Background: an optimization exercise with open tools, aiming at small area. Do not read the settings as production practice. Where RTL was checked, it was by simulation tests only, not by an equivalence proof against the original. The series may have gaps, and a smaller design here may also do less where the tests do not look. For runs 3 and 4, only the layout was checked, not whether the RTL still works.

File: run.sh
#!/bin/bash
# synth_recipe.tcl (not shown) runs the flow's synth.tcl, then flattens the netlist and writes it again
# the make line also repeats each setting of config.mk as NAME=value (left out here)
make -C /OpenROAD-flow-scripts/flow DESIGN_CONFIG=/design/flow/config.mk WORK_HOME=/design/flow/orfs CLKGATE_MAP_FILE= SYNTH_SCRIPT=/design/flow/synth_recipe.tcl finish
File: config.mk
export PLATFORM = sky130hd
export DESIGN_NAME = top_module
export DESIGN_NICKNAME = top_module
export VERILOG_FILES = /design/flow/design.v
export SDC_FILE = /design/flow/constraint.sdc
export NUM_CORES = 4
export LEC_CHECK = 0
export CAP_MARGIN = 20
export CORE_MARGIN = 2
export CORE_UTILIZATION = 30
export SLEW_MARGIN = 20
File: constraint.sdc
create_clock -name core_clock -period 12.0 [get_ports {clk}]
set_input_delay 2.4000 -clock core_clock [delete_from_list [all_inputs] [get_ports {clk}]]
set_output_delay 2.4000 -clock core_clock [all_outputs]
set_load 0.01 [all_outputs]
File: design.v
module top_module (
    input wire clk,               
    input wire rst,               
    input wire white_turn,        
    input wire [7:0] col_in,      
    output wire [2:0] row_addr,   
    output wire row_addr_en,      
    output wire [255:0] piece_values,  
    output wire move_executed,    
    output wire invalid_move,     
    output wire [2:0] start_row,  
    output wire [2:0] start_col,  
    output wire [2:0] end_row,    
    output wire [2:0] end_col,    
    output wire [3:0] lifted_piece  
);
    wire [63:0] sensor_state;           
    wire [255:0] initial_piece_values;  
    wire [63:0] prev_sensor_state;      
    wire [255:0] new_board;             
    wire move_exec_internal;            
    wire invalid_move_internal;         
    wire [2:0] start_row_int, start_col_int;  
    wire [2:0] end_row_int, end_col_int;      
    wire [3:0] lifted_piece_int;              
    localparam CHECK_INITIAL = 1'b0;
    localparam PROCESS_MOVES = 1'b1;
    reg state;                          
    reg [255:0] current_board;          
    reg [63:0] sensor_state_reg;        
    reg move_executed_reg;              
    reg invalid_move_reg;               
    reg [2:0] start_row_reg, start_col_reg;  
    reg [2:0] end_row_reg, end_col_reg;      
    reg [3:0] lifted_piece_reg;              
    wire [63:0] expected_initial_state = 64'hFFFF00000000FFFF;
    top_module_initial initial_module (
        .clk(clk),
        .rst(rst),
        .col_in(col_in),
        .row_addr(row_addr),
        .row_addr_en(row_addr_en),
        .piece_values(initial_piece_values),
        .sensor_state(sensor_state)
    );
    piece_identifier identifier (
        .clk(clk),
        .rst(rst),
        .white_turn(white_turn),
        .sensor_state(sensor_state),
        .prev_sensor_state(prev_sensor_state),
        .board(current_board),
        .new_board(new_board),
        .move_executed(move_exec_internal),
        .invalid_move(invalid_move_internal),
        .start_row(start_row_int),
        .start_col(start_col_int),
        .end_row(end_row_int),
        .end_col(end_col_int),
        .lifted_piece(lifted_piece_int)
    );
    genvar sq;
    generate
        for (sq = 0; sq < 64; sq = sq + 1) begin : occ_gen
            assign prev_sensor_state[sq] = |current_board[sq*4 +: 4];
        end
    endgenerate
    assign piece_values = current_board;
    assign move_executed = move_executed_reg;
    assign invalid_move = invalid_move_reg;
    assign start_row = start_row_reg;
    assign start_col = start_col_reg;
    assign end_row = end_row_reg;
    assign end_col = end_col_reg;
    assign lifted_piece = lifted_piece_reg;
    always @(posedge clk or posedge rst) begin
        if (rst) begin
            state <= CHECK_INITIAL;
            current_board <= 256'b0;
            sensor_state_reg <= 64'b0;
            move_executed_reg <= 1'b0;
            invalid_move_reg <= 1'b0;
            start_row_reg <= 3'b0;
            start_col_reg <= 3'b0;
            end_row_reg <= 3'b0;
            end_col_reg <= 3'b0;
            lifted_piece_reg <= 4'b0;
        end else begin
            sensor_state_reg <= sensor_state;
            move_executed_reg <= 1'b0;
            invalid_move_reg <= invalid_move_internal;
            start_row_reg <= start_row_int;
            start_col_reg <= start_col_int;
            end_row_reg <= end_row_int;
            end_col_reg <= end_col_int;
            lifted_piece_reg <= lifted_piece_int;
            case (state)
                CHECK_INITIAL: begin
                    if (sensor_state == expected_initial_state) begin
                        current_board <= initial_piece_values;  
                        state <= PROCESS_MOVES;  
                    end else begin
                        current_board <= 256'b0;  
                        invalid_move_reg <= 1'b1;  
                    end
                end
                PROCESS_MOVES: begin
                    if (move_exec_internal) begin
                        current_board <= new_board;  
                        move_executed_reg <= 1'b1;  
                    end
                end
            endcase
        end
    end
endmodule
module top_module_initial (
    input wire clk,               
    input wire rst,               
    input wire [7:0] col_in,      
    output wire [2:0] row_addr,   
    output wire row_addr_en,      
    output wire [255:0] piece_values,  
    output wire [63:0] sensor_state    
);
    wire [2:0] internal_row_sel;
    wire internal_row_en;
    wire [63:0] internal_sensor_state;
    reg [2:0] row_addr_reg;
    reg row_addr_en_reg;
    reg [63:0] sensor_state_reg;
    assign row_addr = row_addr_reg;
    assign row_addr_en = row_addr_en_reg;
    assign sensor_state = sensor_state_reg;
    matrix_scanner scanner (
        .clk(clk),
        .rst(rst),
        .col_in(col_in),
        .row_sel(internal_row_sel),
        .row_en(internal_row_en),
        .sensor_state(internal_sensor_state)
    );
    always @(posedge clk or posedge rst) begin
        if (rst) begin
            row_addr_reg <= 3'b000;
            row_addr_en_reg <= 1'b1;   
            sensor_state_reg <= 64'b0;
        end else begin
            row_addr_reg <= internal_row_sel;
            row_addr_en_reg <= internal_row_en;   
            sensor_state_reg <= internal_sensor_state;
        end
    end
    piece_value_converter converter (
        .clk(clk),
        .rst(rst),
        .sensor_state(internal_sensor_state),
        .piece_values(piece_values)
    );
endmodule
module matrix_scanner (
    input wire clk,               
    input wire rst,               
    input wire [7:0] col_in,      
    output reg [2:0] row_sel,     
    output reg row_en,            
    output reg [63:0] sensor_state  
);
    reg [16:0] clk_div;           
    reg scan_en;                  
    integer i;                    
    always @(posedge clk or posedge rst) begin
        if (rst) begin
            clk_div <= 0;
            scan_en <= 0;
        end else begin
            clk_div <= clk_div + 1;
            if (clk_div == 17'd15) begin  
                clk_div <= 0;
                scan_en <= 1;  
            end else begin
                scan_en <= 0;
            end
        end
    end
    always @(posedge clk or posedge rst) begin
        if (rst) begin
            row_sel <= 0;           
            row_en <= 0;            
            sensor_state <= 64'b0;
        end else begin
            row_en <= 0;            
            if (scan_en) begin
                sensor_state[row_sel * 8 +: 8] <= ~col_in;  
                row_sel <= row_sel + 1;
                if (row_sel == 3'd7) begin
                    row_sel <= 0;  
                end
            end
        end
    end
endmodule
`timescale 1ns / 1ps
module piece_value_converter (
    input wire clk,               
    input wire rst,               
    input wire [63:0] sensor_state,  
    output wire [255:0] piece_values  
);
    reg signed [3:0] piece_values_internal [0:7][0:7];
    integer row, col;  
    genvar i, j;
    generate
        for (i = 0; i < 8; i = i + 1) begin : row_gen
            for (j = 0; j < 8; j = j + 1) begin : col_gen
                assign piece_values[(i * 8 + j) * 4 + 3 : (i * 8 + j) * 4] = piece_values_internal[i][j];
            end
        end
    endgenerate
    always @(posedge clk or posedge rst) begin
        if (rst) begin
            for (row = 0; row < 8; row = row + 1) begin
                for (col = 0; col < 8; col = col + 1) begin
                    piece_values_internal[row][col] <= 4'd0;
                end
            end
        end else begin
            for (row = 0; row < 8; row = row + 1) begin
                for (col = 0; col < 8; col = col + 1) begin
                    if (sensor_state[row * 8 + col]) begin
                        if (row == 0) begin
                            case (col)
                                0, 7: piece_values_internal[row][col] <= -4;     
                                1, 6: piece_values_internal[row][col] <= -5;     
                                2, 5: piece_values_internal[row][col] <= -6;     
                                3:    piece_values_internal[row][col] <= -3;     
                                4:    piece_values_internal[row][col] <= -2;     
                                default: piece_values_internal[row][col] <= 4'd0;
                            endcase
                        end else if (row == 1) begin
                            piece_values_internal[row][col] <= -1;               
                        end
                        else if (row == 6) begin
                            piece_values_internal[row][col] <= 1;                
                        end else if (row == 7) begin
                            case (col)
                                0, 7: piece_values_internal[row][col] <= 4;      
                                1, 6: piece_values_internal[row][col] <= 5;      
                                2, 5: piece_values_internal[row][col] <= 6;      
                                3:    piece_values_internal[row][col] <= 3;      
                                4:    piece_values_internal[row][col] <= 2;      
                                default: piece_values_internal[row][col] <= 4'd0;
                            endcase
                        end
                    end else begin
                        piece_values_internal[row][col] <= 4'd0;                 
                    end
                end
            end
        end
    end
endmodule
module piece_identifier(
    input wire clk,                          
    input wire rst,                          
    input wire white_turn,                   
    input wire [63:0] sensor_state,          
    input wire [63:0] prev_sensor_state,     
    input wire [255:0] board,                
    output reg [255:0] new_board,            
    output reg move_executed,                
    output reg invalid_move,                 
    output reg [2:0] start_row, start_col,   
    output reg [2:0] end_row, end_col,       
    output reg [3:0] lifted_piece            
);
    localparam EMPTY = 4'h0;
    localparam W_PAWN = 4'h1;
    localparam W_KING = 4'h2;
    localparam W_QUEEN = 4'h3;
    localparam W_ROOK = 4'h4;
    localparam W_KNIGHT = 4'h5;
    localparam W_BISHOP = 4'h6;
    localparam B_PAWN = 4'hF;    
    localparam B_KING = 4'hE;    
    localparam B_QUEEN = 4'hD;   
    localparam B_ROOK = 4'hC;    
    localparam B_KNIGHT = 4'hB;  
    localparam B_BISHOP = 4'hA;  
    localparam IDLE = 3'b000;
    localparam DETECT_LIFT = 3'b001;
    localparam DETECT_LIFT_SCAN = 3'b010;
    localparam WAIT_PLACEMENT = 3'b011;
    localparam WAIT_PLACEMENT_SCAN = 3'b100;
    localparam VALIDATE_MOVE = 3'b101;
    localparam INVALID_WAIT = 3'b110;
    reg [2:0] state;                     
    reg [2:0] orig_row, orig_col;        
    reg move_in_progress;                
    reg valid_move;                      
    reg [5:0] scan_idx;                  
    reg [5:0] i;                         
    reg cap_valid;                       
    reg [5:0] cap_idx;                   
    reg [255:0] nb;                      
    always @(posedge clk) begin
        if (rst) begin
            state <= IDLE;
            move_executed <= 0;
            invalid_move <= 0;
            move_in_progress <= 0;
            lifted_piece <= EMPTY;
            start_row <= 0;
            start_col <= 0;
            end_row <= 0;
            end_col <= 0;
            orig_row <= 0;
            orig_col <= 0;
            new_board <= board;  
            scan_idx <= 0;
            cap_valid <= 0;
            cap_idx <= 0;
        end else begin
            move_executed <= 0;
            invalid_move <= invalid_move;  
            case (state)
                IDLE: begin
                    if (!move_in_progress) begin
                        state <= DETECT_LIFT;
                        scan_idx <= 0;
                    end
                end
                DETECT_LIFT: begin
                    state <= DETECT_LIFT_SCAN;
                    scan_idx <= 0;
                end
                DETECT_LIFT_SCAN: begin
                    if (scan_idx < 64) begin
                        if (prev_sensor_state[scan_idx] && !sensor_state[scan_idx]) begin
                            if (board[scan_idx*4 +: 4] != EMPTY) begin
                                if ((white_turn && board[scan_idx*4 + 3] == 0) ||
                                    (!white_turn && board[scan_idx*4 + 3] == 1)) begin
                                    lifted_piece <= board[scan_idx*4 +: 4];
                                    start_row <= scan_idx[5:3];
                                    start_col <= scan_idx[2:0];
                                    orig_row <= scan_idx[5:3];
                                    orig_col <= scan_idx[2:0];
                                    move_in_progress <= 1;
                                    invalid_move <= 0;
                                    cap_valid <= 0;
                                    state <= WAIT_PLACEMENT;
                                end else begin
                                    lifted_piece <= board[scan_idx*4 +: 4];
                                    orig_row <= scan_idx[5:3];
                                    orig_col <= scan_idx[2:0];
                                    invalid_move <= 1;
                                    move_in_progress <= 0;
                                    state <= INVALID_WAIT;
                                end
                            end
                        end
                        scan_idx <= scan_idx + 1;
                    end else begin
                        state <= DETECT_LIFT;
                    end
                end
                WAIT_PLACEMENT: begin
                    state <= WAIT_PLACEMENT_SCAN;
                    scan_idx <= 0;
                end
                WAIT_PLACEMENT_SCAN: begin
                    if (scan_idx == orig_row * 8 + orig_col && sensor_state[scan_idx] == 1) begin
                        state <= WAIT_PLACEMENT;
                    end else if (scan_idx < 64) begin
                        if (scan_idx[5:3] != start_row || scan_idx[2:0] != start_col) begin
                            if ((!prev_sensor_state[scan_idx] && sensor_state[scan_idx]) ||  
                                (cap_valid && scan_idx == cap_idx &&
                                 prev_sensor_state[scan_idx] && sensor_state[scan_idx])) begin  
                                end_row <= scan_idx[5:3];
                                end_col <= scan_idx[2:0];
                                state <= VALIDATE_MOVE;
                            end else if (prev_sensor_state[scan_idx] && !sensor_state[scan_idx]) begin
                                cap_valid <= 1;
                                cap_idx <= scan_idx;
                            end
                        end
                        scan_idx <= scan_idx + 1;
                    end else begin
                        state <= WAIT_PLACEMENT;
                    end
                end
                VALIDATE_MOVE: begin
                    valid_move = 0;
                    i = end_row * 8 + end_col;  
                    if (start_row != end_row || start_col != end_col) begin
                        if ((white_turn && (board[i*4 +: 4] == EMPTY || (board[i*4 + 3] == 1 && board[i*4 +: 4] != EMPTY))) ||
                            (!white_turn && (board[i*4 +: 4] == EMPTY || (board[i*4 + 3] == 0 && board[i*4 +: 4] != EMPTY)))) begin
                            case (lifted_piece)
                                W_PAWN, B_PAWN: valid_move = validate_pawn_move(1'b0);
                                W_ROOK, B_ROOK: valid_move = validate_rook_move(1'b0);
                                W_KNIGHT, B_KNIGHT: valid_move = validate_knight_move(1'b0);
                                W_BISHOP, B_BISHOP: valid_move = validate_bishop_move(1'b0);
                                W_QUEEN, B_QUEEN: valid_move = validate_rook_move(1'b0) || validate_bishop_move(1'b0);  
                                W_KING, B_KING: valid_move = validate_king_move(1'b0);
                                default: valid_move = 0;
                            endcase
                        end
                    end
                    if (valid_move) begin
                        nb = board;
                        nb[end_row * 8 * 4 + end_col * 4 +: 4] = lifted_piece;
                        nb[start_row * 8 * 4 + start_col * 4 +: 4] = EMPTY;
                        new_board <= nb;
                        move_executed <= 1;
                        move_in_progress <= 0;
                        invalid_move <= 0;
                        state <= IDLE;
                    end else begin
                        invalid_move <= 1;
                        state <= INVALID_WAIT;
                    end
                end
                INVALID_WAIT: begin
                    i = orig_row * 8 + orig_col;
                    if (sensor_state[i]) begin
                        invalid_move <= 0;
                        move_in_progress <= 0;
                        lifted_piece <= EMPTY;
                        state <= IDLE;
                    end
                end
                default: state <= IDLE;
            endcase
        end
    end
function validate_pawn_move(input reg dummy);
    reg [3:0] delta_row;
    reg [3:0] delta_col;
    reg valid;
    reg [5:0] end_idx, mid_idx;
    begin
        end_idx = end_row * 8 + end_col;
        valid = 0;
        if (white_turn) begin
            if (lifted_piece == W_PAWN) begin
                delta_row = start_row - end_row;  
                delta_col = (end_col > start_col) ? (end_col - start_col) : (start_col - end_col);
                if (delta_row == 1 && delta_col == 0 && board[end_idx*4 +: 4] == EMPTY) begin
                    valid = 1;
                end
                else if (start_row == 6 && delta_row == 2 && delta_col == 0 && 
                         board[end_idx*4 +: 4] == EMPTY) begin
                    mid_idx = (start_row - 1) * 8 + start_col;
                    if (board[mid_idx*4 +: 4] == EMPTY) begin
                        valid = 1;
                    end
                end
                else if (delta_row == 1 && delta_col == 1) begin
                    if (board[end_idx*4 +: 4] != EMPTY && board[end_idx*4 + 3] == 1) begin
                        valid = 1;
                    end
                end
            end
        end else begin
            if (lifted_piece == B_PAWN) begin
                delta_row = end_row - start_row;  
                delta_col = (end_col > start_col) ? (end_col - start_col) : (start_col - end_col);
                if (delta_row == 1 && delta_col == 0 && board[end_idx*4 +: 4] == EMPTY) begin
                    valid = 1;
                end
                else if (start_row == 1 && delta_row == 2 && delta_col == 0 && 
                         board[end_idx*4 +: 4] == EMPTY) begin
                    mid_idx = (start_row + 1) * 8 + start_col;
                    if (board[mid_idx*4 +: 4] == EMPTY) begin
                        valid = 1;
                    end
                end
                else if (delta_row == 1 && delta_col == 1) begin
                    if (board[end_idx*4 +: 4] != EMPTY && board[end_idx*4 + 3] == 0) begin
                        valid = 1;
                    end
                end
            end
        end
        validate_pawn_move = valid;
    end
endfunction
    function validate_rook_move(input reg dummy);
        reg valid;
        reg [5:0] path_idx;
        reg path_clear;
        reg [2:0] delta_row, delta_col;
        begin
            path_clear = 1;
            valid = 0;
            delta_row = (start_row > end_row) ? (start_row - end_row) : (end_row - start_row);
            delta_col = (start_col > end_col) ? (start_col - end_col) : (end_col - start_col);
            if (delta_row == 0 || delta_col == 0) begin  
                if (delta_row == 0) begin  
                    if (start_col < end_col) begin
                        if (start_col + 1 < end_col) begin path_idx = start_row * 8 + (start_col + 1); if (board[path_idx*4 +: 4] != EMPTY) path_clear = 0; end
                        if (start_col + 2 < end_col) begin path_idx = start_row * 8 + (start_col + 2); if (board[path_idx*4 +: 4] != EMPTY) path_clear = 0; end
                        if (start_col + 3 < end_col) begin path_idx = start_row * 8 + (start_col + 3); if (board[path_idx*4 +: 4] != EMPTY) path_clear = 0; end
                        if (start_col + 4 < end_col) begin path_idx = start_row * 8 + (start_col + 4); if (board[path_idx*4 +: 4] != EMPTY) path_clear = 0; end
                        if (start_col + 5 < end_col) begin path_idx = start_row * 8 + (start_col + 5); if (board[path_idx*4 +: 4] != EMPTY) path_clear = 0; end
                        if (start_col + 6 < end_col) begin path_idx = start_row * 8 + (start_col + 6); if (board[path_idx*4 +: 4] != EMPTY) path_clear = 0; end
                    end else begin
                        if (end_col + 1 < start_col) begin path_idx = start_row * 8 + (end_col + 1); if (board[path_idx*4 +: 4] != EMPTY) path_clear = 0; end
                        if (end_col + 2 < start_col) begin path_idx = start_row * 8 + (end_col + 2); if (board[path_idx*4 +: 4] != EMPTY) path_clear = 0; end
                        if (end_col + 3 < start_col) begin path_idx = start_row * 8 + (end_col + 3); if (board[path_idx*4 +: 4] != EMPTY) path_clear = 0; end
                        if (end_col + 4 < start_col) begin path_idx = start_row * 8 + (end_col + 4); if (board[path_idx*4 +: 4] != EMPTY) path_clear = 0; end
                        if (end_col + 5 < start_col) begin path_idx = start_row * 8 + (end_col + 5); if (board[path_idx*4 +: 4] != EMPTY) path_clear = 0; end
                        if (end_col + 6 < start_col) begin path_idx = start_row * 8 + (end_col + 6); if (board[path_idx*4 +: 4] != EMPTY) path_clear = 0; end
                    end
                end else begin  
                    if (start_row < end_row) begin
                        if (start_row + 1 < end_row) begin path_idx = (start_row + 1) * 8 + start_col; if (board[path_idx*4 +: 4] != EMPTY) path_clear = 0; end
                        if (start_row + 2 < end_row) begin path_idx = (start_row + 2) * 8 + start_col; if (board[path_idx*4 +: 4] != EMPTY) path_clear = 0; end
                        if (start_row + 3 < end_row) begin path_idx = (start_row + 3) * 8 + start_col; if (board[path_idx*4 +: 4] != EMPTY) path_clear = 0; end
                        if (start_row + 4 < end_row) begin path_idx = (start_row + 4) * 8 + start_col; if (board[path_idx*4 +: 4] != EMPTY) path_clear = 0; end
                        if (start_row + 5 < end_row) begin path_idx = (start_row + 5) * 8 + start_col; if (board[path_idx*4 +: 4] != EMPTY) path_clear = 0; end
                        if (start_row + 6 < end_row) begin path_idx = (start_row + 6) * 8 + start_col; if (board[path_idx*4 +: 4] != EMPTY) path_clear = 0; end
                    end else begin
                        if (end_row + 1 < start_row) begin path_idx = (end_row + 1) * 8 + start_col; if (board[path_idx*4 +: 4] != EMPTY) path_clear = 0; end
                        if (end_row + 2 < start_row) begin path_idx = (end_row + 2) * 8 + start_col; if (board[path_idx*4 +: 4] != EMPTY) path_clear = 0; end
                        if (end_row + 3 < start_row) begin path_idx = (end_row + 3) * 8 + start_col; if (board[path_idx*4 +: 4] != EMPTY) path_clear = 0; end
                        if (end_row + 4 < start_row) begin path_idx = (end_row + 4) * 8 + start_col; if (board[path_idx*4 +: 4] != EMPTY) path_clear = 0; end
                        if (end_row + 5 < start_row) begin path_idx = (end_row + 5) * 8 + start_col; if (board[path_idx*4 +: 4] != EMPTY) path_clear = 0; end
                        if (end_row + 6 < start_row) begin path_idx = (end_row + 6) * 8 + start_col; if (board[path_idx*4 +: 4] != EMPTY) path_clear = 0; end
                    end
                end
                if (path_clear) begin
                    valid = 1;
                    path_idx = end_row * 8 + end_col;
                    if (board[path_idx*4 +: 4] != EMPTY) begin
                        if ((white_turn && board[path_idx*4 + 3] == 0) || 
                            (!white_turn && board[path_idx*4 + 3] == 1)) begin
                            valid = 0;  
                        end
                    end
                end
            end
            validate_rook_move = valid;
        end
    endfunction
    function validate_knight_move(input reg dummy);
        reg [3:0] delta_row, delta_col;
        reg [5:0] end_idx;
        begin
            end_idx = end_row * 8 + end_col;
            delta_row = (end_row > start_row) ? (end_row - start_row) : (start_row - end_row);
            delta_col = (end_col > start_col) ? (end_col - start_col) : (start_col - end_col);
            validate_knight_move = ((delta_row == 2 && delta_col == 1) || (delta_row == 1 && delta_col == 2));
            if (validate_knight_move && board[end_idx*4 +: 4] != EMPTY) begin
                if ((white_turn && board[end_idx*4 + 3] == 0) || 
                    (!white_turn && board[end_idx*4 + 3] == 1)) begin
                    validate_knight_move = 0;  
                end
            end
        end
    endfunction
    function validate_bishop_move(input reg dummy);
        reg valid;
        reg [5:0] path_idx;
        reg path_clear;
        reg [2:0] delta_row, delta_col;
        reg [2:0] row_step, col_step;
        reg [2:0] check_row, check_col;
        begin
            valid = 0;
            path_clear = 1;
            delta_row = (end_row > start_row) ? (end_row - start_row) : (start_row - end_row);
            delta_col = (end_col > start_col) ? (end_col - start_col) : (start_col - end_col);
            if (delta_row == delta_col) begin
                row_step = (end_row > start_row) ? 1 : -1;
                col_step = (end_col > start_col) ? 1 : -1;
                check_row = start_row + row_step;
                check_col = start_col + col_step;
                if (delta_row > 1) begin
                    path_idx = check_row * 8 + check_col; if (board[path_idx*4 +: 4] != EMPTY) path_clear = 0;
                    check_row = check_row + row_step; check_col = check_col + col_step;
                end
                if (delta_row > 2) begin
                    path_idx = check_row * 8 + check_col; if (board[path_idx*4 +: 4] != EMPTY) path_clear = 0;
                    check_row = check_row + row_step; check_col = check_col + col_step;
                end
                if (delta_row > 3) begin
                    path_idx = check_row * 8 + check_col; if (board[path_idx*4 +: 4] != EMPTY) path_clear = 0;
                    check_row = check_row + row_step; check_col = check_col + col_step;
                end
                if (delta_row > 4) begin
                    path_idx = check_row * 8 + check_col; if (board[path_idx*4 +: 4] != EMPTY) path_clear = 0;
                    check_row = check_row + row_step; check_col = check_col + col_step;
                end
                if (delta_row > 5) begin
                    path_idx = check_row * 8 + check_col; if (board[path_idx*4 +: 4] != EMPTY) path_clear = 0;
                    check_row = check_row + row_step; check_col = check_col + col_step;
                end
                if (delta_row > 6) begin
                    path_idx = check_row * 8 + check_col; if (board[path_idx*4 +: 4] != EMPTY) path_clear = 0;
                end
                if (path_clear) begin
                    valid = 1;
                    path_idx = end_row * 8 + end_col;
                    if (board[path_idx*4 +: 4] != EMPTY) begin
                        if ((white_turn && board[path_idx*4 + 3] == 0) || 
                            (!white_turn && board[path_idx*4 + 3] == 1)) begin
                            valid = 0;  
                        end
                    end
                end
            end
            validate_bishop_move = valid;
        end
    endfunction
    function validate_king_move(input reg dummy);
        reg [3:0] delta_row, delta_col;
        reg [5:0] end_idx;
        begin
            end_idx = end_row * 8 + end_col;
            delta_row = (end_row > start_row) ? (end_row - start_row) : (start_row - end_row);
            delta_col = (end_col > start_col) ? (end_col - start_col) : (start_col - end_col);
            validate_king_move = (delta_row <= 1 && delta_col <= 1 && (delta_row != 0 || delta_col != 0));
            if (validate_king_move && board[end_idx*4 +: 4] != EMPTY) begin
                if ((white_turn && board[end_idx*4 + 3] == 0) || 
                    (!white_turn && board[end_idx*4 + 3] == 1)) begin
                    validate_king_move = 0;  
                end
            end
        end
    endfunction
endmodule
### Metal 1, run 1

Scale bar: 100 um.
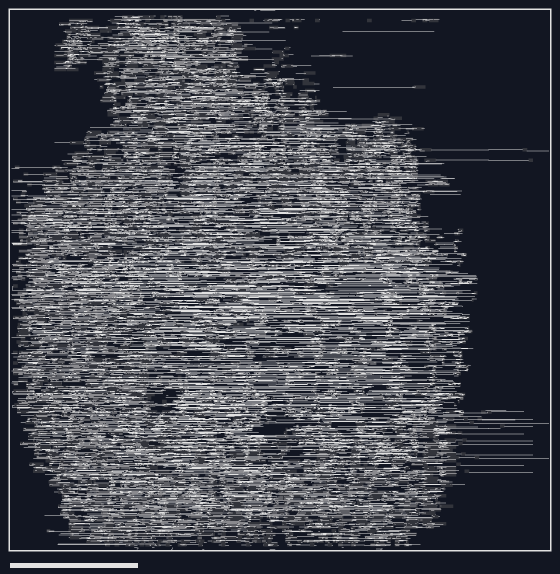
wire length on this layer	108 mm
main direction	horizontal

### Metal 2, run 1

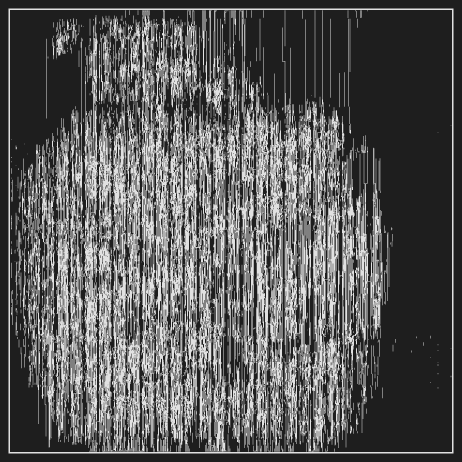
nets with wire on the layer	4,326
main direction	vertical
share of all routed wire	42%
longest straight run	165 um

==> impl_metrics.ini, run 1 <==
[global_routing]
grt_max_degree = 139
globalRouteOverflowTotal = 0
grt_usage = 0.319
grt_pass1_wl_mm = 391
antenna_found_initial = 34
met2_usage = 0.453

[floorplanning]
io_pins = 289
fp.dieW_um = 420
die_h_um = 420
initial_core_util = 0.302
tap_cells = 2310
core_area_um2 = 172000
row_count = 152

[route]
dr_wl_met3_mm = 37.3
wl_per_cell_um = 38.6
antenna_left = 0
vias = 48600

[critical_path]
rr_startpoint = identifier.start_row[0]$_SDFFE_PP0P_
reg2reg_to = identifier.new_board[14]$_DFFE_PP_
critPathKind = flop to flop
arrival_ps = 11140
cp.required_ps = 12340
crit_fanout = 64
r2r_cells = 32

[timing]
worst_slew_pin_slew_ps = 1220
slew_viol_final = 0
fin_skew_ps = 44.4
timing.slew.headroom = 0.181
hold_ws_ps = 373
fin_tns_setup_ps = 0
min_period_ps = 10800

[final_layout]
diodes = 14
finish.instance_area_um2 = 61400
num-multi-input-gates = 3625
syn_to_final_growth_pct = 18.1
largestClassByArea = multi-input combinational cells
reg_top3 = current_board: 256 flops, identifier.new_board: 256 flops
finalNonFillerCells = 7436
clkbuf_count = 110
clkCellAreaFrac = 0.0439
nFlopsAndLatches = 725
seq_area_um2 = 19300

[placement]
dp.cells = 7274
place_congestion = 1.07

[synthesis]
ys_types = 98
yosys.cell_count.top_type = nor2_1
synth_common_cells = 434 x nor2_1, 428 x mux4_2, 427 x dfrtp_1
synth_edf_count = 256
ys_warn_count = 6

[job]
maxCapViolCount = 0

[cts]
clkSinkCount = 725
h-tree-depth = 3

[status]
outcome = timing/DRC/antenna clean
### Signal wires on met3, run 1

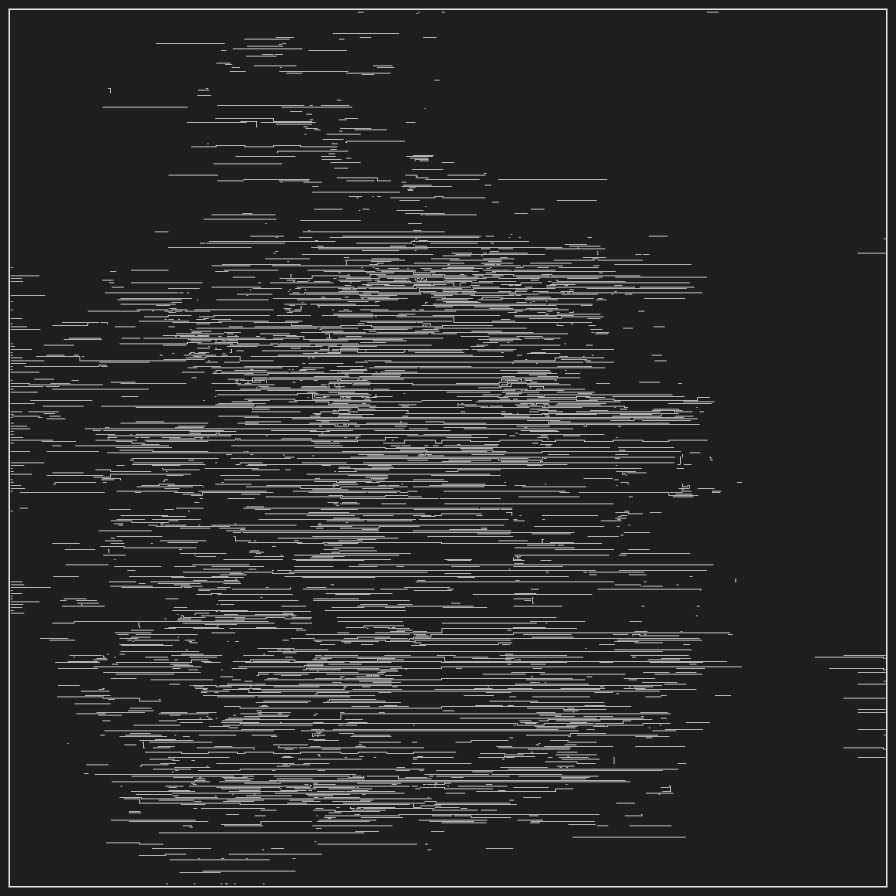
main direction	horizontal
share of all routed wire	13%
nets with wire on the layer	1,003
longest straight run	212 um
wire length on this layer	37.3 mm

--- run 2 (changed files replaced; the others as in run 1) ---
==> design.v <==
module top_module (
    input  wire         clk,
    input  wire         rst,
    input  wire         white_turn,
    input  wire [7:0]   col_in,
    output reg  [2:0]   row_addr,
    output reg          row_addr_en,
    output wire [255:0] piece_values,
    output reg          move_executed,
    output reg          invalid_move,
    output reg  [2:0]   start_row,
    output reg  [2:0]   start_col,
    output reg  [2:0]   end_row,
    output reg  [2:0]   end_col,
    output reg  [3:0]   lifted_piece
);
    reg  [3:0] div;       
    reg        running;   
    reg  [7:0] col_d;     
    wire [63:0] sn;       
    wire row_step = (div == 4'd1) & running;
    always @(posedge clk or posedge rst) begin
        if (rst) begin
            div         <= 4'd0;
            running     <= 1'b0;
            row_addr    <= 3'd0;
            row_addr_en <= 1'b1;
        end else begin
            div         <= div + 4'd1;
            running     <= running | (div == 4'd15);
            row_addr_en <= 1'b0;
            if (row_step)
                row_addr <= row_addr + 3'd1;
        end
    end
    always @(posedge clk)
        col_d <= col_in;
    genvar gr, gc;
    generate
        for (gr = 0; gr < 8; gr = gr + 1) begin : srow
            for (gc = 0; gc < 8; gc = gc + 1) begin : scol
                reg q;
                assign sn[gr*8+gc] = q;
                if (gr == 7 && gc == 0) begin : rbit
                    always @(posedge clk or posedge rst)
                        if (rst)
                            q <= 1'b1;
                        else if (row_step && row_addr == gr)
                            q <= col_d[gc];
                end else begin : nbit
                    always @(posedge clk)
                        if (row_step && row_addr == gr)
                            q <= col_d[gc];
                end
            end
        end
    endgenerate
    wire match = (sn == 64'h0000_FFFF_FFFF_0000);
    localparam [2:0] S_IDLE_C = 3'd0;   
    localparam [2:0] S_IDLE_M = 3'd1;   
    localparam [2:0] S_DL     = 3'd2;
    localparam [2:0] S_DLS    = 3'd3;
    localparam [2:0] S_WP     = 3'd4;
    localparam [2:0] S_WPS    = 3'd5;
    localparam [2:0] S_VAL    = 3'd6;
    localparam [2:0] S_IW     = 3'd7;
    reg        proc;        
    reg  [2:0] st;
    reg  [5:0] idx;         
    reg        cap_valid;
    reg  [5:0] cap_idx;
    wire [255:0] board;
    assign piece_values = board;
    wire [3:0] bsel  = board[idx*4 +: 4];
    wire       occ_x = bsel[0] | bsel[1] | bsel[2];    
    wire       sens_x = ~sn[idx];
    wire [5:0] sidx  = {start_row, start_col};
    wire       at_start = (idx == sidx);
    wire [2:0] sr = start_row, sc = start_col;
    wire [2:0] er = idx[5:3],  ec = idx[2:0];
    wire [2:0] adr = (sr > er) ? (sr - er) : (er - sr);
    wire [2:0] adc = (sc > ec) ? (sc - ec) : (ec - sc);
    wire hz = (sr == er);
    wire vt = (sc == ec);
    wire dg = (adr == adc);
    wire up_r = (er > sr);
    wire up_c = (ec > sc);
    wire same_sign = (up_r == up_c);
    wire [3:0] d1 = {1'b0, sr} - {1'b0, sc} + 4'd7;   
    wire [3:0] d2 = {1'b0, sr} + {1'b0, sc};          
    wire [7:0] rbt, cbt, rh, cv;
    wire [14:0] p1, p2;
    genvar gk;
    generate
        for (gk = 0; gk < 8; gk = gk + 1) begin : rc
            assign rbt[gk] = (gk > sr && gk < er) || (gk > er && gk < sr);
            assign cbt[gk] = (gk > sc && gk < ec) || (gk > ec && gk < sc);
            assign rh[gk]  = hz && (sr == gk);
            assign cv[gk]  = vt && (sc == gk);
        end
        for (gk = 0; gk < 15; gk = gk + 1) begin : dl
            assign p1[gk] = !vt && same_sign  && (d1 == gk);
            assign p2[gk] = !vt && !same_sign && (d2 == gk);
        end
    endgenerate
    wire [63:0] blk;
    generate
        for (gr = 0; gr < 8; gr = gr + 1) begin : brow
            for (gc = 0; gc < 8; gc = gc + 1) begin : bcol
                wire occ = board[(gr*8+gc)*4] | board[(gr*8+gc)*4+1] | board[(gr*8+gc)*4+2];
                assign blk[gr*8+gc] = occ &
                    ((rbt[gr] & (cv[gc] | p1[gr-gc+7] | p2[gr+gc])) | (rh[gr] & cbt[gc]));
            end
        end
    endgenerate
    wire clear = ~|blk;
    wire dest_ok = !occ_x || (bsel[3] == white_turn);
    wire knight  = (adr == 3'd2 && adc == 3'd1) || (adr == 3'd1 && adc == 3'd2);
    wire king    = (adr <= 3'd1) && (adc <= 3'd1);
    wire rook    = (hz || vt) && clear;
    wire bishop  = dg && clear;
    wire w_fwd1  = ({1'b0, er} + 4'd1) == {1'b0, sr};
    wire b_fwd1  = ({1'b0, sr} + 4'd1) == {1'b0, er};
    wire pawn_w  = white_turn && lifted_piece == 4'h1 &&
                   ((w_fwd1 && vt && !occ_x) ||
                    (sr == 3'd6 && er == 3'd4 && vt && !occ_x && clear) ||
                    (w_fwd1 && adc == 3'd1 && occ_x && bsel[3]));
    wire pawn_b  = !white_turn && lifted_piece == 4'hF &&
                   ((b_fwd1 && vt && !occ_x) ||
                    (sr == 3'd1 && er == 3'd3 && vt && !occ_x && clear) ||
                    (b_fwd1 && adc == 3'd1 && occ_x && !bsel[3]));
    reg rule_ok;
    always @* begin
        case (lifted_piece)
            4'h1, 4'hF: rule_ok = pawn_w | pawn_b;
            4'h4, 4'hC: rule_ok = rook;
            4'h5, 4'hB: rule_ok = knight;
            4'h6, 4'hA: rule_ok = bishop;
            4'h3, 4'hD: rule_ok = rook | bishop;
            4'h2, 4'hE: rule_ok = king;
            default:    rule_ok = 1'b0;
        endcase
    end
    wire valid = dest_ok & rule_ok;
    wire lift     = occ_x & ~sens_x;
    wire own      = white_turn ? ~bsel[3] : bsel[3];
    wire place    = ~at_start & ((~occ_x & sens_x) |
                                 (cap_valid & (idx == cap_idx) & occ_x & sens_x));
    wire returned = at_start & sens_x;
    always @(posedge clk or posedge rst) begin
        if (rst) begin
            st <= S_IDLE_C;
        end else begin
            case (st)
                S_IDLE_C, S_IDLE_M: st <= S_DL;
                S_DL:  st <= S_DLS;
                S_DLS: if (lift) st <= own ? S_WP : S_IW;
                S_WP:  st <= S_WPS;
                S_WPS: if (returned) st <= S_WP; else if (place) st <= S_VAL;
                S_VAL: st <= valid ? S_IDLE_M : S_IW;
                S_IW:  if (sens_x) st <= S_IDLE_C;
            endcase
        end
    end
    always @(posedge clk) begin
        case (st)
            S_DL, S_WP: idx <= 6'd0;
            S_DLS: if (!lift) idx <= idx + 6'd1;
            S_WPS: if (!returned && !place) idx <= idx + 6'd1;
            S_VAL: if (!valid) idx <= sidx;
            default: ;
        endcase
        if (st == S_DLS && lift && own)
            cap_valid <= 1'b0;
        else if (st == S_WPS && !at_start && occ_x && !sens_x) begin
            cap_valid <= 1'b1;
            cap_idx   <= idx;
        end
    end
    always @(posedge clk or posedge rst) begin
        if (rst) begin
            proc          <= 1'b0;
            move_executed <= 1'b0;
            invalid_move  <= 1'b0;
            start_row     <= 3'd0;
            start_col     <= 3'd0;
            end_row       <= 3'd0;
            end_col       <= 3'd0;
            lifted_piece  <= 4'd0;
        end else begin
            proc          <= proc | match;
            move_executed <= proc & (st == S_IDLE_M);
            invalid_move  <= (~proc & ~match) | (st == S_IW);
            if (st == S_WP) begin
                start_row <= idx[5:3];
                start_col <= idx[2:0];
            end
            if (st == S_VAL) begin
                end_row <= idx[5:3];
                end_col <= idx[2:0];
            end
            if (st == S_IDLE_C)
                lifted_piece <= 4'd0;
            else if (st == S_WP || st == S_IW)
                lifted_piece <= bsel;
        end
    end
    localparam [255:0] INIT = {
        32'h45623654, 32'h11111111, 32'h00000000, 32'h00000000,
        32'h00000000, 32'h00000000, 32'hFFFFFFFF, 32'hCBAEDABC };
    wire load = ~proc & match;
    wire upd  = proc & (st == S_IDLE_M);
    wire [5:0] eidx = {end_row, end_col};
    generate
        for (gk = 0; gk < 64; gk = gk + 1) begin : sq
            reg [3:0] q;
            assign board[gk*4 +: 4] = q;
            always @(posedge clk or posedge rst) begin
                if (rst)
                    q <= 4'd0;
                else if (load)
                    q <= INIT[gk*4 +: 4];
                else if (upd && eidx == gk)
                    q <= lifted_piece;
                else if (upd && sidx == gk)
                    q <= 4'd0;
            end
        end
    endgenerate
endmodule
### M4 wires, run 2

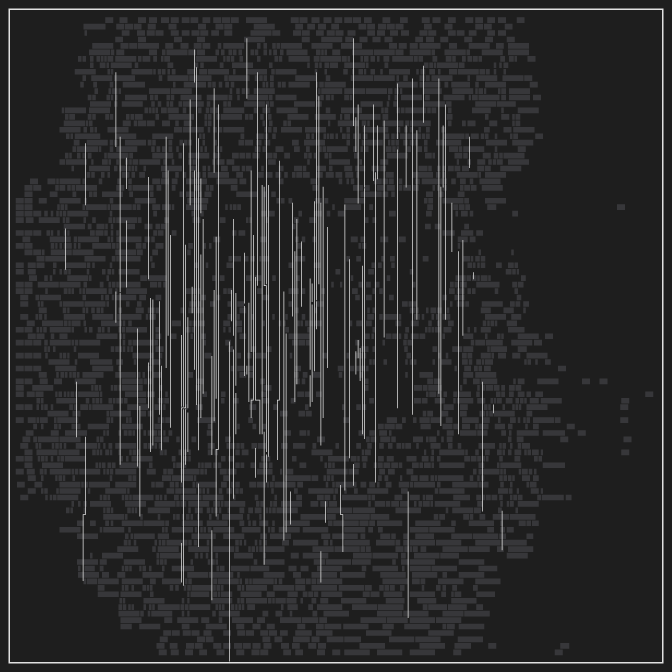
main direction	vertical
nets with wire on the layer	91
longest straight run	145 um

### Metal 1, run 2

Scale bar: 100 um.
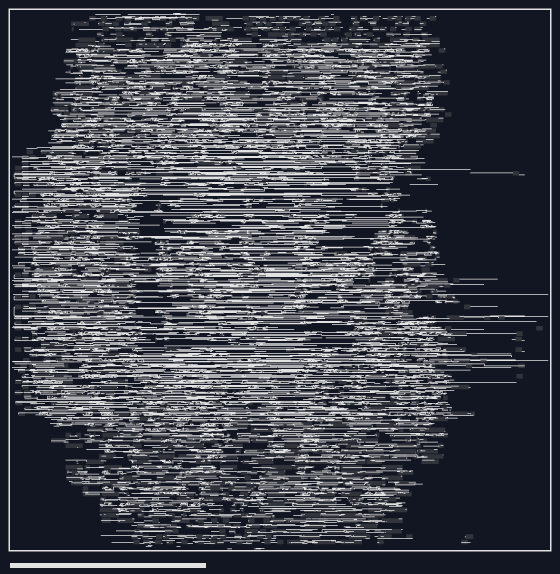
longest straight run	72.2 um
main direction	horizontal
nets with wire on the layer	2,504
share of all routed wire	41%
wire length on this layer	46.8 mm

### The worst timing path, run 2

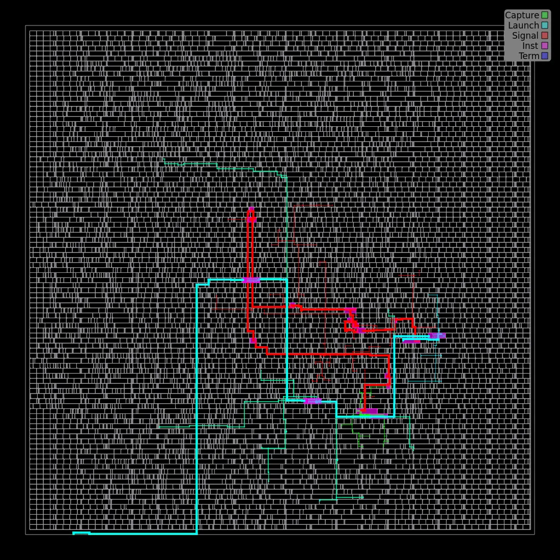
Final Core Density: 0.375
Setup TNS: 0 ps
number of cells in the finished layout apart from fillers: 3,668
setup ws final: 6040 ps
clock period minus worst slack: 5960 ps

### Signal wires on met3, run 2

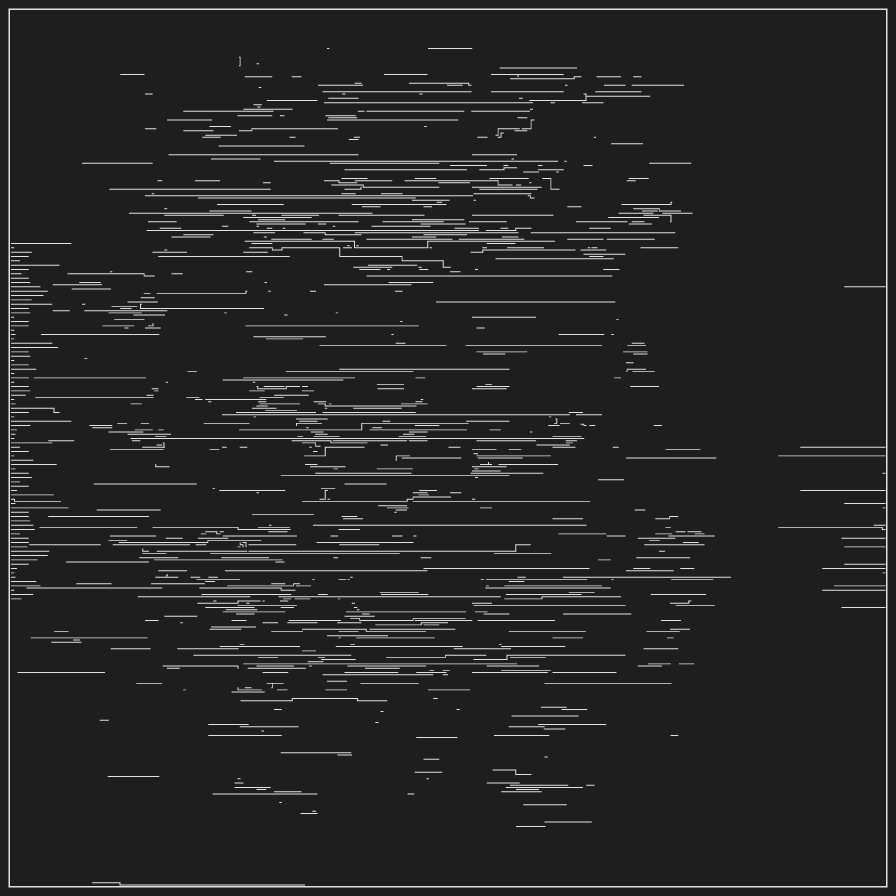
longest straight run	142 um
main direction	horizontal
share of all routed wire	8.5%
wire length on this layer	9,770 um

==> run 2 against run 1 <==
Clock-buffer cell count is 50 lower; setup slack better by 4800 ps; worst hold slack better by 86 ps; sequential cell count is 353 lower; clock skew is 13 ps lower; final area is 55% lower; critical path depth is 20 lower; synthesized cell count is 50% lower; sequential share of layout area is 3.9 points higher; largest cell class unchanged.
==> impl_metrics.ini, run 2 <==
[final_layout]
clkCellAreaFrac = 0.0537
clkbuf_count = 60
seq_area_um2 = 9650
num-multi-input-gates = 1881
largestClassByArea = multi-input combinational cells
finish.instance_area_um2 = 27300
diodes = 1
nFlopsAndLatches = 372
final_cell_mix = 443 x nand2_1, 288 x clkdlybuf4s50_1, 282 x dfrtp_1
syn_to_final_growth_pct = 24.2
reg_top3 = sq.q: 256 flops, srow.scol.q: 64 flops, col_d: 8 flops

[status]
outcome = timing/DRC/antenna clean

[timing]
worst_slew_pin_slew_ps = 1260
hold_ws_ps = 460
timing.slew.headroom = 0.156
fin_skew_ps = 31.7
slew_viol_final = 0

[placement]
dp.cells = 3590
place_congestion = 1.08

[floorplanning]
fp.dieW_um = 275
io_pins = 289
initial_core_util = 0.302
tap_cells = 959
die_h_um = 275
row_count = 99
core_area_um2 = 72800

[cts]
clkSinkCount = 372
cts-root-buf = clkbuf_16
h-tree-depth = 2

[job]
maxCapViolCount = 0

[critical_path]
r2r_cells = 12
cp.required_ps = 12290
endpoint_kind = flop
critPathKind = flop to flop
rr_startpoint = start_row[1]$_DFFE_PP0P_
crit_fanout = 21
reg2reg_to = idx[0]$_DFFE_PP_

[global_routing]
met2_usage = 0.465
antenna_found_initial = 2
grt_pass1_wl_mm = 162
grt_max_degree = 112
grt_usage = 0.300

[synthesis]
yosys.cell_count.top_type = nand2_1
ys_seq_elements = 372
synthMuxAreaShare = 0.0820
ys_warn_count = 1
synth_common_cells = 443 x nand2_1, 286 x dfrtp_1, 253 x o21ai_0
synth_top_cell_area_share = 0.325
synth_edf_count = 75

[route]
vias = 22200
dr_wl_met3_mm = 9.77

[hold_path]
worstHoldEndpoint = running$_DFF_PP0_
### Metal 2, run 2

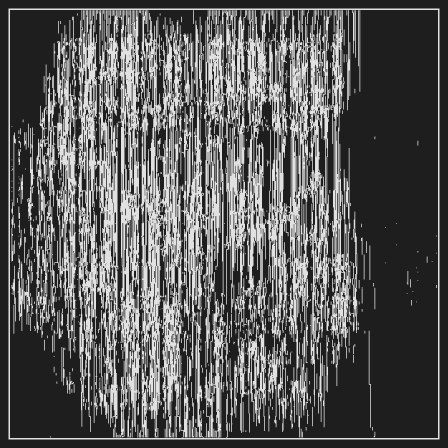

==> run 3: changes to the inputs <==
--- a/design.v
+++ b/design.v
@@ -38,2 +38,3 @@
     genvar gr, gc;
+    wire [7:0] row_we = {8{row_step}} & (8'd1 << row_addr);
     generate
@@ -43,12 +44,10 @@
                 assign sn[gr*8+gc] = q;
+                wire d = (q & ~row_we[gr]) | (col_d[gc] & row_we[gr]);
                 if (gr == 7 && gc == 0) begin : rbit
                     always @(posedge clk or posedge rst)
-                        if (rst)
-                            q <= 1'b1;
-                        else if (row_step && row_addr == gr)
-                            q <= col_d[gc];
+                        if (rst) q <= 1'b1;
+                        else     q <= d;
                 end else begin : nbit
                     always @(posedge clk)
-                        if (row_step && row_addr == gr)
-                            q <= col_d[gc];
+                        q <= d;
                 end
@@ -90,4 +89,5 @@
     wire [3:0] d2 = {1'b0, sr} + {1'b0, sc};          
-    wire [7:0] rbt, cbt, rh, cv;
-    wire [14:0] p1, p2;
+    wire hv = hz | vt;
+    wire [7:0] rb, cb;
+    wire [14:0] on1, on2;
     genvar gk;
@@ -95,10 +95,8 @@
         for (gk = 0; gk < 8; gk = gk + 1) begin : rc
-            assign rbt[gk] = (gk > sr && gk < er) || (gk > er && gk < sr);
-            assign cbt[gk] = (gk > sc && gk < ec) || (gk > ec && gk < sc);
-            assign rh[gk]  = hz && (sr == gk);
-            assign cv[gk]  = vt && (sc == gk);
+            assign rb[gk] = (gk > sr && gk < er) || (gk > er && gk < sr) || (hz && sr == gk);
+            assign cb[gk] = (gk > sc && gk < ec) || (gk > ec && gk < sc) || (vt && sc == gk);
         end
         for (gk = 0; gk < 15; gk = gk + 1) begin : dl
-            assign p1[gk] = !vt && same_sign  && (d1 == gk);
-            assign p2[gk] = !vt && !same_sign && (d2 == gk);
+            assign on1[gk] = hv || (same_sign  && d1 == gk);
+            assign on2[gk] = hv || (!same_sign && d2 == gk);
         end
@@ -110,4 +108,3 @@
                 wire occ = board[(gr*8+gc)*4] | board[(gr*8+gc)*4+1] | board[(gr*8+gc)*4+2];
-                assign blk[gr*8+gc] = occ &
-                    ((rbt[gr] & (cv[gc] | p1[gr-gc+7] | p2[gr+gc])) | (rh[gr] & cbt[gc]));
+                assign blk[gr*8+gc] = occ & rb[gr] & cb[gc] & (on1[gr-gc+7] | on2[gr+gc]);
             end
@@ -213,2 +210,6 @@
     wire [5:0] eidx = {end_row, end_col};
+    wire [7:0] e_r = {8{upd}} & (8'd1 << end_row);
+    wire [7:0] e_c = 8'd1 << end_col;
+    wire [7:0] s_r = {8{upd}} & (8'd1 << start_row);
+    wire [7:0] s_c = 8'd1 << start_col;
     generate
@@ -217,11 +218,9 @@
             assign board[gk*4 +: 4] = q;
+            wire wr   = e_r[gk/8] & e_c[gk%8];
+            wire keep = ~(wr | (s_r[gk/8] & s_c[gk%8]));
+            wire [3:0] d = (q & {4{keep}}) | (lifted_piece & {4{wr}}) |
+                           (INIT[gk*4 +: 4] & {4{load}});
             always @(posedge clk or posedge rst) begin
-                if (rst)
-                    q <= 4'd0;
-                else if (load)
-                    q <= INIT[gk*4 +: 4];
-                else if (upd && eidx == gk)
-                    q <= lifted_piece;
-                else if (upd && sidx == gk)
-                    q <= 4'd0;
+                if (rst) q <= 4'd0;
+                else     q <= d;
             end
==> flow/run.sh (new file) <==
#!/bin/bash
# Own layout flow: the standard flow (standard.sh) with three changes that
# only affect how the layout is made:
#  1. Yosys's ABC step maps the logic with an area-oriented script
#     (flow/abc_area.script) instead of ORFS's; the rest of the synthesis,
#     and so every register, is the standard one.
#  2. Ports are buffered with the smallest buffer (buf_1).
#  3. Clock tree synthesis without dummy loads and with smaller buffers.
# Each step's full output goes to a log file in this folder.
set -euo pipefail
w=$(pwd)
rm -rf "$w/sd"
cp -r "$FLOW_HOME/scripts" "$w/sd"
cp "$w/flow/abc_area.script" "$w/sd/abc_area.script"
export SCRIPTS_DIR="$w/sd"
export ABC_AREA=1
bash standard.sh synth > "$w/synth.log" 2>&1
export BUFFER_PORTS_ARGS="-buffer_cell sky130_fd_sc_hd__buf_1"
export CTS_ARGS="-sink_clustering_enable -repair_clock_nets -dont_use_dummy_load -buf_list {sky130_fd_sc_hd__clkbuf_2 sky130_fd_sc_hd__clkbuf_4}"
bash standard.sh finish > "$w/layout.log" 2>&1
==> flow/abc_area.script (new file) <==
&get -n
&st
&dch -f
&nf -R 1000
&put
topo
==> standard.sh (new file) <==
#!/bin/bash
# synth_recipe.tcl (not shown) runs the flow's synth.tcl, then flattens the netlist and writes it again
# the make line also repeats each setting of config.mk as NAME=value (left out here)
make -C /OpenROAD-flow-scripts/flow DESIGN_CONFIG=/design/flow/config.mk WORK_HOME=/design/flow/orfs CLKGATE_MAP_FILE= SYNTH_SCRIPT=/design/flow/synth_recipe.tcl "${@:-finish}"
--- a/config.mk
+++ b/config.mk
@@ -7,5 +7,6 @@
 export LEC_CHECK = 0
-export CAP_MARGIN = 20
+export ABC_AREA = 1
+export CAP_MARGIN = 0
 export CORE_MARGIN = 2
-export CORE_UTILIZATION = 30
-export SLEW_MARGIN = 20
+export CORE_UTILIZATION = 55
+export SLEW_MARGIN = 0
removed: run.sh
### Metal 2, run 3

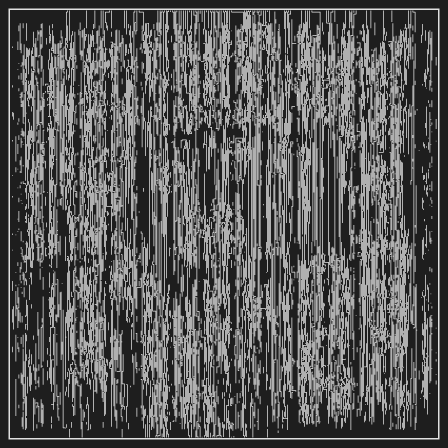
share of all routed wire	43%
nets with wire on the layer	1,940
main direction	vertical
total wire length: 76.7 mm
met2 Use GR: 0.632

### Signal wires on met3, run 3

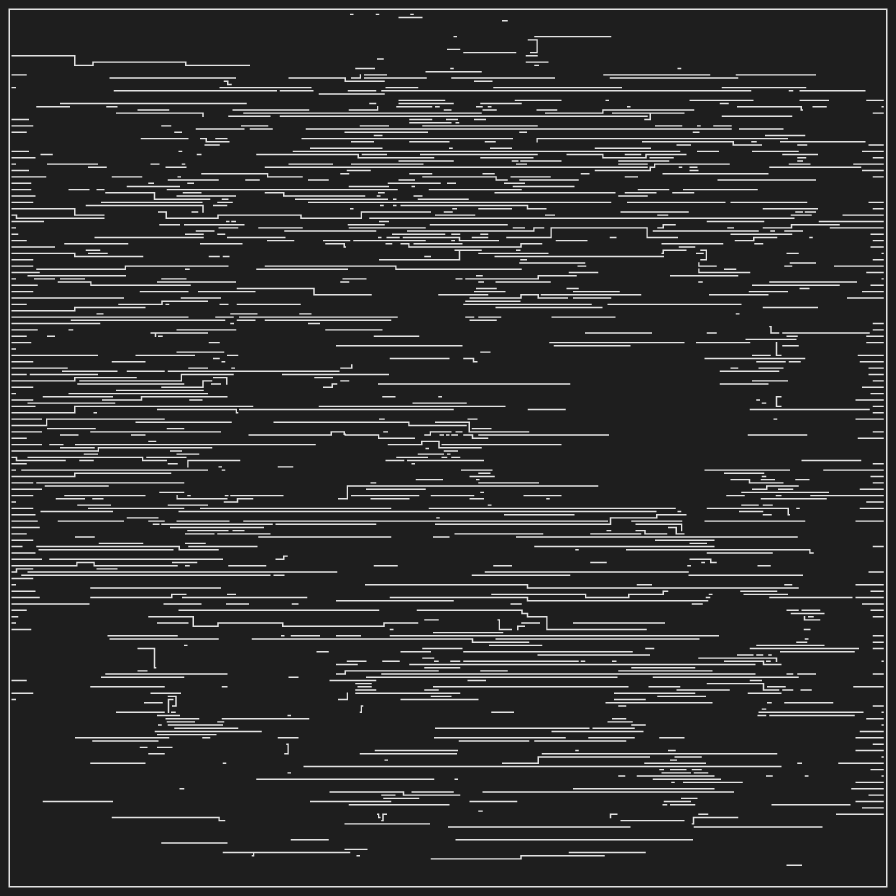
wire length on this layer	10,800 um
nets with wire on the layer	576
share of all routed wire	14%
longest straight run	102 um
met3 GRT Util: 0.140
via count: 18.8k

### M4 wires, run 3

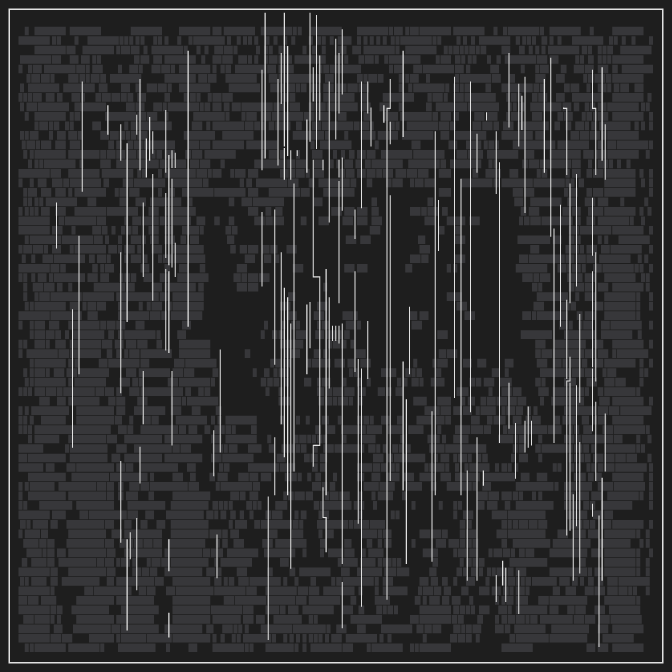
share of all routed wire	5.5%
wire length on this layer	4,190 um
longest straight run	141 um

### The worst timing path, run 3

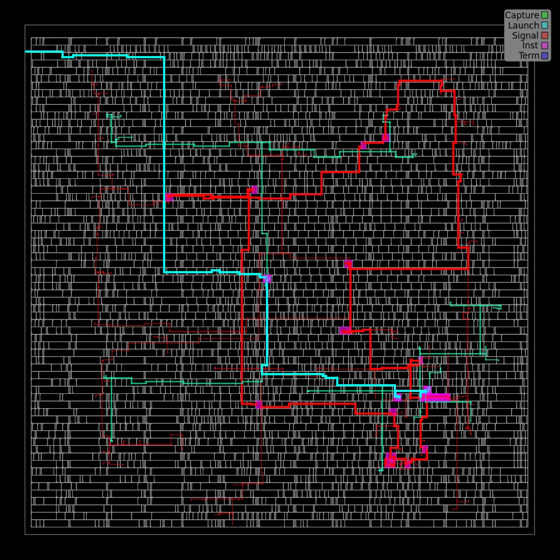
number of cells in the finished layout apart from fillers: 2,612
clock period minus worst slack: 6510 ps

==> run 3 against run 2 <==
Synthesized cell count down 28%; via count down 15%; now fails the layout checks on max-slew violations; clock-buffer cell count grew 33; clock skew increased by 54 ps; critical path depth is 3 higher.
==> impl_metrics.ini, run 3 <==
[route]
met1Wirelength_mm = 28.8
wl_per_cell_um = 29.4
routed.top_layer = met5
antenna_left = 0

[final_layout]
nFlopsAndLatches = 372
utilization = 0.645
diodes = 10
num-multi-input-gates = 1343
largestClassByArea = registers
final_cell_mix = 288 x buf_1, 282 x dfrtp_1, 202 x nand2_1
seq_area_um2 = 9650
clkbuf_count = 93
syn_to_final_growth_pct = 14.6
multi_input_area_um2 = 8710
clkCellAreaFrac = 0.0331

[global_routing]
globalRouteOverflowTotal = 0
grt_max_degree = 124
grt_usage = 0.432
grt_pass1_wl_mm = 113
antenna_found_initial = 9

[synthesis]
ys_seq_elements = 372
synthMuxAreaShare = 0.0107
ys_warn_count = 1
synth_common_cells = 286 x dfrtp_1, 202 x nand2_1, 200 x a22o_1
yosys.cell_count.top_type = dfrtp_1
synth_top_family_by_area = compound AO/OA/AOI/OAI gates
synth_edf_count = 75

[timing]
finalSetupViolCount = 0
timing.slew.headroom = -0.0247
slew_viol_final = 8
fin_skew_ps = 86.1
finalWorstSetupSlack_ps = 5490
hold_ws_ps = 471

[critical_path]
crit_fanout = 48
rr_startpoint = idx[1]$_DFFE_PP_
crit_path_start = idx[1]$_DFFE_PP_
arrival_ps = 6930
r2r_cells = 15
cp.required_ps = 12430
critPathKind = flop to flop
reg2reg_to = idx[1]$_DFFE_PP_
endpoint_kind = flop

[cts]
cts-root-buf = clkbuf_4
cts_buffers = 93
clkTransAtPathRegs_ps = 50
h-tree-depth = 3
clkSinkCount = 372
ctsHoldBuffers = 0
cts_setup_buffers = 0

[floorplanning]
row_count = 66
fp.dieW_um = 187
core_area_um2 = 32700
initial_core_util = 0.563
die_h_um = 187
tap_cells = 442
io_pins = 289

[job]
maxCapViolCount = 0

[status]
outcome = finished with violations
so.violations = max-slew violations

[placement]
place_congestion = 1.04
dp.cells = 2509

[hold_path]
worstHoldEndpoint = running$_DFF_PP0_
==> run 4: changes to the inputs <==
--- a/flow/run.sh
+++ b/flow/run.sh
@@ -18,3 +18,3 @@
 export BUFFER_PORTS_ARGS="-buffer_cell sky130_fd_sc_hd__buf_1"
-export CTS_ARGS="-sink_clustering_enable -repair_clock_nets -dont_use_dummy_load -buf_list {sky130_fd_sc_hd__clkbuf_2 sky130_fd_sc_hd__clkbuf_4}"
+export CTS_ARGS="-sink_clustering_enable -repair_clock_nets -dont_use_dummy_load -sink_clustering_size 24 -buf_list {sky130_fd_sc_hd__clkbuf_4}"
 bash standard.sh finish > "$w/layout.log" 2>&1
### Metal 1, run 4

Scale bar: 50 um.
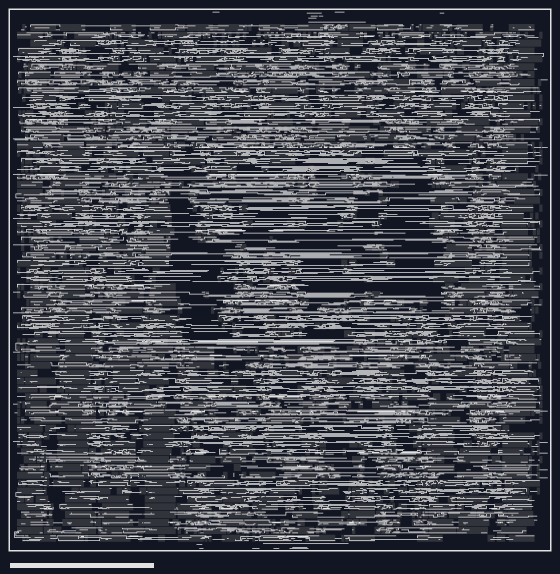
longest straight run	88.8 um
nets with wire on the layer	1,976
wire length on this layer	28.8 mm
main direction	horizontal

==> run 4 against run 3 <==
The layout still fails its checks (max-slew violations); largest cell class unchanged; highest routed layer unchanged; register-to-register slack barely moved; clock-buffer cell count did not move; setup slack did not move; sequential cell count did not move.
==> impl_metrics.ini, run 4 <==
[critical_path]
cp.required_ps = 12430
critPathKind = flop to flop
crit_buf_inv = 2
reg2reg_slack_ps = 5490
crit_fanout = 48
endpoint_kind = flop
reg2reg_to = idx[1]$_DFFE_PP_
arrival_ps = 6930
rr_startpoint = idx[1]$_DFFE_PP_
r2r_cells = 15
crit_path_start = idx[1]$_DFFE_PP_

[cts]
cts_buffers = 93
h-tree-depth = 3
insertion_delay_ps = 850
clkSinkCount = 372
cts-root-buf = clkbuf_4
clockBufferDepth = 3
clkTransAtPathRegs_ps = 50
ctsHoldBuffers = 0
cts_setup_buffers = 0

[synthesis]
synth_area_um2 = 18400
synth_top_family_by_area = compound AO/OA/AOI/OAI gates
synth_edf_count = 75
ys_seq_elements = 372
synthMuxAreaShare = 0.0107
ys_types = 53
synthSimpleGateAreaFrac = 0.148
ys_async_sr_fraction = 0.774
synth_common_cells = 286 x dfrtp_1, 202 x nand2_1, 200 x a22o_1
yosys.cell_count.top_type = dfrtp_1
synth_top_cell_area_share = 0.389
syn-instance-count = 1744
synth-compound-area-share = 0.266
ys_warn_count = 1

[route]
detail_route.first_pass.iterations = 8
antenna_left = 0
dr_wl_met3_mm = 10.8
wirelength_mm = 76.7
met1Wirelength_mm = 28.8
routed.top_layer = met5
dr_wl_met2_mm = 32.9
vias_per_cell = 7.22
vias = 18800

[job]
maxCapViolCount = 0

[timing]
hold_ws_ps = 471
worst_slew_pin_slew_ps = 1540
timing.slew.headroom = -0.0247
fmax_mhz = 154
slew_viol_final = 8
fin_skew_ps = 86.1
fin_tns_setup_ps = 0
finalSetupViolCount = 0
min_period_ps = 6510
finalWorstSetupSlack_ps = 5490

[global_routing]
groute.layer.met3.usage = 0.140
grt_usage = 0.432
globalRouteOverflowTotal = 0
met2_usage = 0.632
antenna_found_initial = 9
grt_pass1_wl_mm = 113
grt_pass1_vias = 17500
grt_max_degree = 124

[placement]
place_congestion = 1.04
dp.cells = 2509
pre_cts_slack_ps = 5790

[final_layout]
largestClassByArea = registers
nFlopsAndLatches = 372
finish.instance_area_um2 = 21100
clkCellAreaFrac = 0.0331
inverters = 29
clkbuf_count = 93
final_cell_mix = 288 x buf_1, 282 x dfrtp_1, 202 x nand2_1
syn_to_final_growth_pct = 14.6
seq_area_um2 = 9650
multi_input_area_share = 0.413
buffers = 323
finalNonFillerCells = 2612
diodes = 10
drive_gt1_frac = 0.0699
seq_area_frac = 0.457
utilization = 0.645
multi_input_area_um2 = 8710
num-multi-input-gates = 1343

[hold_path]
hold_path_depth = 1
worstHoldEndpoint = running$_DFF_PP0_
hp-start = running$_DFF_PP0_

[floorplanning]
dieArea_um2 = 34900
die_h_um = 187
core_area_um2 = 32700
row_count = 66
tap_cells = 442
initial_core_util = 0.563
fp.dieW_um = 187
io_pins = 289

[status]
outcome = finished with violations
so.violations = max-slew violations
### Routing congestion, run 4

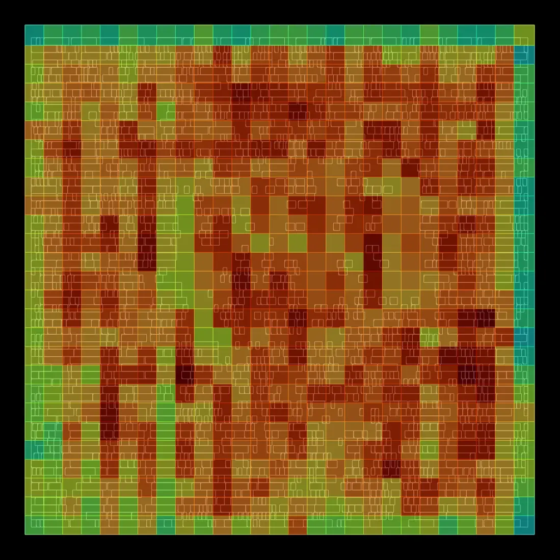
global route hottest layer: met2
Wirelength per Cell: 29.4 um

==> run 5: changes to the inputs <==
--- a/design.v
+++ b/design.v
@@ -44,10 +44,12 @@
                 assign sn[gr*8+gc] = q;
-                wire d = (q & ~row_we[gr]) | (col_d[gc] & row_we[gr]);
                 if (gr == 7 && gc == 0) begin : rbit
                     always @(posedge clk or posedge rst)
-                        if (rst) q <= 1'b1;
-                        else     q <= d;
+                        if (rst)
+                            q <= 1'b1;
+                        else if (row_we[gr])
+                            q <= col_d[gc];
                 end else begin : nbit
                     always @(posedge clk)
-                        q <= d;
+                        if (row_we[gr])
+                            q <= col_d[gc];
                 end
==> flow/run.sh (replaced) <==
#!/bin/bash
# Own layout flow: the standard flow (standard.sh) with three changes that
# only affect how the layout is made:
#  1. Yosys's ABC step maps the logic with an area-oriented script
#     (flow/abc_area.script) instead of ORFS's, and adders are left to ABC
#     instead of being mapped to half/full-adder cells; the rest of the
#     synthesis, and so every register, is the standard one.
#  2. Ports are buffered with the smallest buffer (buf_1).
#  3. Clock tree synthesis without dummy loads, with smaller buffers and
#     larger sink clusters.
# Each step's full output goes to a log file in this folder.
set -euo pipefail
w=$(pwd)
rm -rf "$w/sd"
cp -r "$FLOW_HOME/scripts" "$w/sd"
cp "$w/flow/abc_area.script" "$w/sd/abc_area.script"
export SCRIPTS_DIR="$w/sd"
export ABC_AREA=1
export ADDER_MAP_FILE=
bash standard.sh synth > "$w/synth.log" 2>&1
export BUFFER_PORTS_ARGS="-buffer_cell sky130_fd_sc_hd__buf_1"
export CTS_ARGS="-sink_clustering_enable -repair_clock_nets -dont_use_dummy_load -sink_clustering_size 10 -sink_clustering_max_diameter 60 -buf_list {sky130_fd_sc_hd__clkbuf_8}"
bash standard.sh finish > "$w/layout.log" 2>&1
--- a/config.mk
+++ b/config.mk
@@ -8,5 +8,5 @@
 export ABC_AREA = 1
-export CAP_MARGIN = 0
+export CAP_MARGIN = 10
 export CORE_MARGIN = 2
 export CORE_UTILIZATION = 55
-export SLEW_MARGIN = 0
+export SLEW_MARGIN = 10
==> run 5 against run 4 <==
The run now finishes clean; global-route usage shrank 1.1 points; area after synthesis down 3.0%; worst hold slack improved by 11 ps; non-clock buffer count down 6; clock-buffer cell count is 50 lower; via count is 3.7% lower; die area fell by 3.0%; sequential cell count did not move; register-to-register slack worse by 210 ps; critical path type unchanged; largest cell class unchanged; highest routed layer is now met4.
==> impl_metrics.ini, run 5 <==
[cts]
clockBufferDepth = 3
insertion_delay_ps = 590
cts_buffers = 43
cts-root-buf = clkbuf_8

[placement]
pre_cts_slack_ps = 5500
place_congestion = 0.983

[timing]
fin_skew_ps = 55.1
slew_viol_final = 0
min_period_ps = 6710
fmax_mhz = 149
worst_slew_pin_slew_ps = 1290
fin_tns_setup_ps = 0

[floorplanning]
die_h_um = 184
io_pins = 289
initial_core_util = 0.563
core_area_um2 = 31700
tap_cells = 402

[synthesis]
syn-instance-count = 1708
ys_types = 52
synth-compound-area-share = 0.290
ys_seq_elements = 372
synth_top_family_by_area = compound AO/OA/AOI/OAI gates
synth_edf_count = 75
synthSimpleGateAreaFrac = 0.148
yosys.cell_count.top_type = dfrtp_1
synth_area_um2 = 17800

[global_routing]
antenna_found_initial = 1
globalRouteOverflowTotal = 0
grt_max_degree = 156
grt_usage = 0.422
grt_pass1_vias = 16500
busiest_layer = met2

[final_layout]
clkbuf_count = 43
num-multi-input-gates = 1324
multi_input_area_um2 = 8220
diodes = 2
reg_top3 = sq.q: 256 flops, srow.scol.q: 64 flops, col_d: 8 flops
clkCellAreaFrac = 0.0291
buffers = 317
final_cell_mix = 288 x buf_1, 282 x dfrtp_1, 207 x a22oi_1
inverters = 12
seq_area_um2 = 9650
finish.instance_area_um2 = 20300
nFlopsAndLatches = 372

[route]
vias = 18200
dr_wl_met3_mm = 9.74
vias_per_cell = 7.34
detail_route.first_pass.iterations = 7
wirelength_mm = 72.8

[critical_path]
crit_path_start = start_col[0]$_DFFE_PP0P_
endpoint_kind = flop
reg2reg_slack_ps = 5290
r2r_cells = 22
critPathKind = flop to flop

[job]
maxCapViolCount = 0

[status]
outcome = timing/DRC/antenna clean
### M4 wires, run 5

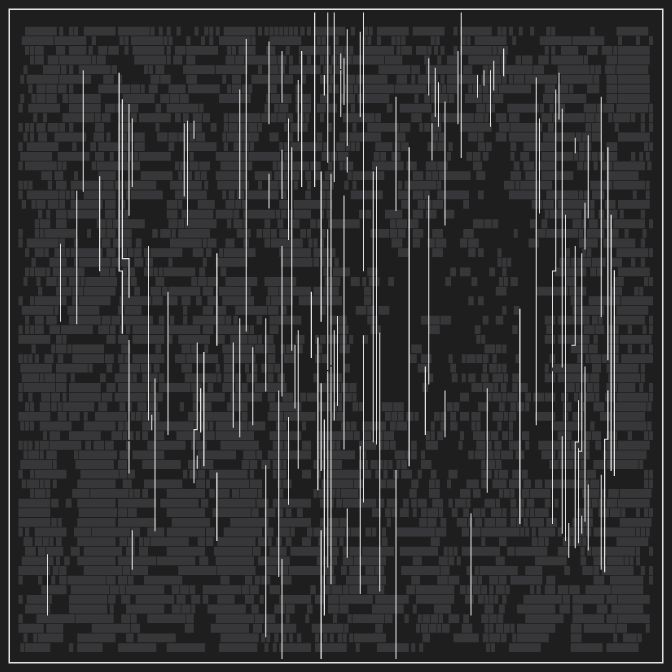
nets with wire on the layer	94
longest straight run	97.9 um
share of all routed wire	5.7%
main direction	vertical

### Signal wires on met3, run 5

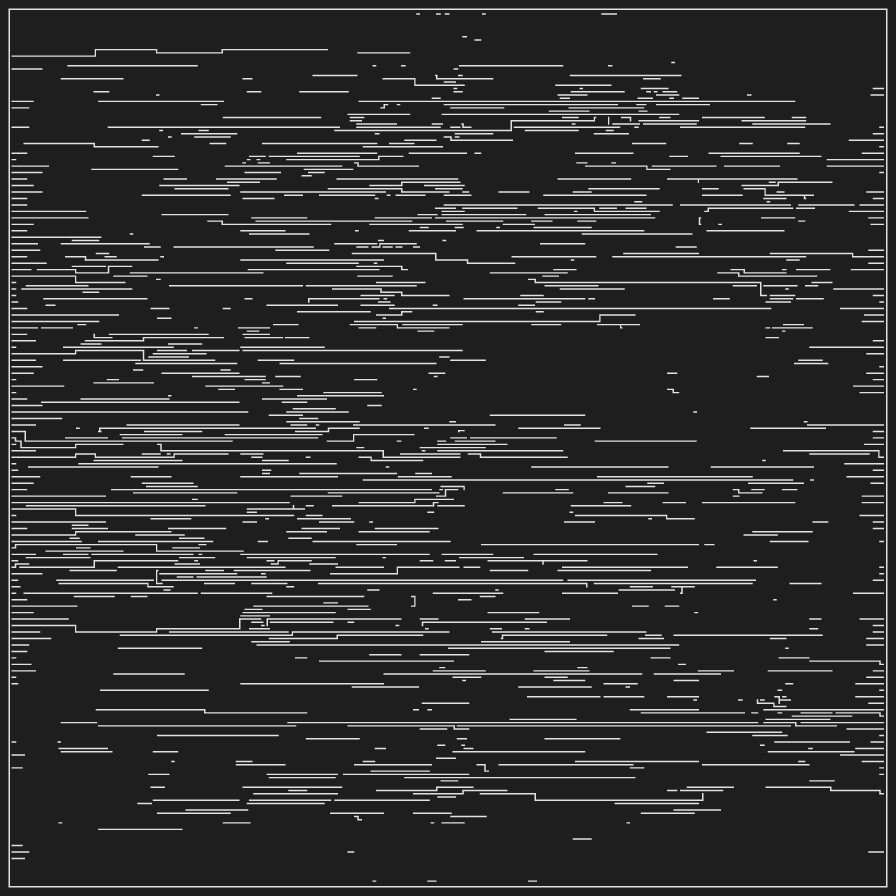
longest straight run	98.7 um
main direction	horizontal
nets with wire on the layer	540
wire length on this layer	9,740 um

### Metal 1, run 5

Scale bar: 50 um.
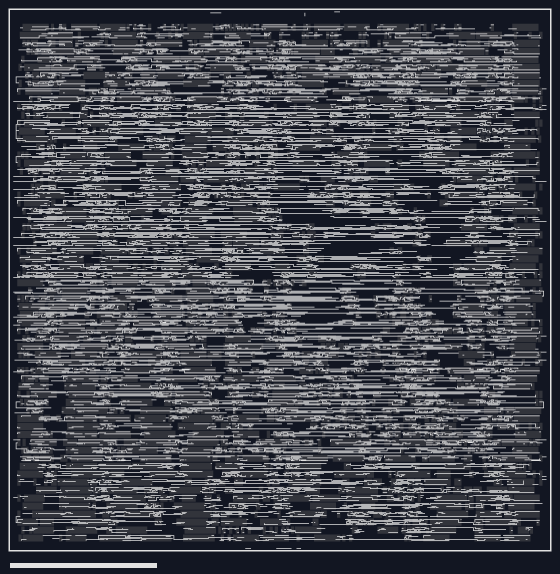
nets with wire on the layer	1,871
share of all routed wire	38%
wire length on this layer	27.6 mm
longest straight run	77.3 um
main direction	horizontal

### The worst timing path, run 5

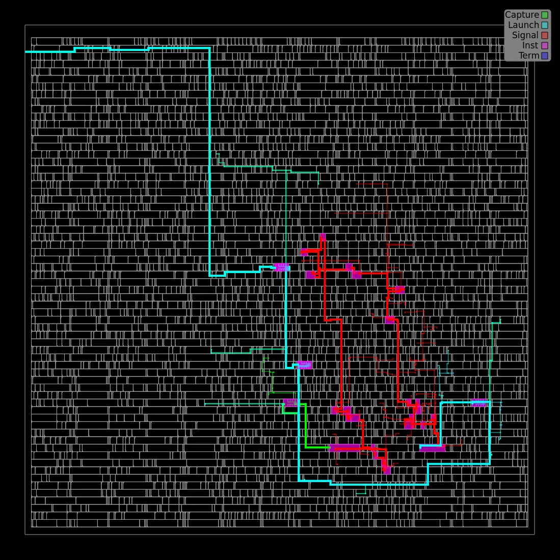
Final Core Density: 0.641
number of cells in the finished layout apart from fillers: 2,472

==> run 6: changes to the inputs <==
--- a/design.v
+++ b/design.v
@@ -74,5 +74,24 @@
     assign piece_values = board;
-    wire [3:0] bsel  = board[idx*4 +: 4];
+    wire [7:0] ic = 8'd1 << idx[2:0];
+    wire [7:0] ir = 8'd1 << idx[5:3];
+    wire [39:0] rowsel;    
+    wire [4:0] sel;
+    genvar gm, gn;
+    generate
+        for (gm = 0; gm < 8; gm = gm + 1) begin : mrow
+            wire [39:0] t;
+            for (gn = 0; gn < 8; gn = gn + 1) begin : mcol
+                assign t[gn*5 +: 5] = {sn[gm*8+gn], board[(gm*8+gn)*4 +: 4]} & {5{ic[gn]}};
+            end
+            assign rowsel[gm*5 +: 5] = t[0 +: 5] | t[5 +: 5] | t[10 +: 5] | t[15 +: 5] |
+                                       t[20 +: 5] | t[25 +: 5] | t[30 +: 5] | t[35 +: 5];
+        end
+    endgenerate
+    assign sel = (rowsel[0 +: 5] & {5{ir[0]}}) | (rowsel[5 +: 5] & {5{ir[1]}}) |
+                 (rowsel[10 +: 5] & {5{ir[2]}}) | (rowsel[15 +: 5] & {5{ir[3]}}) |
+                 (rowsel[20 +: 5] & {5{ir[4]}}) | (rowsel[25 +: 5] & {5{ir[5]}}) |
+                 (rowsel[30 +: 5] & {5{ir[6]}}) | (rowsel[35 +: 5] & {5{ir[7]}});
+    wire [3:0] bsel  = sel[3:0];
     wire       occ_x = bsel[0] | bsel[1] | bsel[2];    
-    wire       sens_x = ~sn[idx];
+    wire       sens_x = ~sel[4];
     wire [5:0] sidx  = {start_row, start_col};
@@ -81,9 +100,11 @@
     wire [2:0] er = idx[5:3],  ec = idx[2:0];
-    wire [2:0] adr = (sr > er) ? (sr - er) : (er - sr);
-    wire [2:0] adc = (sc > ec) ? (sc - ec) : (ec - sc);
-    wire hz = (sr == er);
-    wire vt = (sc == ec);
+    wire [3:0] dr = {1'b0, er} - {1'b0, sr};
+    wire [3:0] dc = {1'b0, ec} - {1'b0, sc};
+    wire [2:0] adr = dr[3] ? (3'd0 - dr[2:0]) : dr[2:0];
+    wire [2:0] adc = dc[3] ? (3'd0 - dc[2:0]) : dc[2:0];
+    wire hz = (dr == 4'd0);
+    wire vt = (dc == 4'd0);
     wire dg = (adr == adc);
-    wire up_r = (er > sr);
-    wire up_c = (ec > sc);
+    wire up_r = ~dr[3];
+    wire up_c = ~dc[3];
     wire same_sign = (up_r == up_c);
@@ -120,4 +141,4 @@
     wire bishop  = dg && clear;
-    wire w_fwd1  = ({1'b0, er} + 4'd1) == {1'b0, sr};
-    wire b_fwd1  = ({1'b0, sr} + 4'd1) == {1'b0, er};
+    wire w_fwd1  = (dr == 4'hF);
+    wire b_fwd1  = (dr == 4'h1);
     wire pawn_w  = white_turn && lifted_piece == 4'h1 &&
==> run 6 against run 5 <==
Via count fell by 3.6%; synthesized cell count decreased by 3.4%; register-to-register slack better by 670 ps; global-route usage hardly changed; fmax grew 11%; die area decreased by 2.2%; core utilization fell by 0.51 points; setup slack improved by 670 ps; clock-buffer cell count is 1 higher; non-clock buffer count rose by 1; critical path type unchanged; largest cell class unchanged.
==> impl_metrics.ini, run 6 <==
[status]
outcome = timing/DRC/antenna clean

[synthesis]
synth_top_family_by_area = compound AO/OA/AOI/OAI gates
yosys.cell_count.top_type = dfrtp_1
synth-compound-area-share = 0.270
synth_area_um2 = 17400
synthSimpleGateAreaFrac = 0.151
ys_warn_count = 1
ys_seq_elements = 372
synth_top_cell_area_share = 0.410
ys_async_sr_fraction = 0.774
synth_edf_count = 75
avgSynthCellArea_um2 = 10.6
ys_types = 50
synth_common_cells = 286 x dfrtp_1, 194 x a22o_1, 190 x nand2_1
synthMuxAreaShare = 0.00517

[critical_path]
reg2reg_slack_ps = 5960
crit_buf_inv = 1
r2r_cells = 17
crit_path_start = start_col[2]$_DFFE_PP0P_
reg2reg_to = idx[1]$_DFFE_PP_
critPathKind = flop to flop
endpoint_kind = flop
path_depth = 17
arrival_ps = 6220
crit_fanout = 18
cp.required_ps = 12180
cp_cell_sequence = clkinv_1 -> a221oi_1 -> a21oi_1 -> xor2_1 -> or3_1 -> o21ai_0 -> a21oi_1 -> o32a_1 -> o311ai_0 -> o21ai_0 -> o2111ai_1 -> nor3_1 -> a221oi_1 -> nor4_1 -> a21oi_1 -> a22oi_1 -> a211oi_1
rr_startpoint = start_col[2]$_DFFE_PP0P_

[final_layout]
syn_to_final_growth_pct = 14.5
clkCellAreaFrac = 0.0303
clkbuf_count = 44
inverters = 13
multi_input_area_share = 0.392
diodes = 1
final-nonclk-buf-share = 0.0661
nFlopsAndLatches = 372
drive_gt1_frac = 0.0467
seq_area_um2 = 9650
multi_input_area_um2 = 7830
seq_area_frac = 0.483
buffers = 318
largestClassByArea = registers
final_cell_mix = 288 x buf_1, 282 x dfrtp_1, 194 x a22o_1
finish.instance_area_um2 = 20000
reg_top3 = sq.q: 256 flops, srow.scol.q: 64 flops, col_d: 8 flops

[global_routing]
grt_pass1_vias = 16100
grt_max_degree = 181
use_met1 = 0.583
grt_usage = 0.422
met2_usage = 0.624
globalRouteOverflowTotal = 0
antenna_found_initial = 2
busiest_layer = met2
grt_pass1_wl_mm = 104

[floorplanning]
row_count = 65
initial_core_util = 0.555
core_area_um2 = 31400
io_pins = 289
fp.dieW_um = 182
tap_cells = 402
dieArea_um2 = 33100
die_h_um = 182

[route]
wl_per_cell_um = 29.5
detail_route.first_pass.iterations = 10
antenna_left = 0
vias_per_cell = 7.24
met1Wirelength_mm = 27.3
dr_wl_met2_mm = 30.9

[timing]
worst_slew_pin_slew_ps = 1380
fmax_mhz = 166
finalSetupViolCount = 0
timing.slew.headroom = 0.0752
min_period_ps = 6040
fin_skew_ps = 95.0
slew_viol_final = 0
hold_ws_ps = 499
fin_tns_setup_ps = 0

[placement]
pre_cts_slack_ps = 6040
hpwl_mm = 48.6
dp.cells = 2370
place_congestion = 1.00

[cts]
cts_setup_buffers = 0
cts-root-buf = clkbuf_8
cts_buffers = 44
insertion_delay_ps = 610
ctsHoldBuffers = 0
cts_tree = yes
clkSinkCount = 372
clkTransAtPathRegs_ps = 70
clockBufferDepth = 3
h-tree-depth = 2

[job]
maxCapViolCount = 0

[hold_path]
worstHoldEndpoint = running$_DFF_PP0_
hp-start = running$_DFF_PP0_
hold_path_depth = 1
### Metal 2, run 6

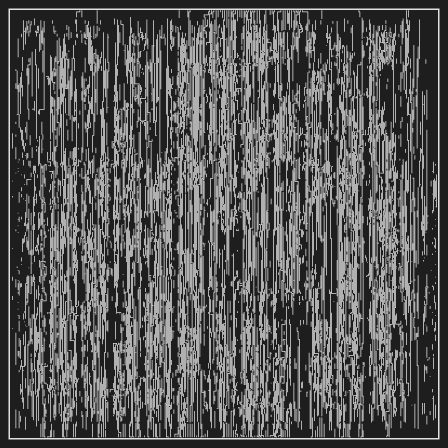
share of all routed wire	43%
main direction	vertical
nets with wire on the layer	1,797
wire length on this layer	30.9 mm

### The worst timing path, run 6

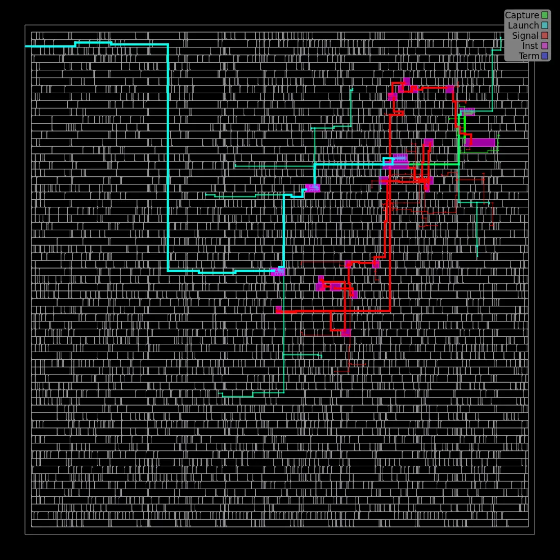
number of cells in the finished layout apart from fillers: 2,415
setup ws final: 5960 ps
Final Core Density: 0.636

### Metal 1, run 6

Scale bar: 50 um.
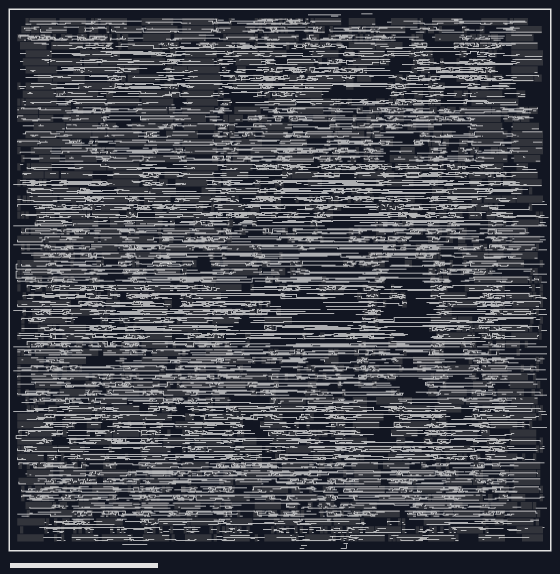
nets with wire on the layer	1,846
share of all routed wire	38%

### Signal wires on met3, run 6

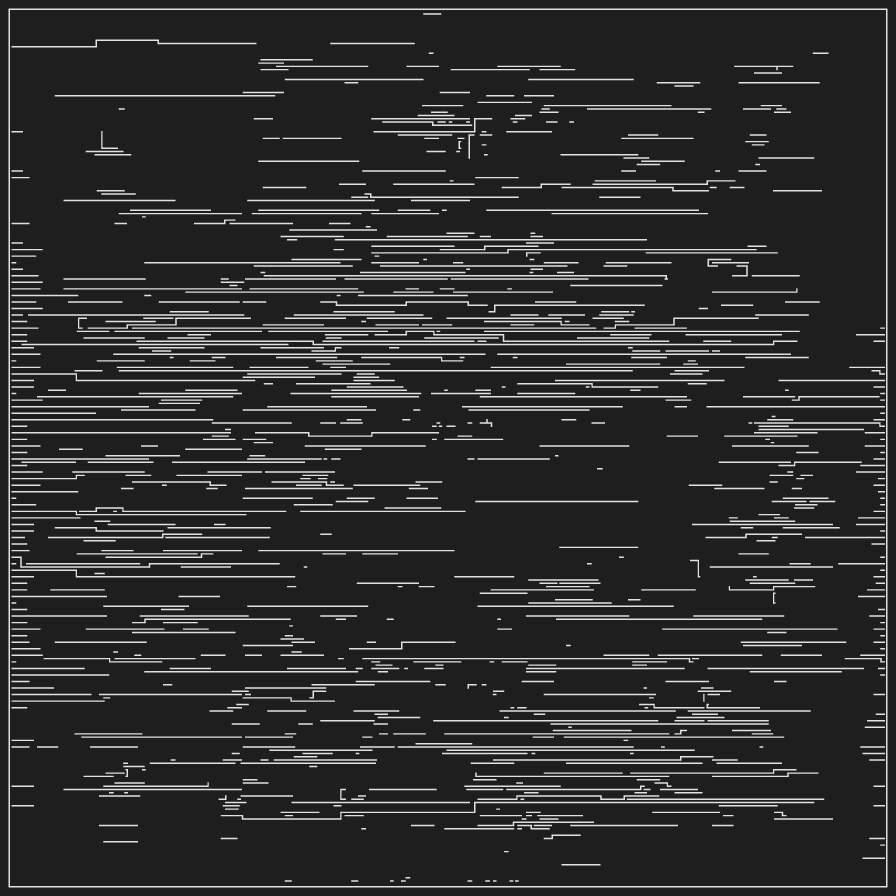
nets with wire on the layer	513
share of all routed wire	13%
total wire length: 71.3 mm
via count: 17.5k
met3 GRT Util: 0.113

==> run 7: changes to the inputs <==
--- a/design.v
+++ b/design.v
@@ -74,26 +74,5 @@
     assign piece_values = board;
-    wire [7:0] ic = 8'd1 << idx[2:0];
-    wire [7:0] ir = 8'd1 << idx[5:3];
-    wire [39:0] rowsel;    
-    wire [4:0] sel;
-    genvar gm, gn;
-    generate
-        for (gm = 0; gm < 8; gm = gm + 1) begin : mrow
-            wire [39:0] t;
-            for (gn = 0; gn < 8; gn = gn + 1) begin : mcol
-                assign t[gn*5 +: 5] = {sn[gm*8+gn], board[(gm*8+gn)*4 +: 4]} & {5{ic[gn]}};
-            end
-            assign rowsel[gm*5 +: 5] = t[0 +: 5] | t[5 +: 5] | t[10 +: 5] | t[15 +: 5] |
-                                       t[20 +: 5] | t[25 +: 5] | t[30 +: 5] | t[35 +: 5];
-        end
-    endgenerate
-    assign sel = (rowsel[0 +: 5] & {5{ir[0]}}) | (rowsel[5 +: 5] & {5{ir[1]}}) |
-                 (rowsel[10 +: 5] & {5{ir[2]}}) | (rowsel[15 +: 5] & {5{ir[3]}}) |
-                 (rowsel[20 +: 5] & {5{ir[4]}}) | (rowsel[25 +: 5] & {5{ir[5]}}) |
-                 (rowsel[30 +: 5] & {5{ir[6]}}) | (rowsel[35 +: 5] & {5{ir[7]}});
-    wire [3:0] bsel  = sel[3:0];
-    wire       occ_x = bsel[0] | bsel[1] | bsel[2];    
-    wire       sens_x = ~sel[4];
     wire [5:0] sidx  = {start_row, start_col};
     wire       at_start = (idx == sidx);
+    wire       val = (st == S_VAL);
     wire [2:0] sr = start_row, sc = start_col;
@@ -107,10 +86,6 @@
     wire dg = (adr == adc);
-    wire up_r = ~dr[3];
-    wire up_c = ~dc[3];
-    wire same_sign = (up_r == up_c);
+    wire same_sign = (dr[3] == dc[3]);
     wire [3:0] d1 = {1'b0, sr} - {1'b0, sc} + 4'd7;   
     wire [3:0] d2 = {1'b0, sr} + {1'b0, sc};          
-    wire hv = hz | vt;
-    wire [7:0] rb, cb;
-    wire [14:0] on1, on2;
+    wire [7:0] rbt, cbt;
     genvar gk;
@@ -118,21 +93,44 @@
         for (gk = 0; gk < 8; gk = gk + 1) begin : rc
-            assign rb[gk] = (gk > sr && gk < er) || (gk > er && gk < sr) || (hz && sr == gk);
-            assign cb[gk] = (gk > sc && gk < ec) || (gk > ec && gk < sc) || (vt && sc == gk);
-        end
-        for (gk = 0; gk < 15; gk = gk + 1) begin : dl
-            assign on1[gk] = hv || (same_sign  && d1 == gk);
-            assign on2[gk] = hv || (!same_sign && d2 == gk);
-        end
-    endgenerate
-    wire [63:0] blk;
-    generate
-        for (gr = 0; gr < 8; gr = gr + 1) begin : brow
-            for (gc = 0; gc < 8; gc = gc + 1) begin : bcol
-                wire occ = board[(gr*8+gc)*4] | board[(gr*8+gc)*4+1] | board[(gr*8+gc)*4+2];
-                assign blk[gr*8+gc] = occ & rb[gr] & cb[gc] & (on1[gr-gc+7] | on2[gr+gc]);
-            end
-        end
-    endgenerate
-    wire clear = ~|blk;
-    wire dest_ok = !occ_x || (bsel[3] == white_turn);
+            assign rbt[gk] = (gk > sr && gk < er) || (gk > er && gk < sr);
+            assign cbt[gk] = (gk > sc && gk < ec) || (gk > ec && gk < sc);
+        end
+    endgenerate
+    wire [7:0] ic = 8'd1 << idx[2:0];
+    wire [7:0] ir = 8'd1 << idx[5:3];
+    wire [7:0] sr_oh = 8'd1 << sr;
+    wire [7:0] sc_oh = 8'd1 << sc;
+    wire [7:0] rs  = val ? (hz ? sr_oh : rbt) : ir;
+    wire [7:0] csa = val ? (hz ? cbt : (vt ? sc_oh : 8'd0)) : ic;
+    wire diag = val & ~hz & ~vt;
+    wire [14:0] ds1 = {15{diag &  same_sign}} & (15'd1 << d1);   
+    wire [14:0] ds2 = {15{diag & ~same_sign}} & (15'd1 << d2);   
+    wire [39:0] rowsel;    
+    wire [4:0] sel;
+    genvar gm, gn;
+    generate
+        for (gm = 0; gm < 8; gm = gm + 1) begin : mrow
+            wire [39:0] t;
+            for (gn = 0; gn < 8; gn = gn + 1) begin : mcol
+                wire cs = (gm == 0 || gm == 7 || gn == 0 || gn == 7) ? csa[gn] :
+                          (csa[gn] | ds1[gm-gn+7] | ds2[gm+gn]);
+                assign t[gn*5 +: 5] = {sn[gm*8+gn], board[(gm*8+gn)*4 +: 4]} & {5{cs}};
+            end
+            assign rowsel[gm*5 +: 5] = t[0 +: 5] | t[5 +: 5] | t[10 +: 5] | t[15 +: 5] |
+                                       t[20 +: 5] | t[25 +: 5] | t[30 +: 5] | t[35 +: 5];
+        end
+    endgenerate
+    assign sel = (rowsel[0 +: 5] & {5{rs[0]}}) | (rowsel[5 +: 5] & {5{rs[1]}}) |
+                 (rowsel[10 +: 5] & {5{rs[2]}}) | (rowsel[15 +: 5] & {5{rs[3]}}) |
+                 (rowsel[20 +: 5] & {5{rs[4]}}) | (rowsel[25 +: 5] & {5{rs[5]}}) |
+                 (rowsel[30 +: 5] & {5{rs[6]}}) | (rowsel[35 +: 5] & {5{rs[7]}});
+    wire [3:0] bsel  = sel[3:0];
+    wire       occ_x = bsel[0] | bsel[1] | bsel[2];    
+    wire       sens_x = ~sel[4];
+    reg occ_e, blk_e;
+    always @(posedge clk) begin
+        occ_e <= occ_x;
+        blk_e <= bsel[3];
+    end
+    wire clear = ~occ_x;
+    wire dest_ok = !occ_e || (blk_e == white_turn);
     wire knight  = (adr == 3'd2 && adc == 3'd1) || (adr == 3'd1 && adc == 3'd2);
@@ -144,9 +142,9 @@
     wire pawn_w  = white_turn && lifted_piece == 4'h1 &&
-                   ((w_fwd1 && vt && !occ_x) ||
-                    (sr == 3'd6 && er == 3'd4 && vt && !occ_x && clear) ||
-                    (w_fwd1 && adc == 3'd1 && occ_x && bsel[3]));
+                   ((w_fwd1 && vt && !occ_e) ||
+                    (sr == 3'd6 && er == 3'd4 && vt && !occ_e && clear) ||
+                    (w_fwd1 && adc == 3'd1 && occ_e && blk_e));
     wire pawn_b  = !white_turn && lifted_piece == 4'hF &&
-                   ((b_fwd1 && vt && !occ_x) ||
-                    (sr == 3'd1 && er == 3'd3 && vt && !occ_x && clear) ||
-                    (b_fwd1 && adc == 3'd1 && occ_x && !bsel[3]));
+                   ((b_fwd1 && vt && !occ_e) ||
+                    (sr == 3'd1 && er == 3'd3 && vt && !occ_e && clear) ||
+                    (b_fwd1 && adc == 3'd1 && occ_e && !blk_e));
     reg rule_ok;
### Routing congestion, run 7

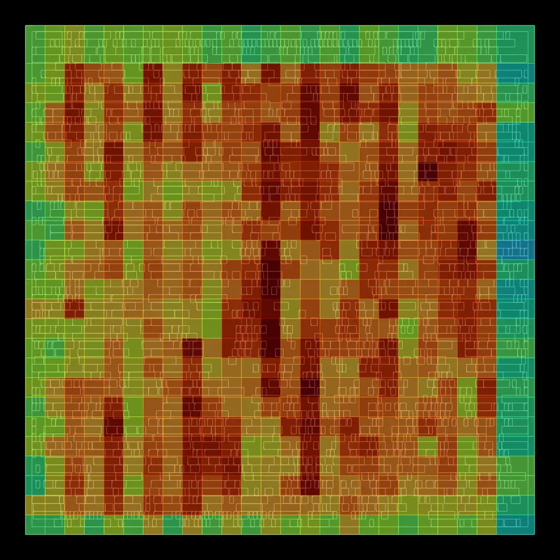
Wirelength per Cell: 30.1 um
Final Core Density: 0.636
met1 GRT Util: 0.598
global route hottest layer: met1

### M4 wires, run 7

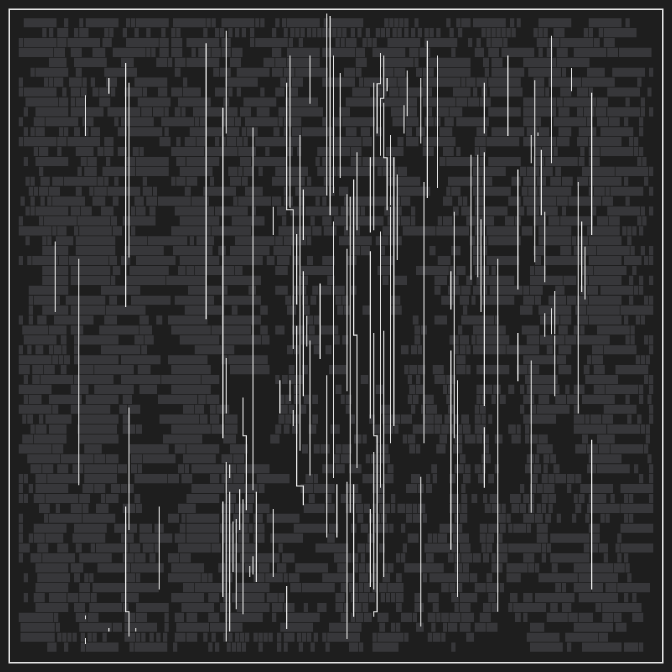
longest straight run	99.3 um
wire length on this layer	3,750 um
main direction	vertical
share of all routed wire	5.5%
nets with wire on the layer	86

### Signal wires on met3, run 7

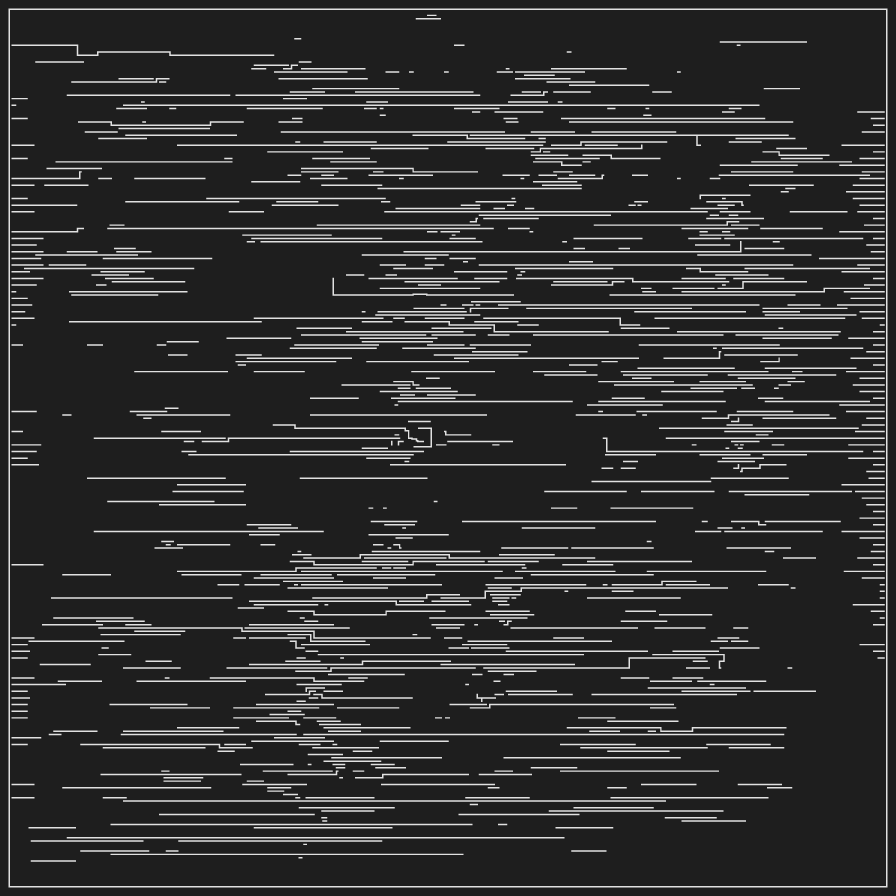
main direction	horizontal
wire length on this layer	10,000 um
longest straight run	130 um
nets with wire on the layer	512
share of all routed wire	15%
met3 GRT Util: 0.115
total wire length: 67.8 mm
via count: 16.5k

### The worst timing path, run 7

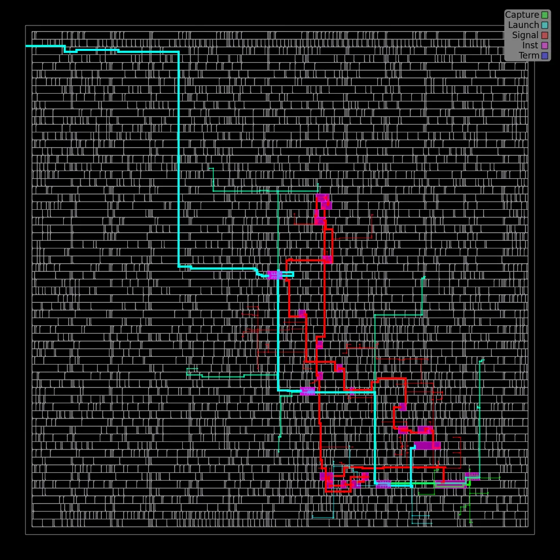
clock period minus worst slack: 7270 ps
setup ws final: 4730 ps
number of cells in the finished layout apart from fillers: 2,250

==> run 7 against run 6 <==
Sequential cell count is 2 higher; area after synthesis fell by 3.5%; wire length fell by 5.0%; critical endpoint is now idx[4]$_DFFE_PP_; worst hold slack gained 1.2 ps; cell count decreased by 6.8%; still clean on timing, DRC and antenna.
==> impl_metrics.ini, run 7 <==
[hold_path]
worstHoldEndpoint = cap_valid$_SDFFE_PP0P_

[synthesis]
synth-compound-area-share = 0.259
synthMuxAreaShare = 0.00268
synth_area_um2 = 16800
avgSynthCellArea_um2 = 11.2
synth_common_cells = 286 x dfrtp_1, 188 x a22o_1, 137 x nand2_1
ys_seq_elements = 374
ys_warn_count = 1

[cts]
cts_buffers = 44
insertion_delay_ps = 590
ctsHoldBuffers = 0

[placement]
pre_cts_slack_ps = 4620

[critical_path]
reg2reg_to = idx[4]$_DFFE_PP_
crit_path_start = start_row[0]$_DFFE_PP0P_
endpoint_kind = flop
critPathKind = flop to flop
crit_buf_inv = 1
r2r_cells = 20
path_depth = 20
cp_cell_sequence = nand2_1 -> maj3_1 -> xor2_1 -> or2_0 -> nand2_1 -> nor3_1 -> nand4_1 -> o311ai_0 -> a222oi_1 -> clkinv_1 -> a221oi_1 -> nand2_1 -> a222oi_1 -> and3_1 -> nand3_1 -> o22ai_1 -> a32oi_1 -> nand3_1 -> and3_1 -> nor4_2

[final_layout]
multi_input_area_um2 = 7180
buffers = 314
clkCellAreaFrac = 0.0314
seq_area_um2 = 9690
final-nonclk-buf-share = 0.0661
drive_gt1_frac = 0.0480

[route]
detail_route.first_pass.iterations = 14
vias_per_cell = 7.35
dr_wl_met3_mm = 10.0
met1Wirelength_mm = 25.6

[timing]
timing.slew.headroom = 0.136
fin_tns_setup_ps = 0
fmax_mhz = 138
worst_slew_pin_slew_ps = 1290

[floorplanning]
die_h_um = 179
row_count = 64

[job]
maxCapViolCount = 0

[global_routing]
grt_max_degree = 89
antenna_found_initial = 3

[status]
outcome = timing/DRC/antenna clean
### Metal 2, run 7

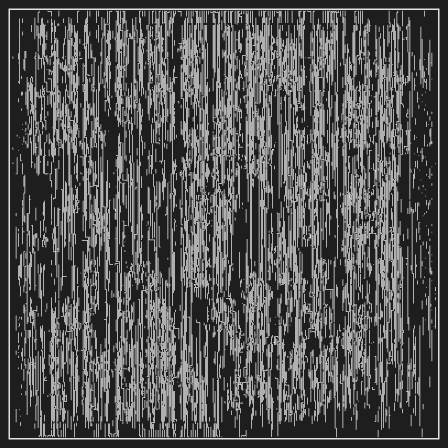

==> run 8: changes to the inputs <==
--- a/design.v
+++ b/design.v
@@ -19,3 +19,3 @@
     reg  [7:0] col_d;     
-    wire [63:0] sn;       
+    wire [63:0] sd;       
     wire row_step = (div == 4'd1) & running;
@@ -43,3 +43,4 @@
                 reg q;
-                assign sn[gr*8+gc] = q;
+                assign sd[gr*8+gc] = q;
+                wire din = (gr >= 2 && gr <= 5) ? ~col_d[gc] : col_d[gc];
                 if (gr == 7 && gc == 0) begin : rbit
@@ -49,3 +50,3 @@
                         else if (row_we[gr])
-                            q <= col_d[gc];
+                            q <= din;
                 end else begin : nbit
@@ -53,3 +54,3 @@
                         if (row_we[gr])
-                            q <= col_d[gc];
+                            q <= din;
                 end
@@ -58,3 +59,2 @@
     endgenerate
-    wire match = (sn == 64'h0000_FFFF_FFFF_0000);
     localparam [2:0] S_IDLE_C = 3'd0;   
@@ -101,4 +101,4 @@
     wire [7:0] sc_oh = 8'd1 << sc;
-    wire [7:0] rs  = val ? (hz ? sr_oh : rbt) : ir;
-    wire [7:0] csa = val ? (hz ? cbt : (vt ? sc_oh : 8'd0)) : ic;
+    wire [7:0] rs  = ~proc ? 8'hFF : val ? (hz ? sr_oh : rbt) : ir;
+    wire [7:0] csa = ~proc ? 8'hFF : val ? (hz ? cbt : (vt ? sc_oh : 8'd0)) : ic;
     wire diag = val & ~hz & ~vt;
@@ -115,3 +115,3 @@
                           (csa[gn] | ds1[gm-gn+7] | ds2[gm+gn]);
-                assign t[gn*5 +: 5] = {sn[gm*8+gn], board[(gm*8+gn)*4 +: 4]} & {5{cs}};
+                assign t[gn*5 +: 5] = {sd[gm*8+gn], board[(gm*8+gn)*4 +: 4]} & {5{cs}};
             end
@@ -127,3 +127,4 @@
     wire       occ_x = bsel[0] | bsel[1] | bsel[2];    
-    wire       sens_x = ~sel[4];
+    wire       sens_x = sel[4] ^ (idx[5] ~^ idx[4]);    
+    wire       match  = ~sel[4];                       
     reg occ_e, blk_e;
### Metal 2, run 8

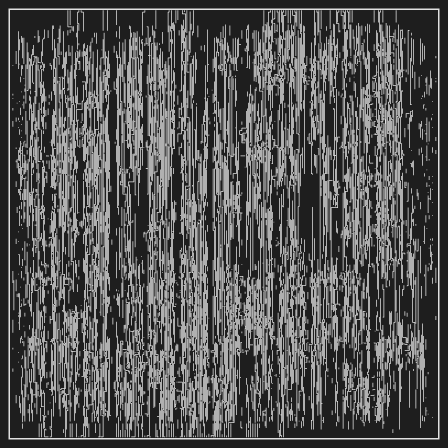
longest straight run	79.4 um
main direction	vertical

### Routing congestion, run 8

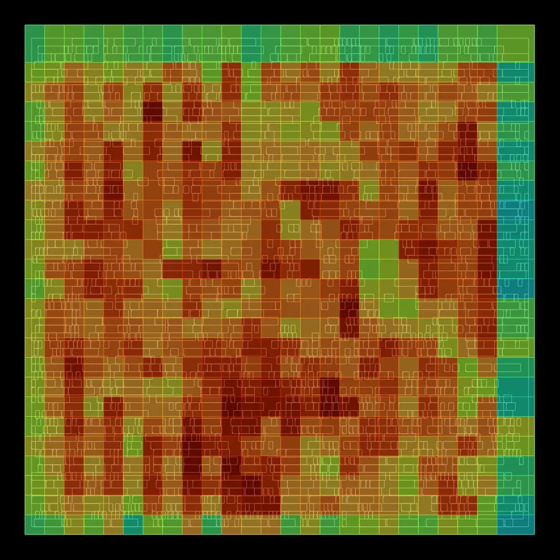
gr usage total: 0.419
Final Core Density: 0.643
met3 GRT Util: 0.103
met2 Use GR: 0.603
met1 GRT Util: 0.597

==> run 8 against run 7 <==
Fmax up 5.2%; via count down 0.11%; setup slack better by 360 ps; global-route usage up 0.28 points; cell count unchanged; highest routed layer is now met4.
==> impl_metrics.ini, run 8 <==
[status]
outcome = timing/DRC/antenna clean

[synthesis]
synth_top_cell_area_share = 0.426
syn-instance-count = 1508
synth_common_cells = 286 x dfrtp_1, 186 x a22o_1, 148 x nand2_1
synth_top_family_by_area = compound AO/OA/AOI/OAI gates
synthSimpleGateAreaFrac = 0.141
synth_area_um2 = 16800
ys_warn_count = 1
synth-compound-area-share = 0.253
avgSynthCellArea_um2 = 11.1
yosys.cell_count.top_type = dfrtp_1
synth_edf_count = 75
ys_async_sr_fraction = 0.770

[final_layout]
drive_gt1_frac = 0.0441
reg_top3 = sq.q: 256 flops, srow.scol.q: 64 flops, col_d: 8 flops
seq_area_um2 = 9690
buffers = 307
nFlopsAndLatches = 374
finish.instance_area_um2 = 19200
multi_input_area_um2 = 7070
syn_to_final_growth_pct = 14.4
largestClassByArea = registers
clkCellAreaFrac = 0.0323
final-nonclk-buf-share = 0.0644
seq_area_frac = 0.504
multi_input_area_share = 0.368
inverters = 25
finalNonFillerCells = 2250
final_cell_mix = 288 x buf_1, 282 x dfrtp_1, 186 x a22o_1
num-multi-input-gates = 1109
clkbuf_count = 45

[timing]
timing.slew.headroom = 0.0729
slew_viol_final = 0
hold_ws_ps = 487
finalSetupViolCount = 0
fmax_mhz = 145
worst_slew_pin_slew_ps = 1370

[floorplanning]
io_pins = 289
tap_cells = 390
dieArea_um2 = 31900
fp.dieW_um = 179
row_count = 63

[critical_path]
reg2reg_to = idx[4]$_DFFE_PP_
cp_cell_sequence = clkinv_1 -> maj3_1 -> a21oi_1 -> nor2_1 -> nand3_1 -> nand2_1 -> nor3b_1 -> buf_4 -> nand4_1 -> nand3_1 -> a222oi_1 -> nand3_1 -> a222oi_1 -> and3_1 -> nand3_1 -> nand3b_1 -> o21ai_0 -> a32oi_1 -> o211ai_1 -> and3_1 -> nor4_2
reg2reg_slack_ps = 5090
r2r_cells = 21
crit_path_start = start_row[1]$_DFFE_PP0P_
critPathKind = flop to flop
crit_path_end = idx[4]$_DFFE_PP_
cp.required_ps = 12160
crit_buf_inv = 2
endpoint_kind = flop
arrival_ps = 7060
crit_fanout = 15

[job]
maxCapViolCount = 0

[cts]
cts_tree = yes
ctsHoldBuffers = 0
cts_setup_buffers = 0
clockBufferDepth = 3
cts_buffers = 45
clkSinkCount = 374
clkTransAtPathRegs_ps = 70
cts-root-buf = clkbuf_8
insertion_delay_ps = 600
h-tree-depth = 2

[global_routing]
antenna_found_initial = 1
globalRouteOverflowTotal = 0
grt_pass1_vias = 15100
busiest_layer = met2
grt_max_degree = 166
grt_pass1_wl_mm = 98.5

[hold_path]
hp-start = running$_DFF_PP0_
hold_path_depth = 1

[route]
routed.top_layer = met4
antenna_left = 0
detail_route.first_pass.iterations = 9
vias = 16500
dr_wl_met2_mm = 29.0
dr_wl_met3_mm = 10.0
wirelength_mm = 67.9
drc_errors = 0
vias_per_cell = 7.35
wl_per_cell_um = 30.2

[placement]
place_congestion = 0.967
pre_cts_slack_ps = 5050
hpwl_mm = 45.7
dp.cells = 2205
### M4 wires, run 8

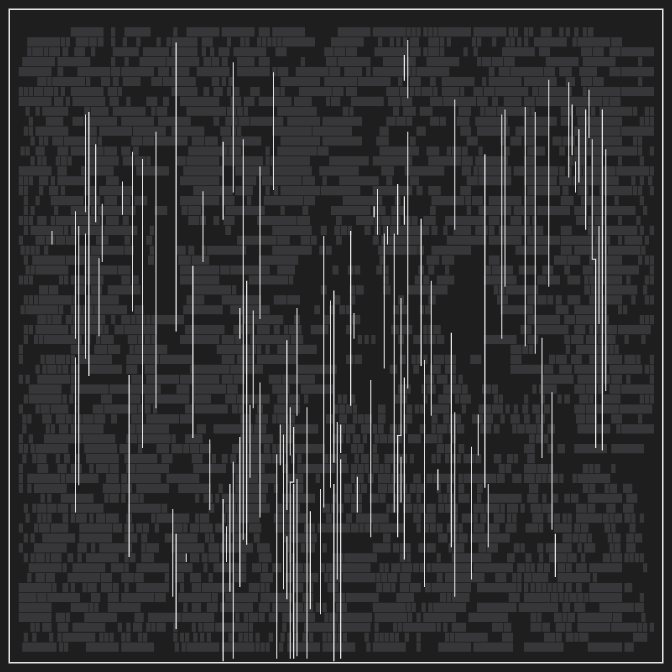
longest straight run	110 um
share of all routed wire	5.8%
main direction	vertical
nets with wire on the layer	74

### The worst timing path, run 8

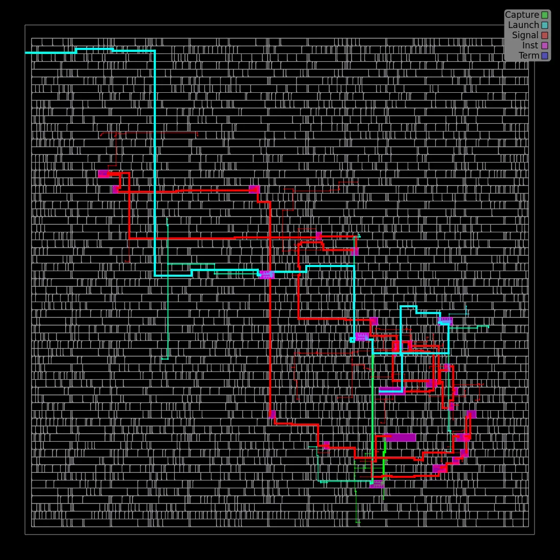
setup ws final: 5090 ps
clock period minus worst slack: 6910 ps

==> run 9: changes to the inputs <==
--- a/flow/run.sh
+++ b/flow/run.sh
@@ -21,3 +21,3 @@
 export BUFFER_PORTS_ARGS="-buffer_cell sky130_fd_sc_hd__buf_1"
-export CTS_ARGS="-sink_clustering_enable -repair_clock_nets -dont_use_dummy_load -sink_clustering_size 10 -sink_clustering_max_diameter 60 -buf_list {sky130_fd_sc_hd__clkbuf_8}"
+export CTS_ARGS="-sink_clustering_enable -repair_clock_nets -dont_use_dummy_load -sink_clustering_size 12 -sink_clustering_max_diameter 60 -buf_list {sky130_fd_sc_hd__clkbuf_8}"
 bash standard.sh finish > "$w/layout.log" 2>&1
--- a/config.mk
+++ b/config.mk
@@ -10,3 +10,3 @@
 export CORE_MARGIN = 2
-export CORE_UTILIZATION = 55
+export CORE_UTILIZATION = 65
 export SLEW_MARGIN = 10
### Metal 2, run 9

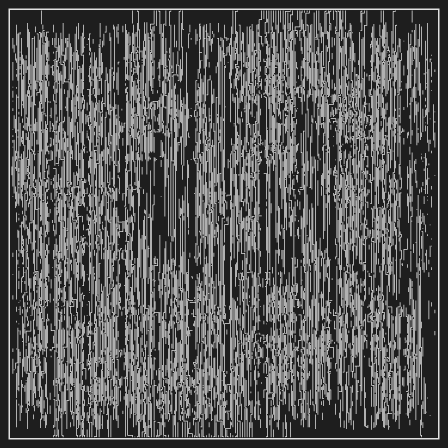
wire length on this layer	28.4 mm
share of all routed wire	42%
longest straight run	76.0 um
via count: 17.1k
met2 Use GR: 0.706
total wire length: 68.0 mm

### The worst timing path, run 9

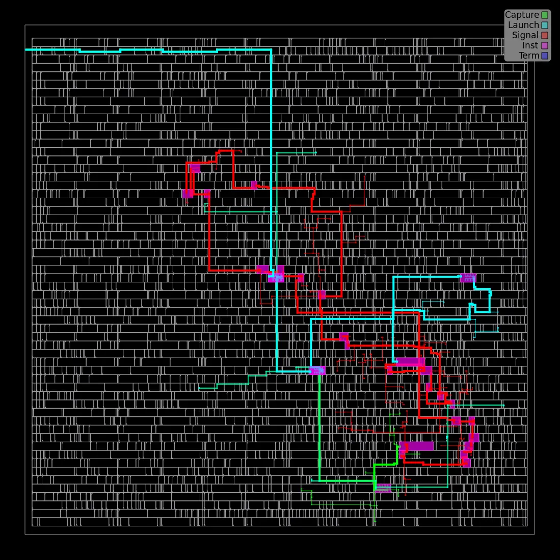
setup ws final: 4470 ps
clock period minus worst slack: 7530 ps
number of cells in the finished layout apart from fillers: 2,185
Final Core Density: 0.753

==> run 9 against run 8 <==
Still clean; global-route usage rose by 7.6 points; final area decreased by 0.94%; register-to-register slack got worse by 620 ps; synthesized cell count is the same; critical path type unchanged; highest routed layer is now met5.
==> impl_metrics.ini, run 9 <==
[synthesis]
yosys.cell_count.top_type = dfrtp_1
synthSimpleGateAreaFrac = 0.141
synthMuxAreaShare = 0.00201
avgSynthCellArea_um2 = 11.1
synth_common_cells = 286 x dfrtp_1, 186 x a22o_1, 148 x nand2_1
ys_seq_elements = 374
synth_area_um2 = 16800
synth_top_cell_area_share = 0.426
synth_top_family_by_area = compound AO/OA/AOI/OAI gates
synth_edf_count = 75
ys_warn_count = 1

[final_layout]
multi_input_area_share = 0.372
finish.instance_area_um2 = 19000
clkCellAreaFrac = 0.0275
buffers = 308
diodes = 1
nFlopsAndLatches = 374
seq_area_um2 = 9690
inverters = 25
drive_gt1_frac = 0.0399
largestClassByArea = registers
final-nonclk-buf-share = 0.0646

[floorplanning]
die_h_um = 165
tap_cells = 330
initial_core_util = 0.665
core_area_um2 = 25300
fp.dieW_um = 165
dieArea_um2 = 27100

[hold_path]
worstHoldEndpoint = cap_valid$_SDFFE_PP0P_
hp-start = cap_valid$_SDFFE_PP0P_

[timing]
hold_ws_ps = 504
worst_slew_pin_slew_ps = 1260
slew_viol_final = 0

[route]
dr_wl_met3_mm = 12.0
dr_wl_met2_mm = 28.4
wl_per_cell_um = 31.1
met1Wirelength_mm = 22.4
detail_route.first_pass.iterations = 12
routed.top_layer = met5

[critical_path]
r2r_cells = 22
cp_cell_sequence = clkinv_1 -> maj3_1 -> a21oi_1 -> nor2_1 -> nand3_1 -> nand2_1 -> nor3b_1 -> nand4_1 -> nand3_1 -> a22o_1 -> a221oi_1 -> nand3_1 -> a222oi_1 -> and3_1 -> nand3_1 -> nand3b_1 -> o21ai_0 -> a32oi_1 -> o211ai_1 -> and3_1 -> nor4_1 -> clkbuf_2
critPathKind = flop to flop
endpoint_kind = flop
path_depth = 22
arrival_ps = 7800
reg2reg_slack_ps = 4470
crit_fanout = 15
crit_buf_inv = 2
cp.required_ps = 12260

[cts]
cts-root-buf = clkbuf_8
clkSinkCount = 374
clkTransAtPathRegs_ps = 80
cts_tree = yes
cts_buffers = 38
h-tree-depth = 2
ctsHoldBuffers = 0

[global_routing]
antenna_found_initial = 2
globalRouteOverflowTotal = 0

[placement]
hpwl_mm = 45.7
dp.cells = 2145
place_congestion = 1.03

[status]
outcome = timing/DRC/antenna clean
### Signal wires on met3, run 9

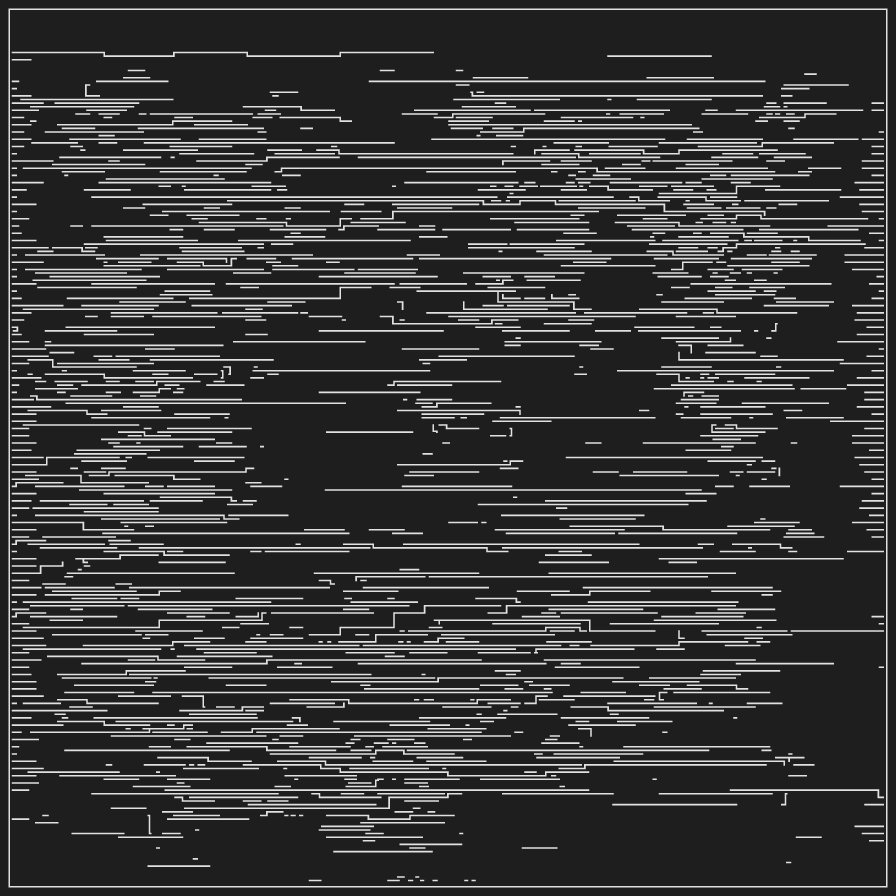
nets with wire on the layer	649
main direction	horizontal
met3 GRT Util: 0.179

### M4 wires, run 9

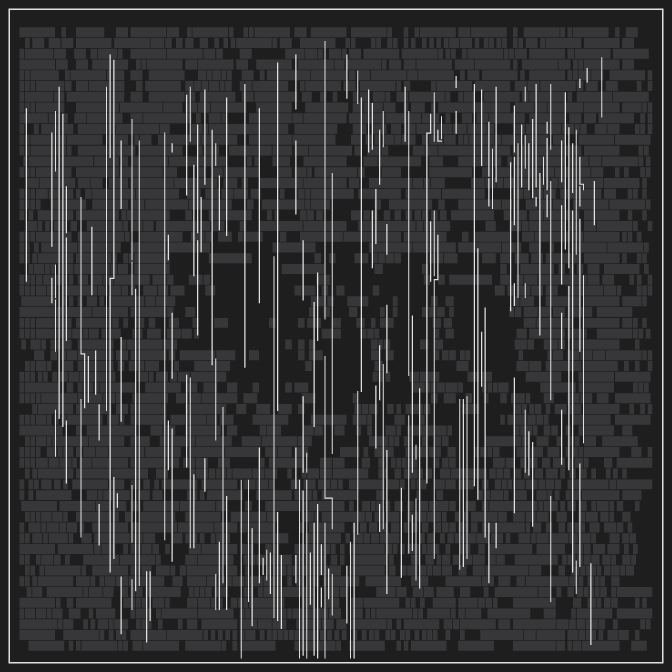
main direction	vertical
longest straight run	112 um
share of all routed wire	7.6%

==> run 10: changes to the inputs <==
--- a/flow/run.sh
+++ b/flow/run.sh
@@ -21,3 +21,3 @@
 export BUFFER_PORTS_ARGS="-buffer_cell sky130_fd_sc_hd__buf_1"
-export CTS_ARGS="-sink_clustering_enable -repair_clock_nets -dont_use_dummy_load -sink_clustering_size 12 -sink_clustering_max_diameter 60 -buf_list {sky130_fd_sc_hd__clkbuf_8}"
+export CTS_ARGS="-sink_clustering_enable -repair_clock_nets -dont_use_dummy_load -sink_clustering_size 14 -sink_clustering_max_diameter 60 -buf_list {sky130_fd_sc_hd__clkbuf_8}"
 bash standard.sh finish > "$w/layout.log" 2>&1
==> run 10 against run 9 <==
Cell count shrank 0.14%; sequential cell count unchanged; setup slack lost 84 ps; critical path depth did not move; register-to-register slack got worse by 80 ps; synthesized cell count unchanged; wire length down 1.4%; final area shrank 0.22%; non-clock buffer count unchanged; area after synthesis is the same; highest routed layer is now met4.
==> impl_metrics.ini, run 10 <==
[hold_path]
hold_path_depth = 1
hp-start = running$_DFF_PP0_
worstHoldEndpoint = running$_DFF_PP0_

[synthesis]
synth_common_cells = 286 x dfrtp_1, 186 x a22o_1, 148 x nand2_1
yosys.cell_count.top_type = dfrtp_1
syn-instance-count = 1508
synth_top_cell_area_share = 0.426
synth_top_family_by_area = compound AO/OA/AOI/OAI gates
synthSimpleGateAreaFrac = 0.141
avgSynthCellArea_um2 = 11.1
ys_warn_count = 1

[route]
detail_route.first_pass.iterations = 10
vias_per_cell = 7.81
routed.top_layer = met4
drc_errors = 0

[final_layout]
multi_input_area_um2 = 7070
largestClassByArea = registers
final-nonclk-buf-share = 0.0647
clkbuf_count = 35
drive_gt1_frac = 0.0384
finalNonFillerCells = 2182
inverters = 25
clkCellAreaFrac = 0.0254
seq_area_um2 = 9690
diodes = 1
final_cell_mix = 288 x buf_1, 282 x dfrtp_1, 186 x a22o_1
reg_top3 = sq.q: 256 flops, srow.scol.q: 64 flops, col_d: 8 flops
nFlopsAndLatches = 374
num-multi-input-gates = 1109
syn_to_final_growth_pct = 13.0
buffers = 308

[timing]
finalWorstSetupSlack_ps = 4380
finalSetupViolCount = 0
timing.slew.headroom = 0.131
min_period_ps = 7620
fmax_mhz = 131
fin_skew_ps = 70.9
worst_slew_pin_slew_ps = 1300

[critical_path]
cp_cell_sequence = clkinv_1 -> maj3_1 -> a21oi_1 -> nor2_1 -> nand3_1 -> nand2_1 -> nor3b_1 -> nand4_1 -> nand3_1 -> a22o_1 -> a221oi_1 -> nand3_1 -> a222oi_1 -> and3_1 -> nand3_1 -> nand3b_1 -> o21ai_0 -> a32oi_1 -> o211ai_1 -> and3_1 -> nor4_1 -> clkbuf_2
crit_path_start = start_row[1]$_DFFE_PP0P_
r2r_cells = 22
arrival_ps = 7880
crit_path_end = idx[4]$_DFFE_PP_
crit_buf_inv = 2
path_depth = 22
cp.required_ps = 12270
rr_startpoint = start_row[1]$_DFFE_PP0P_
reg2reg_to = idx[4]$_DFFE_PP_
endpoint_kind = flop
reg2reg_slack_ps = 4380
critPathKind = flop to flop

[cts]
insertion_delay_ps = 580
clkTransAtPathRegs_ps = 90
clkSinkCount = 374
cts_buffers = 35
cts_setup_buffers = 0
cts_tree = yes
clockBufferDepth = 3
ctsHoldBuffers = 0

[global_routing]
grt_pass1_wl_mm = 97.8
grt_pass1_vias = 15500
antenna_found_initial = 0
grt_max_degree = 130
globalRouteOverflowTotal = 0
busiest_layer = met2

[placement]
pre_cts_slack_ps = 4650
place_congestion = 1.03
dp.cells = 2145

[status]
outcome = timing/DRC/antenna clean

[floorplanning]
fp.dieW_um = 165
dieArea_um2 = 27100
die_h_um = 165
row_count = 58
initial_core_util = 0.665
io_pins = 289
core_area_um2 = 25300

[job]
maxCapViolCount = 0
### Signal wires on met3, run 10

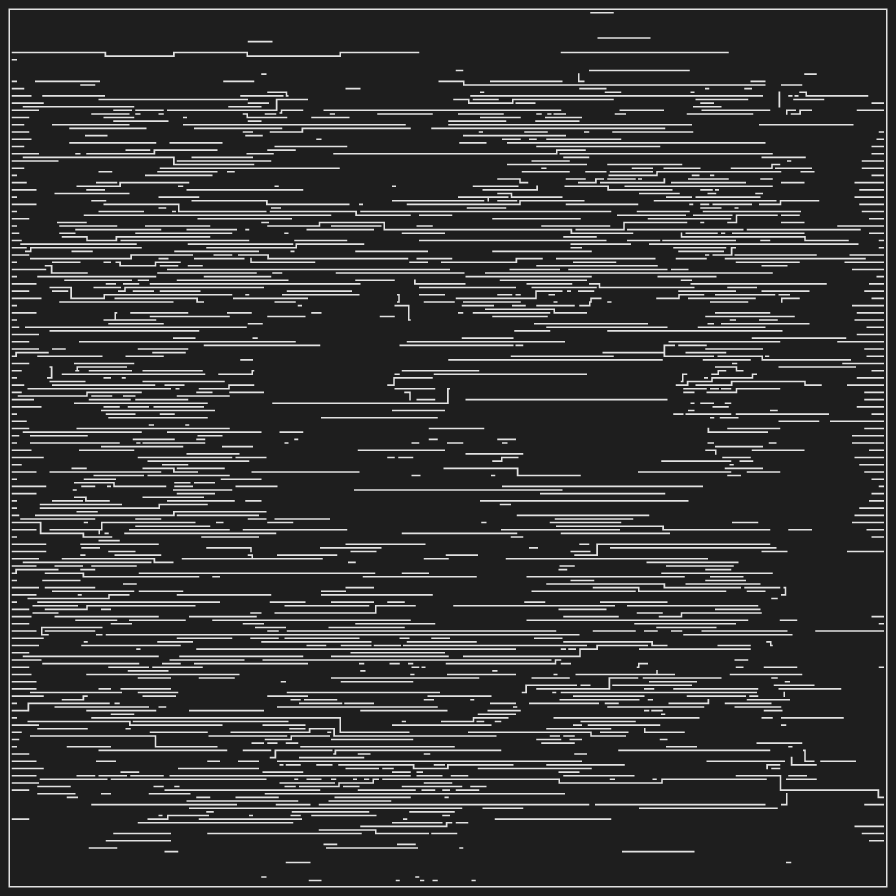
share of all routed wire	17%
longest straight run	88.8 um
wire length on this layer	11,300 um
total wire length: 67.0 mm
met3 GRT Util: 0.164
via count: 17.0k

### M4 wires, run 10

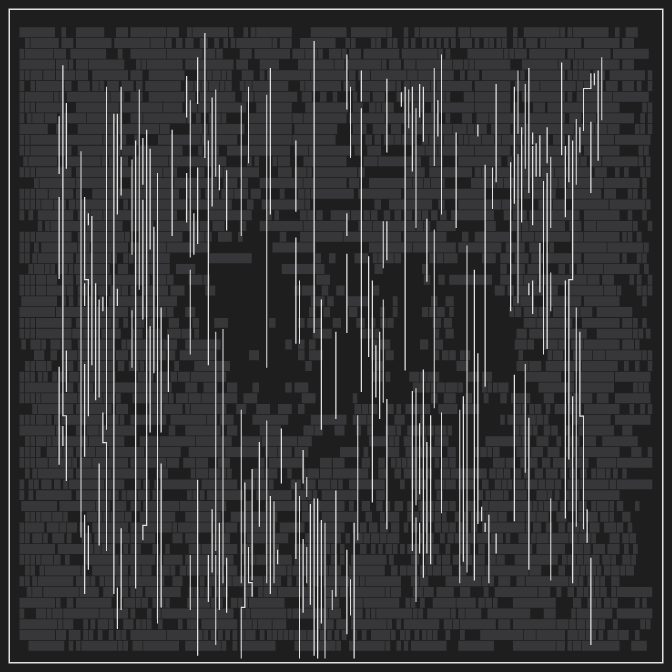
nets with wire on the layer	133
share of all routed wire	8.0%
wire length on this layer	5,350 um

### Metal 1, run 10

Scale bar: 50 um.
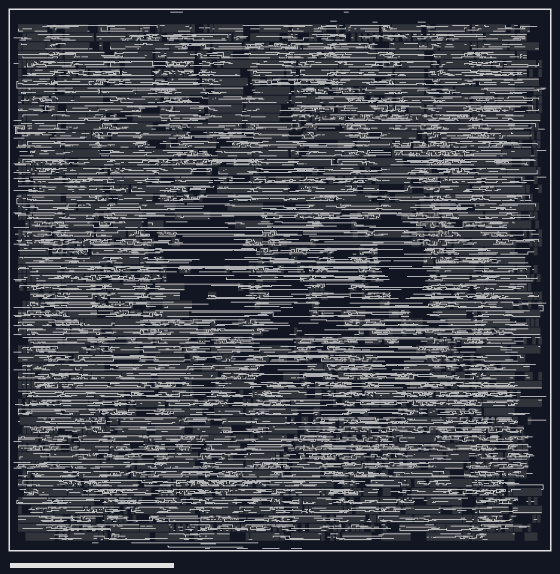
nets with wire on the layer	1,677
longest straight run	56.1 um
share of all routed wire	34%
wire length on this layer	22.5 mm

### Routing congestion, run 10

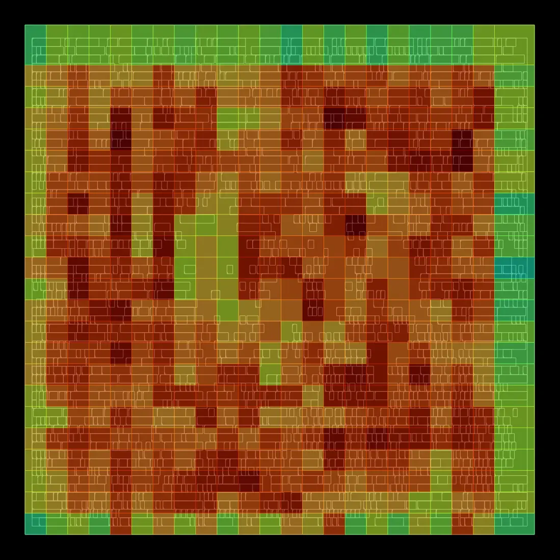
met2 Use GR: 0.700
gr usage total: 0.490
met1 GRT Util: 0.659
Wirelength per Cell: 30.7 um
Final Core Density: 0.752

-- what the ideal ports hide --
The results above use ideal ports. As a check the final layouts listed here were re-extracted and re-timed, cells and wires unchanged.
Step 1 (the two cells are an assumption about what drives the block):
set clk [get_ports {clk}]
set_driving_cell -lib_cell sky130_fd_sc_hd__clkbuf_16 $clk
set_driving_cell -lib_cell sky130_fd_sc_hd__buf_2 [delete_from_list [all_inputs] $clk]
Step 2, shift: input delay + t, output delay - t, t = (earliest + latest rising clock arrival at the registers) / 2. This alone moves slack from input paths to output paths.
a / b / c = no drivers / after step 1 / after step 2; a / b = the first two.
run	t (ns)	setup WS [ns]	worst setup path after step 2	cell pins on the clock port's net
run 1	0.795	1.199 / 1.199 / 1.199	register to register	1
run 2	0.643	6.037 / 6.037 / 6.037	register to register	1
run 3	0.861	5.494 / 5.494 / 5.494	register to register	1
run 4	0.861	5.494 / 5.494 / 5.494	register to register	1
run 5	0.613	5.288 / 5.288 / 5.288	register to register	1
run 6	0.613	5.960 / 5.960 / 5.960	register to register	1
run 7	0.605	4.734 / 4.734 / 4.734	register to register	1
run 8	0.606	5.092 / 5.092 / 5.092	register to register	1
run 9	0.601	4.467 / 4.467 / 4.467	register to register	1
run 10	0.590	4.382 / 4.382 / 4.382	register to register	1
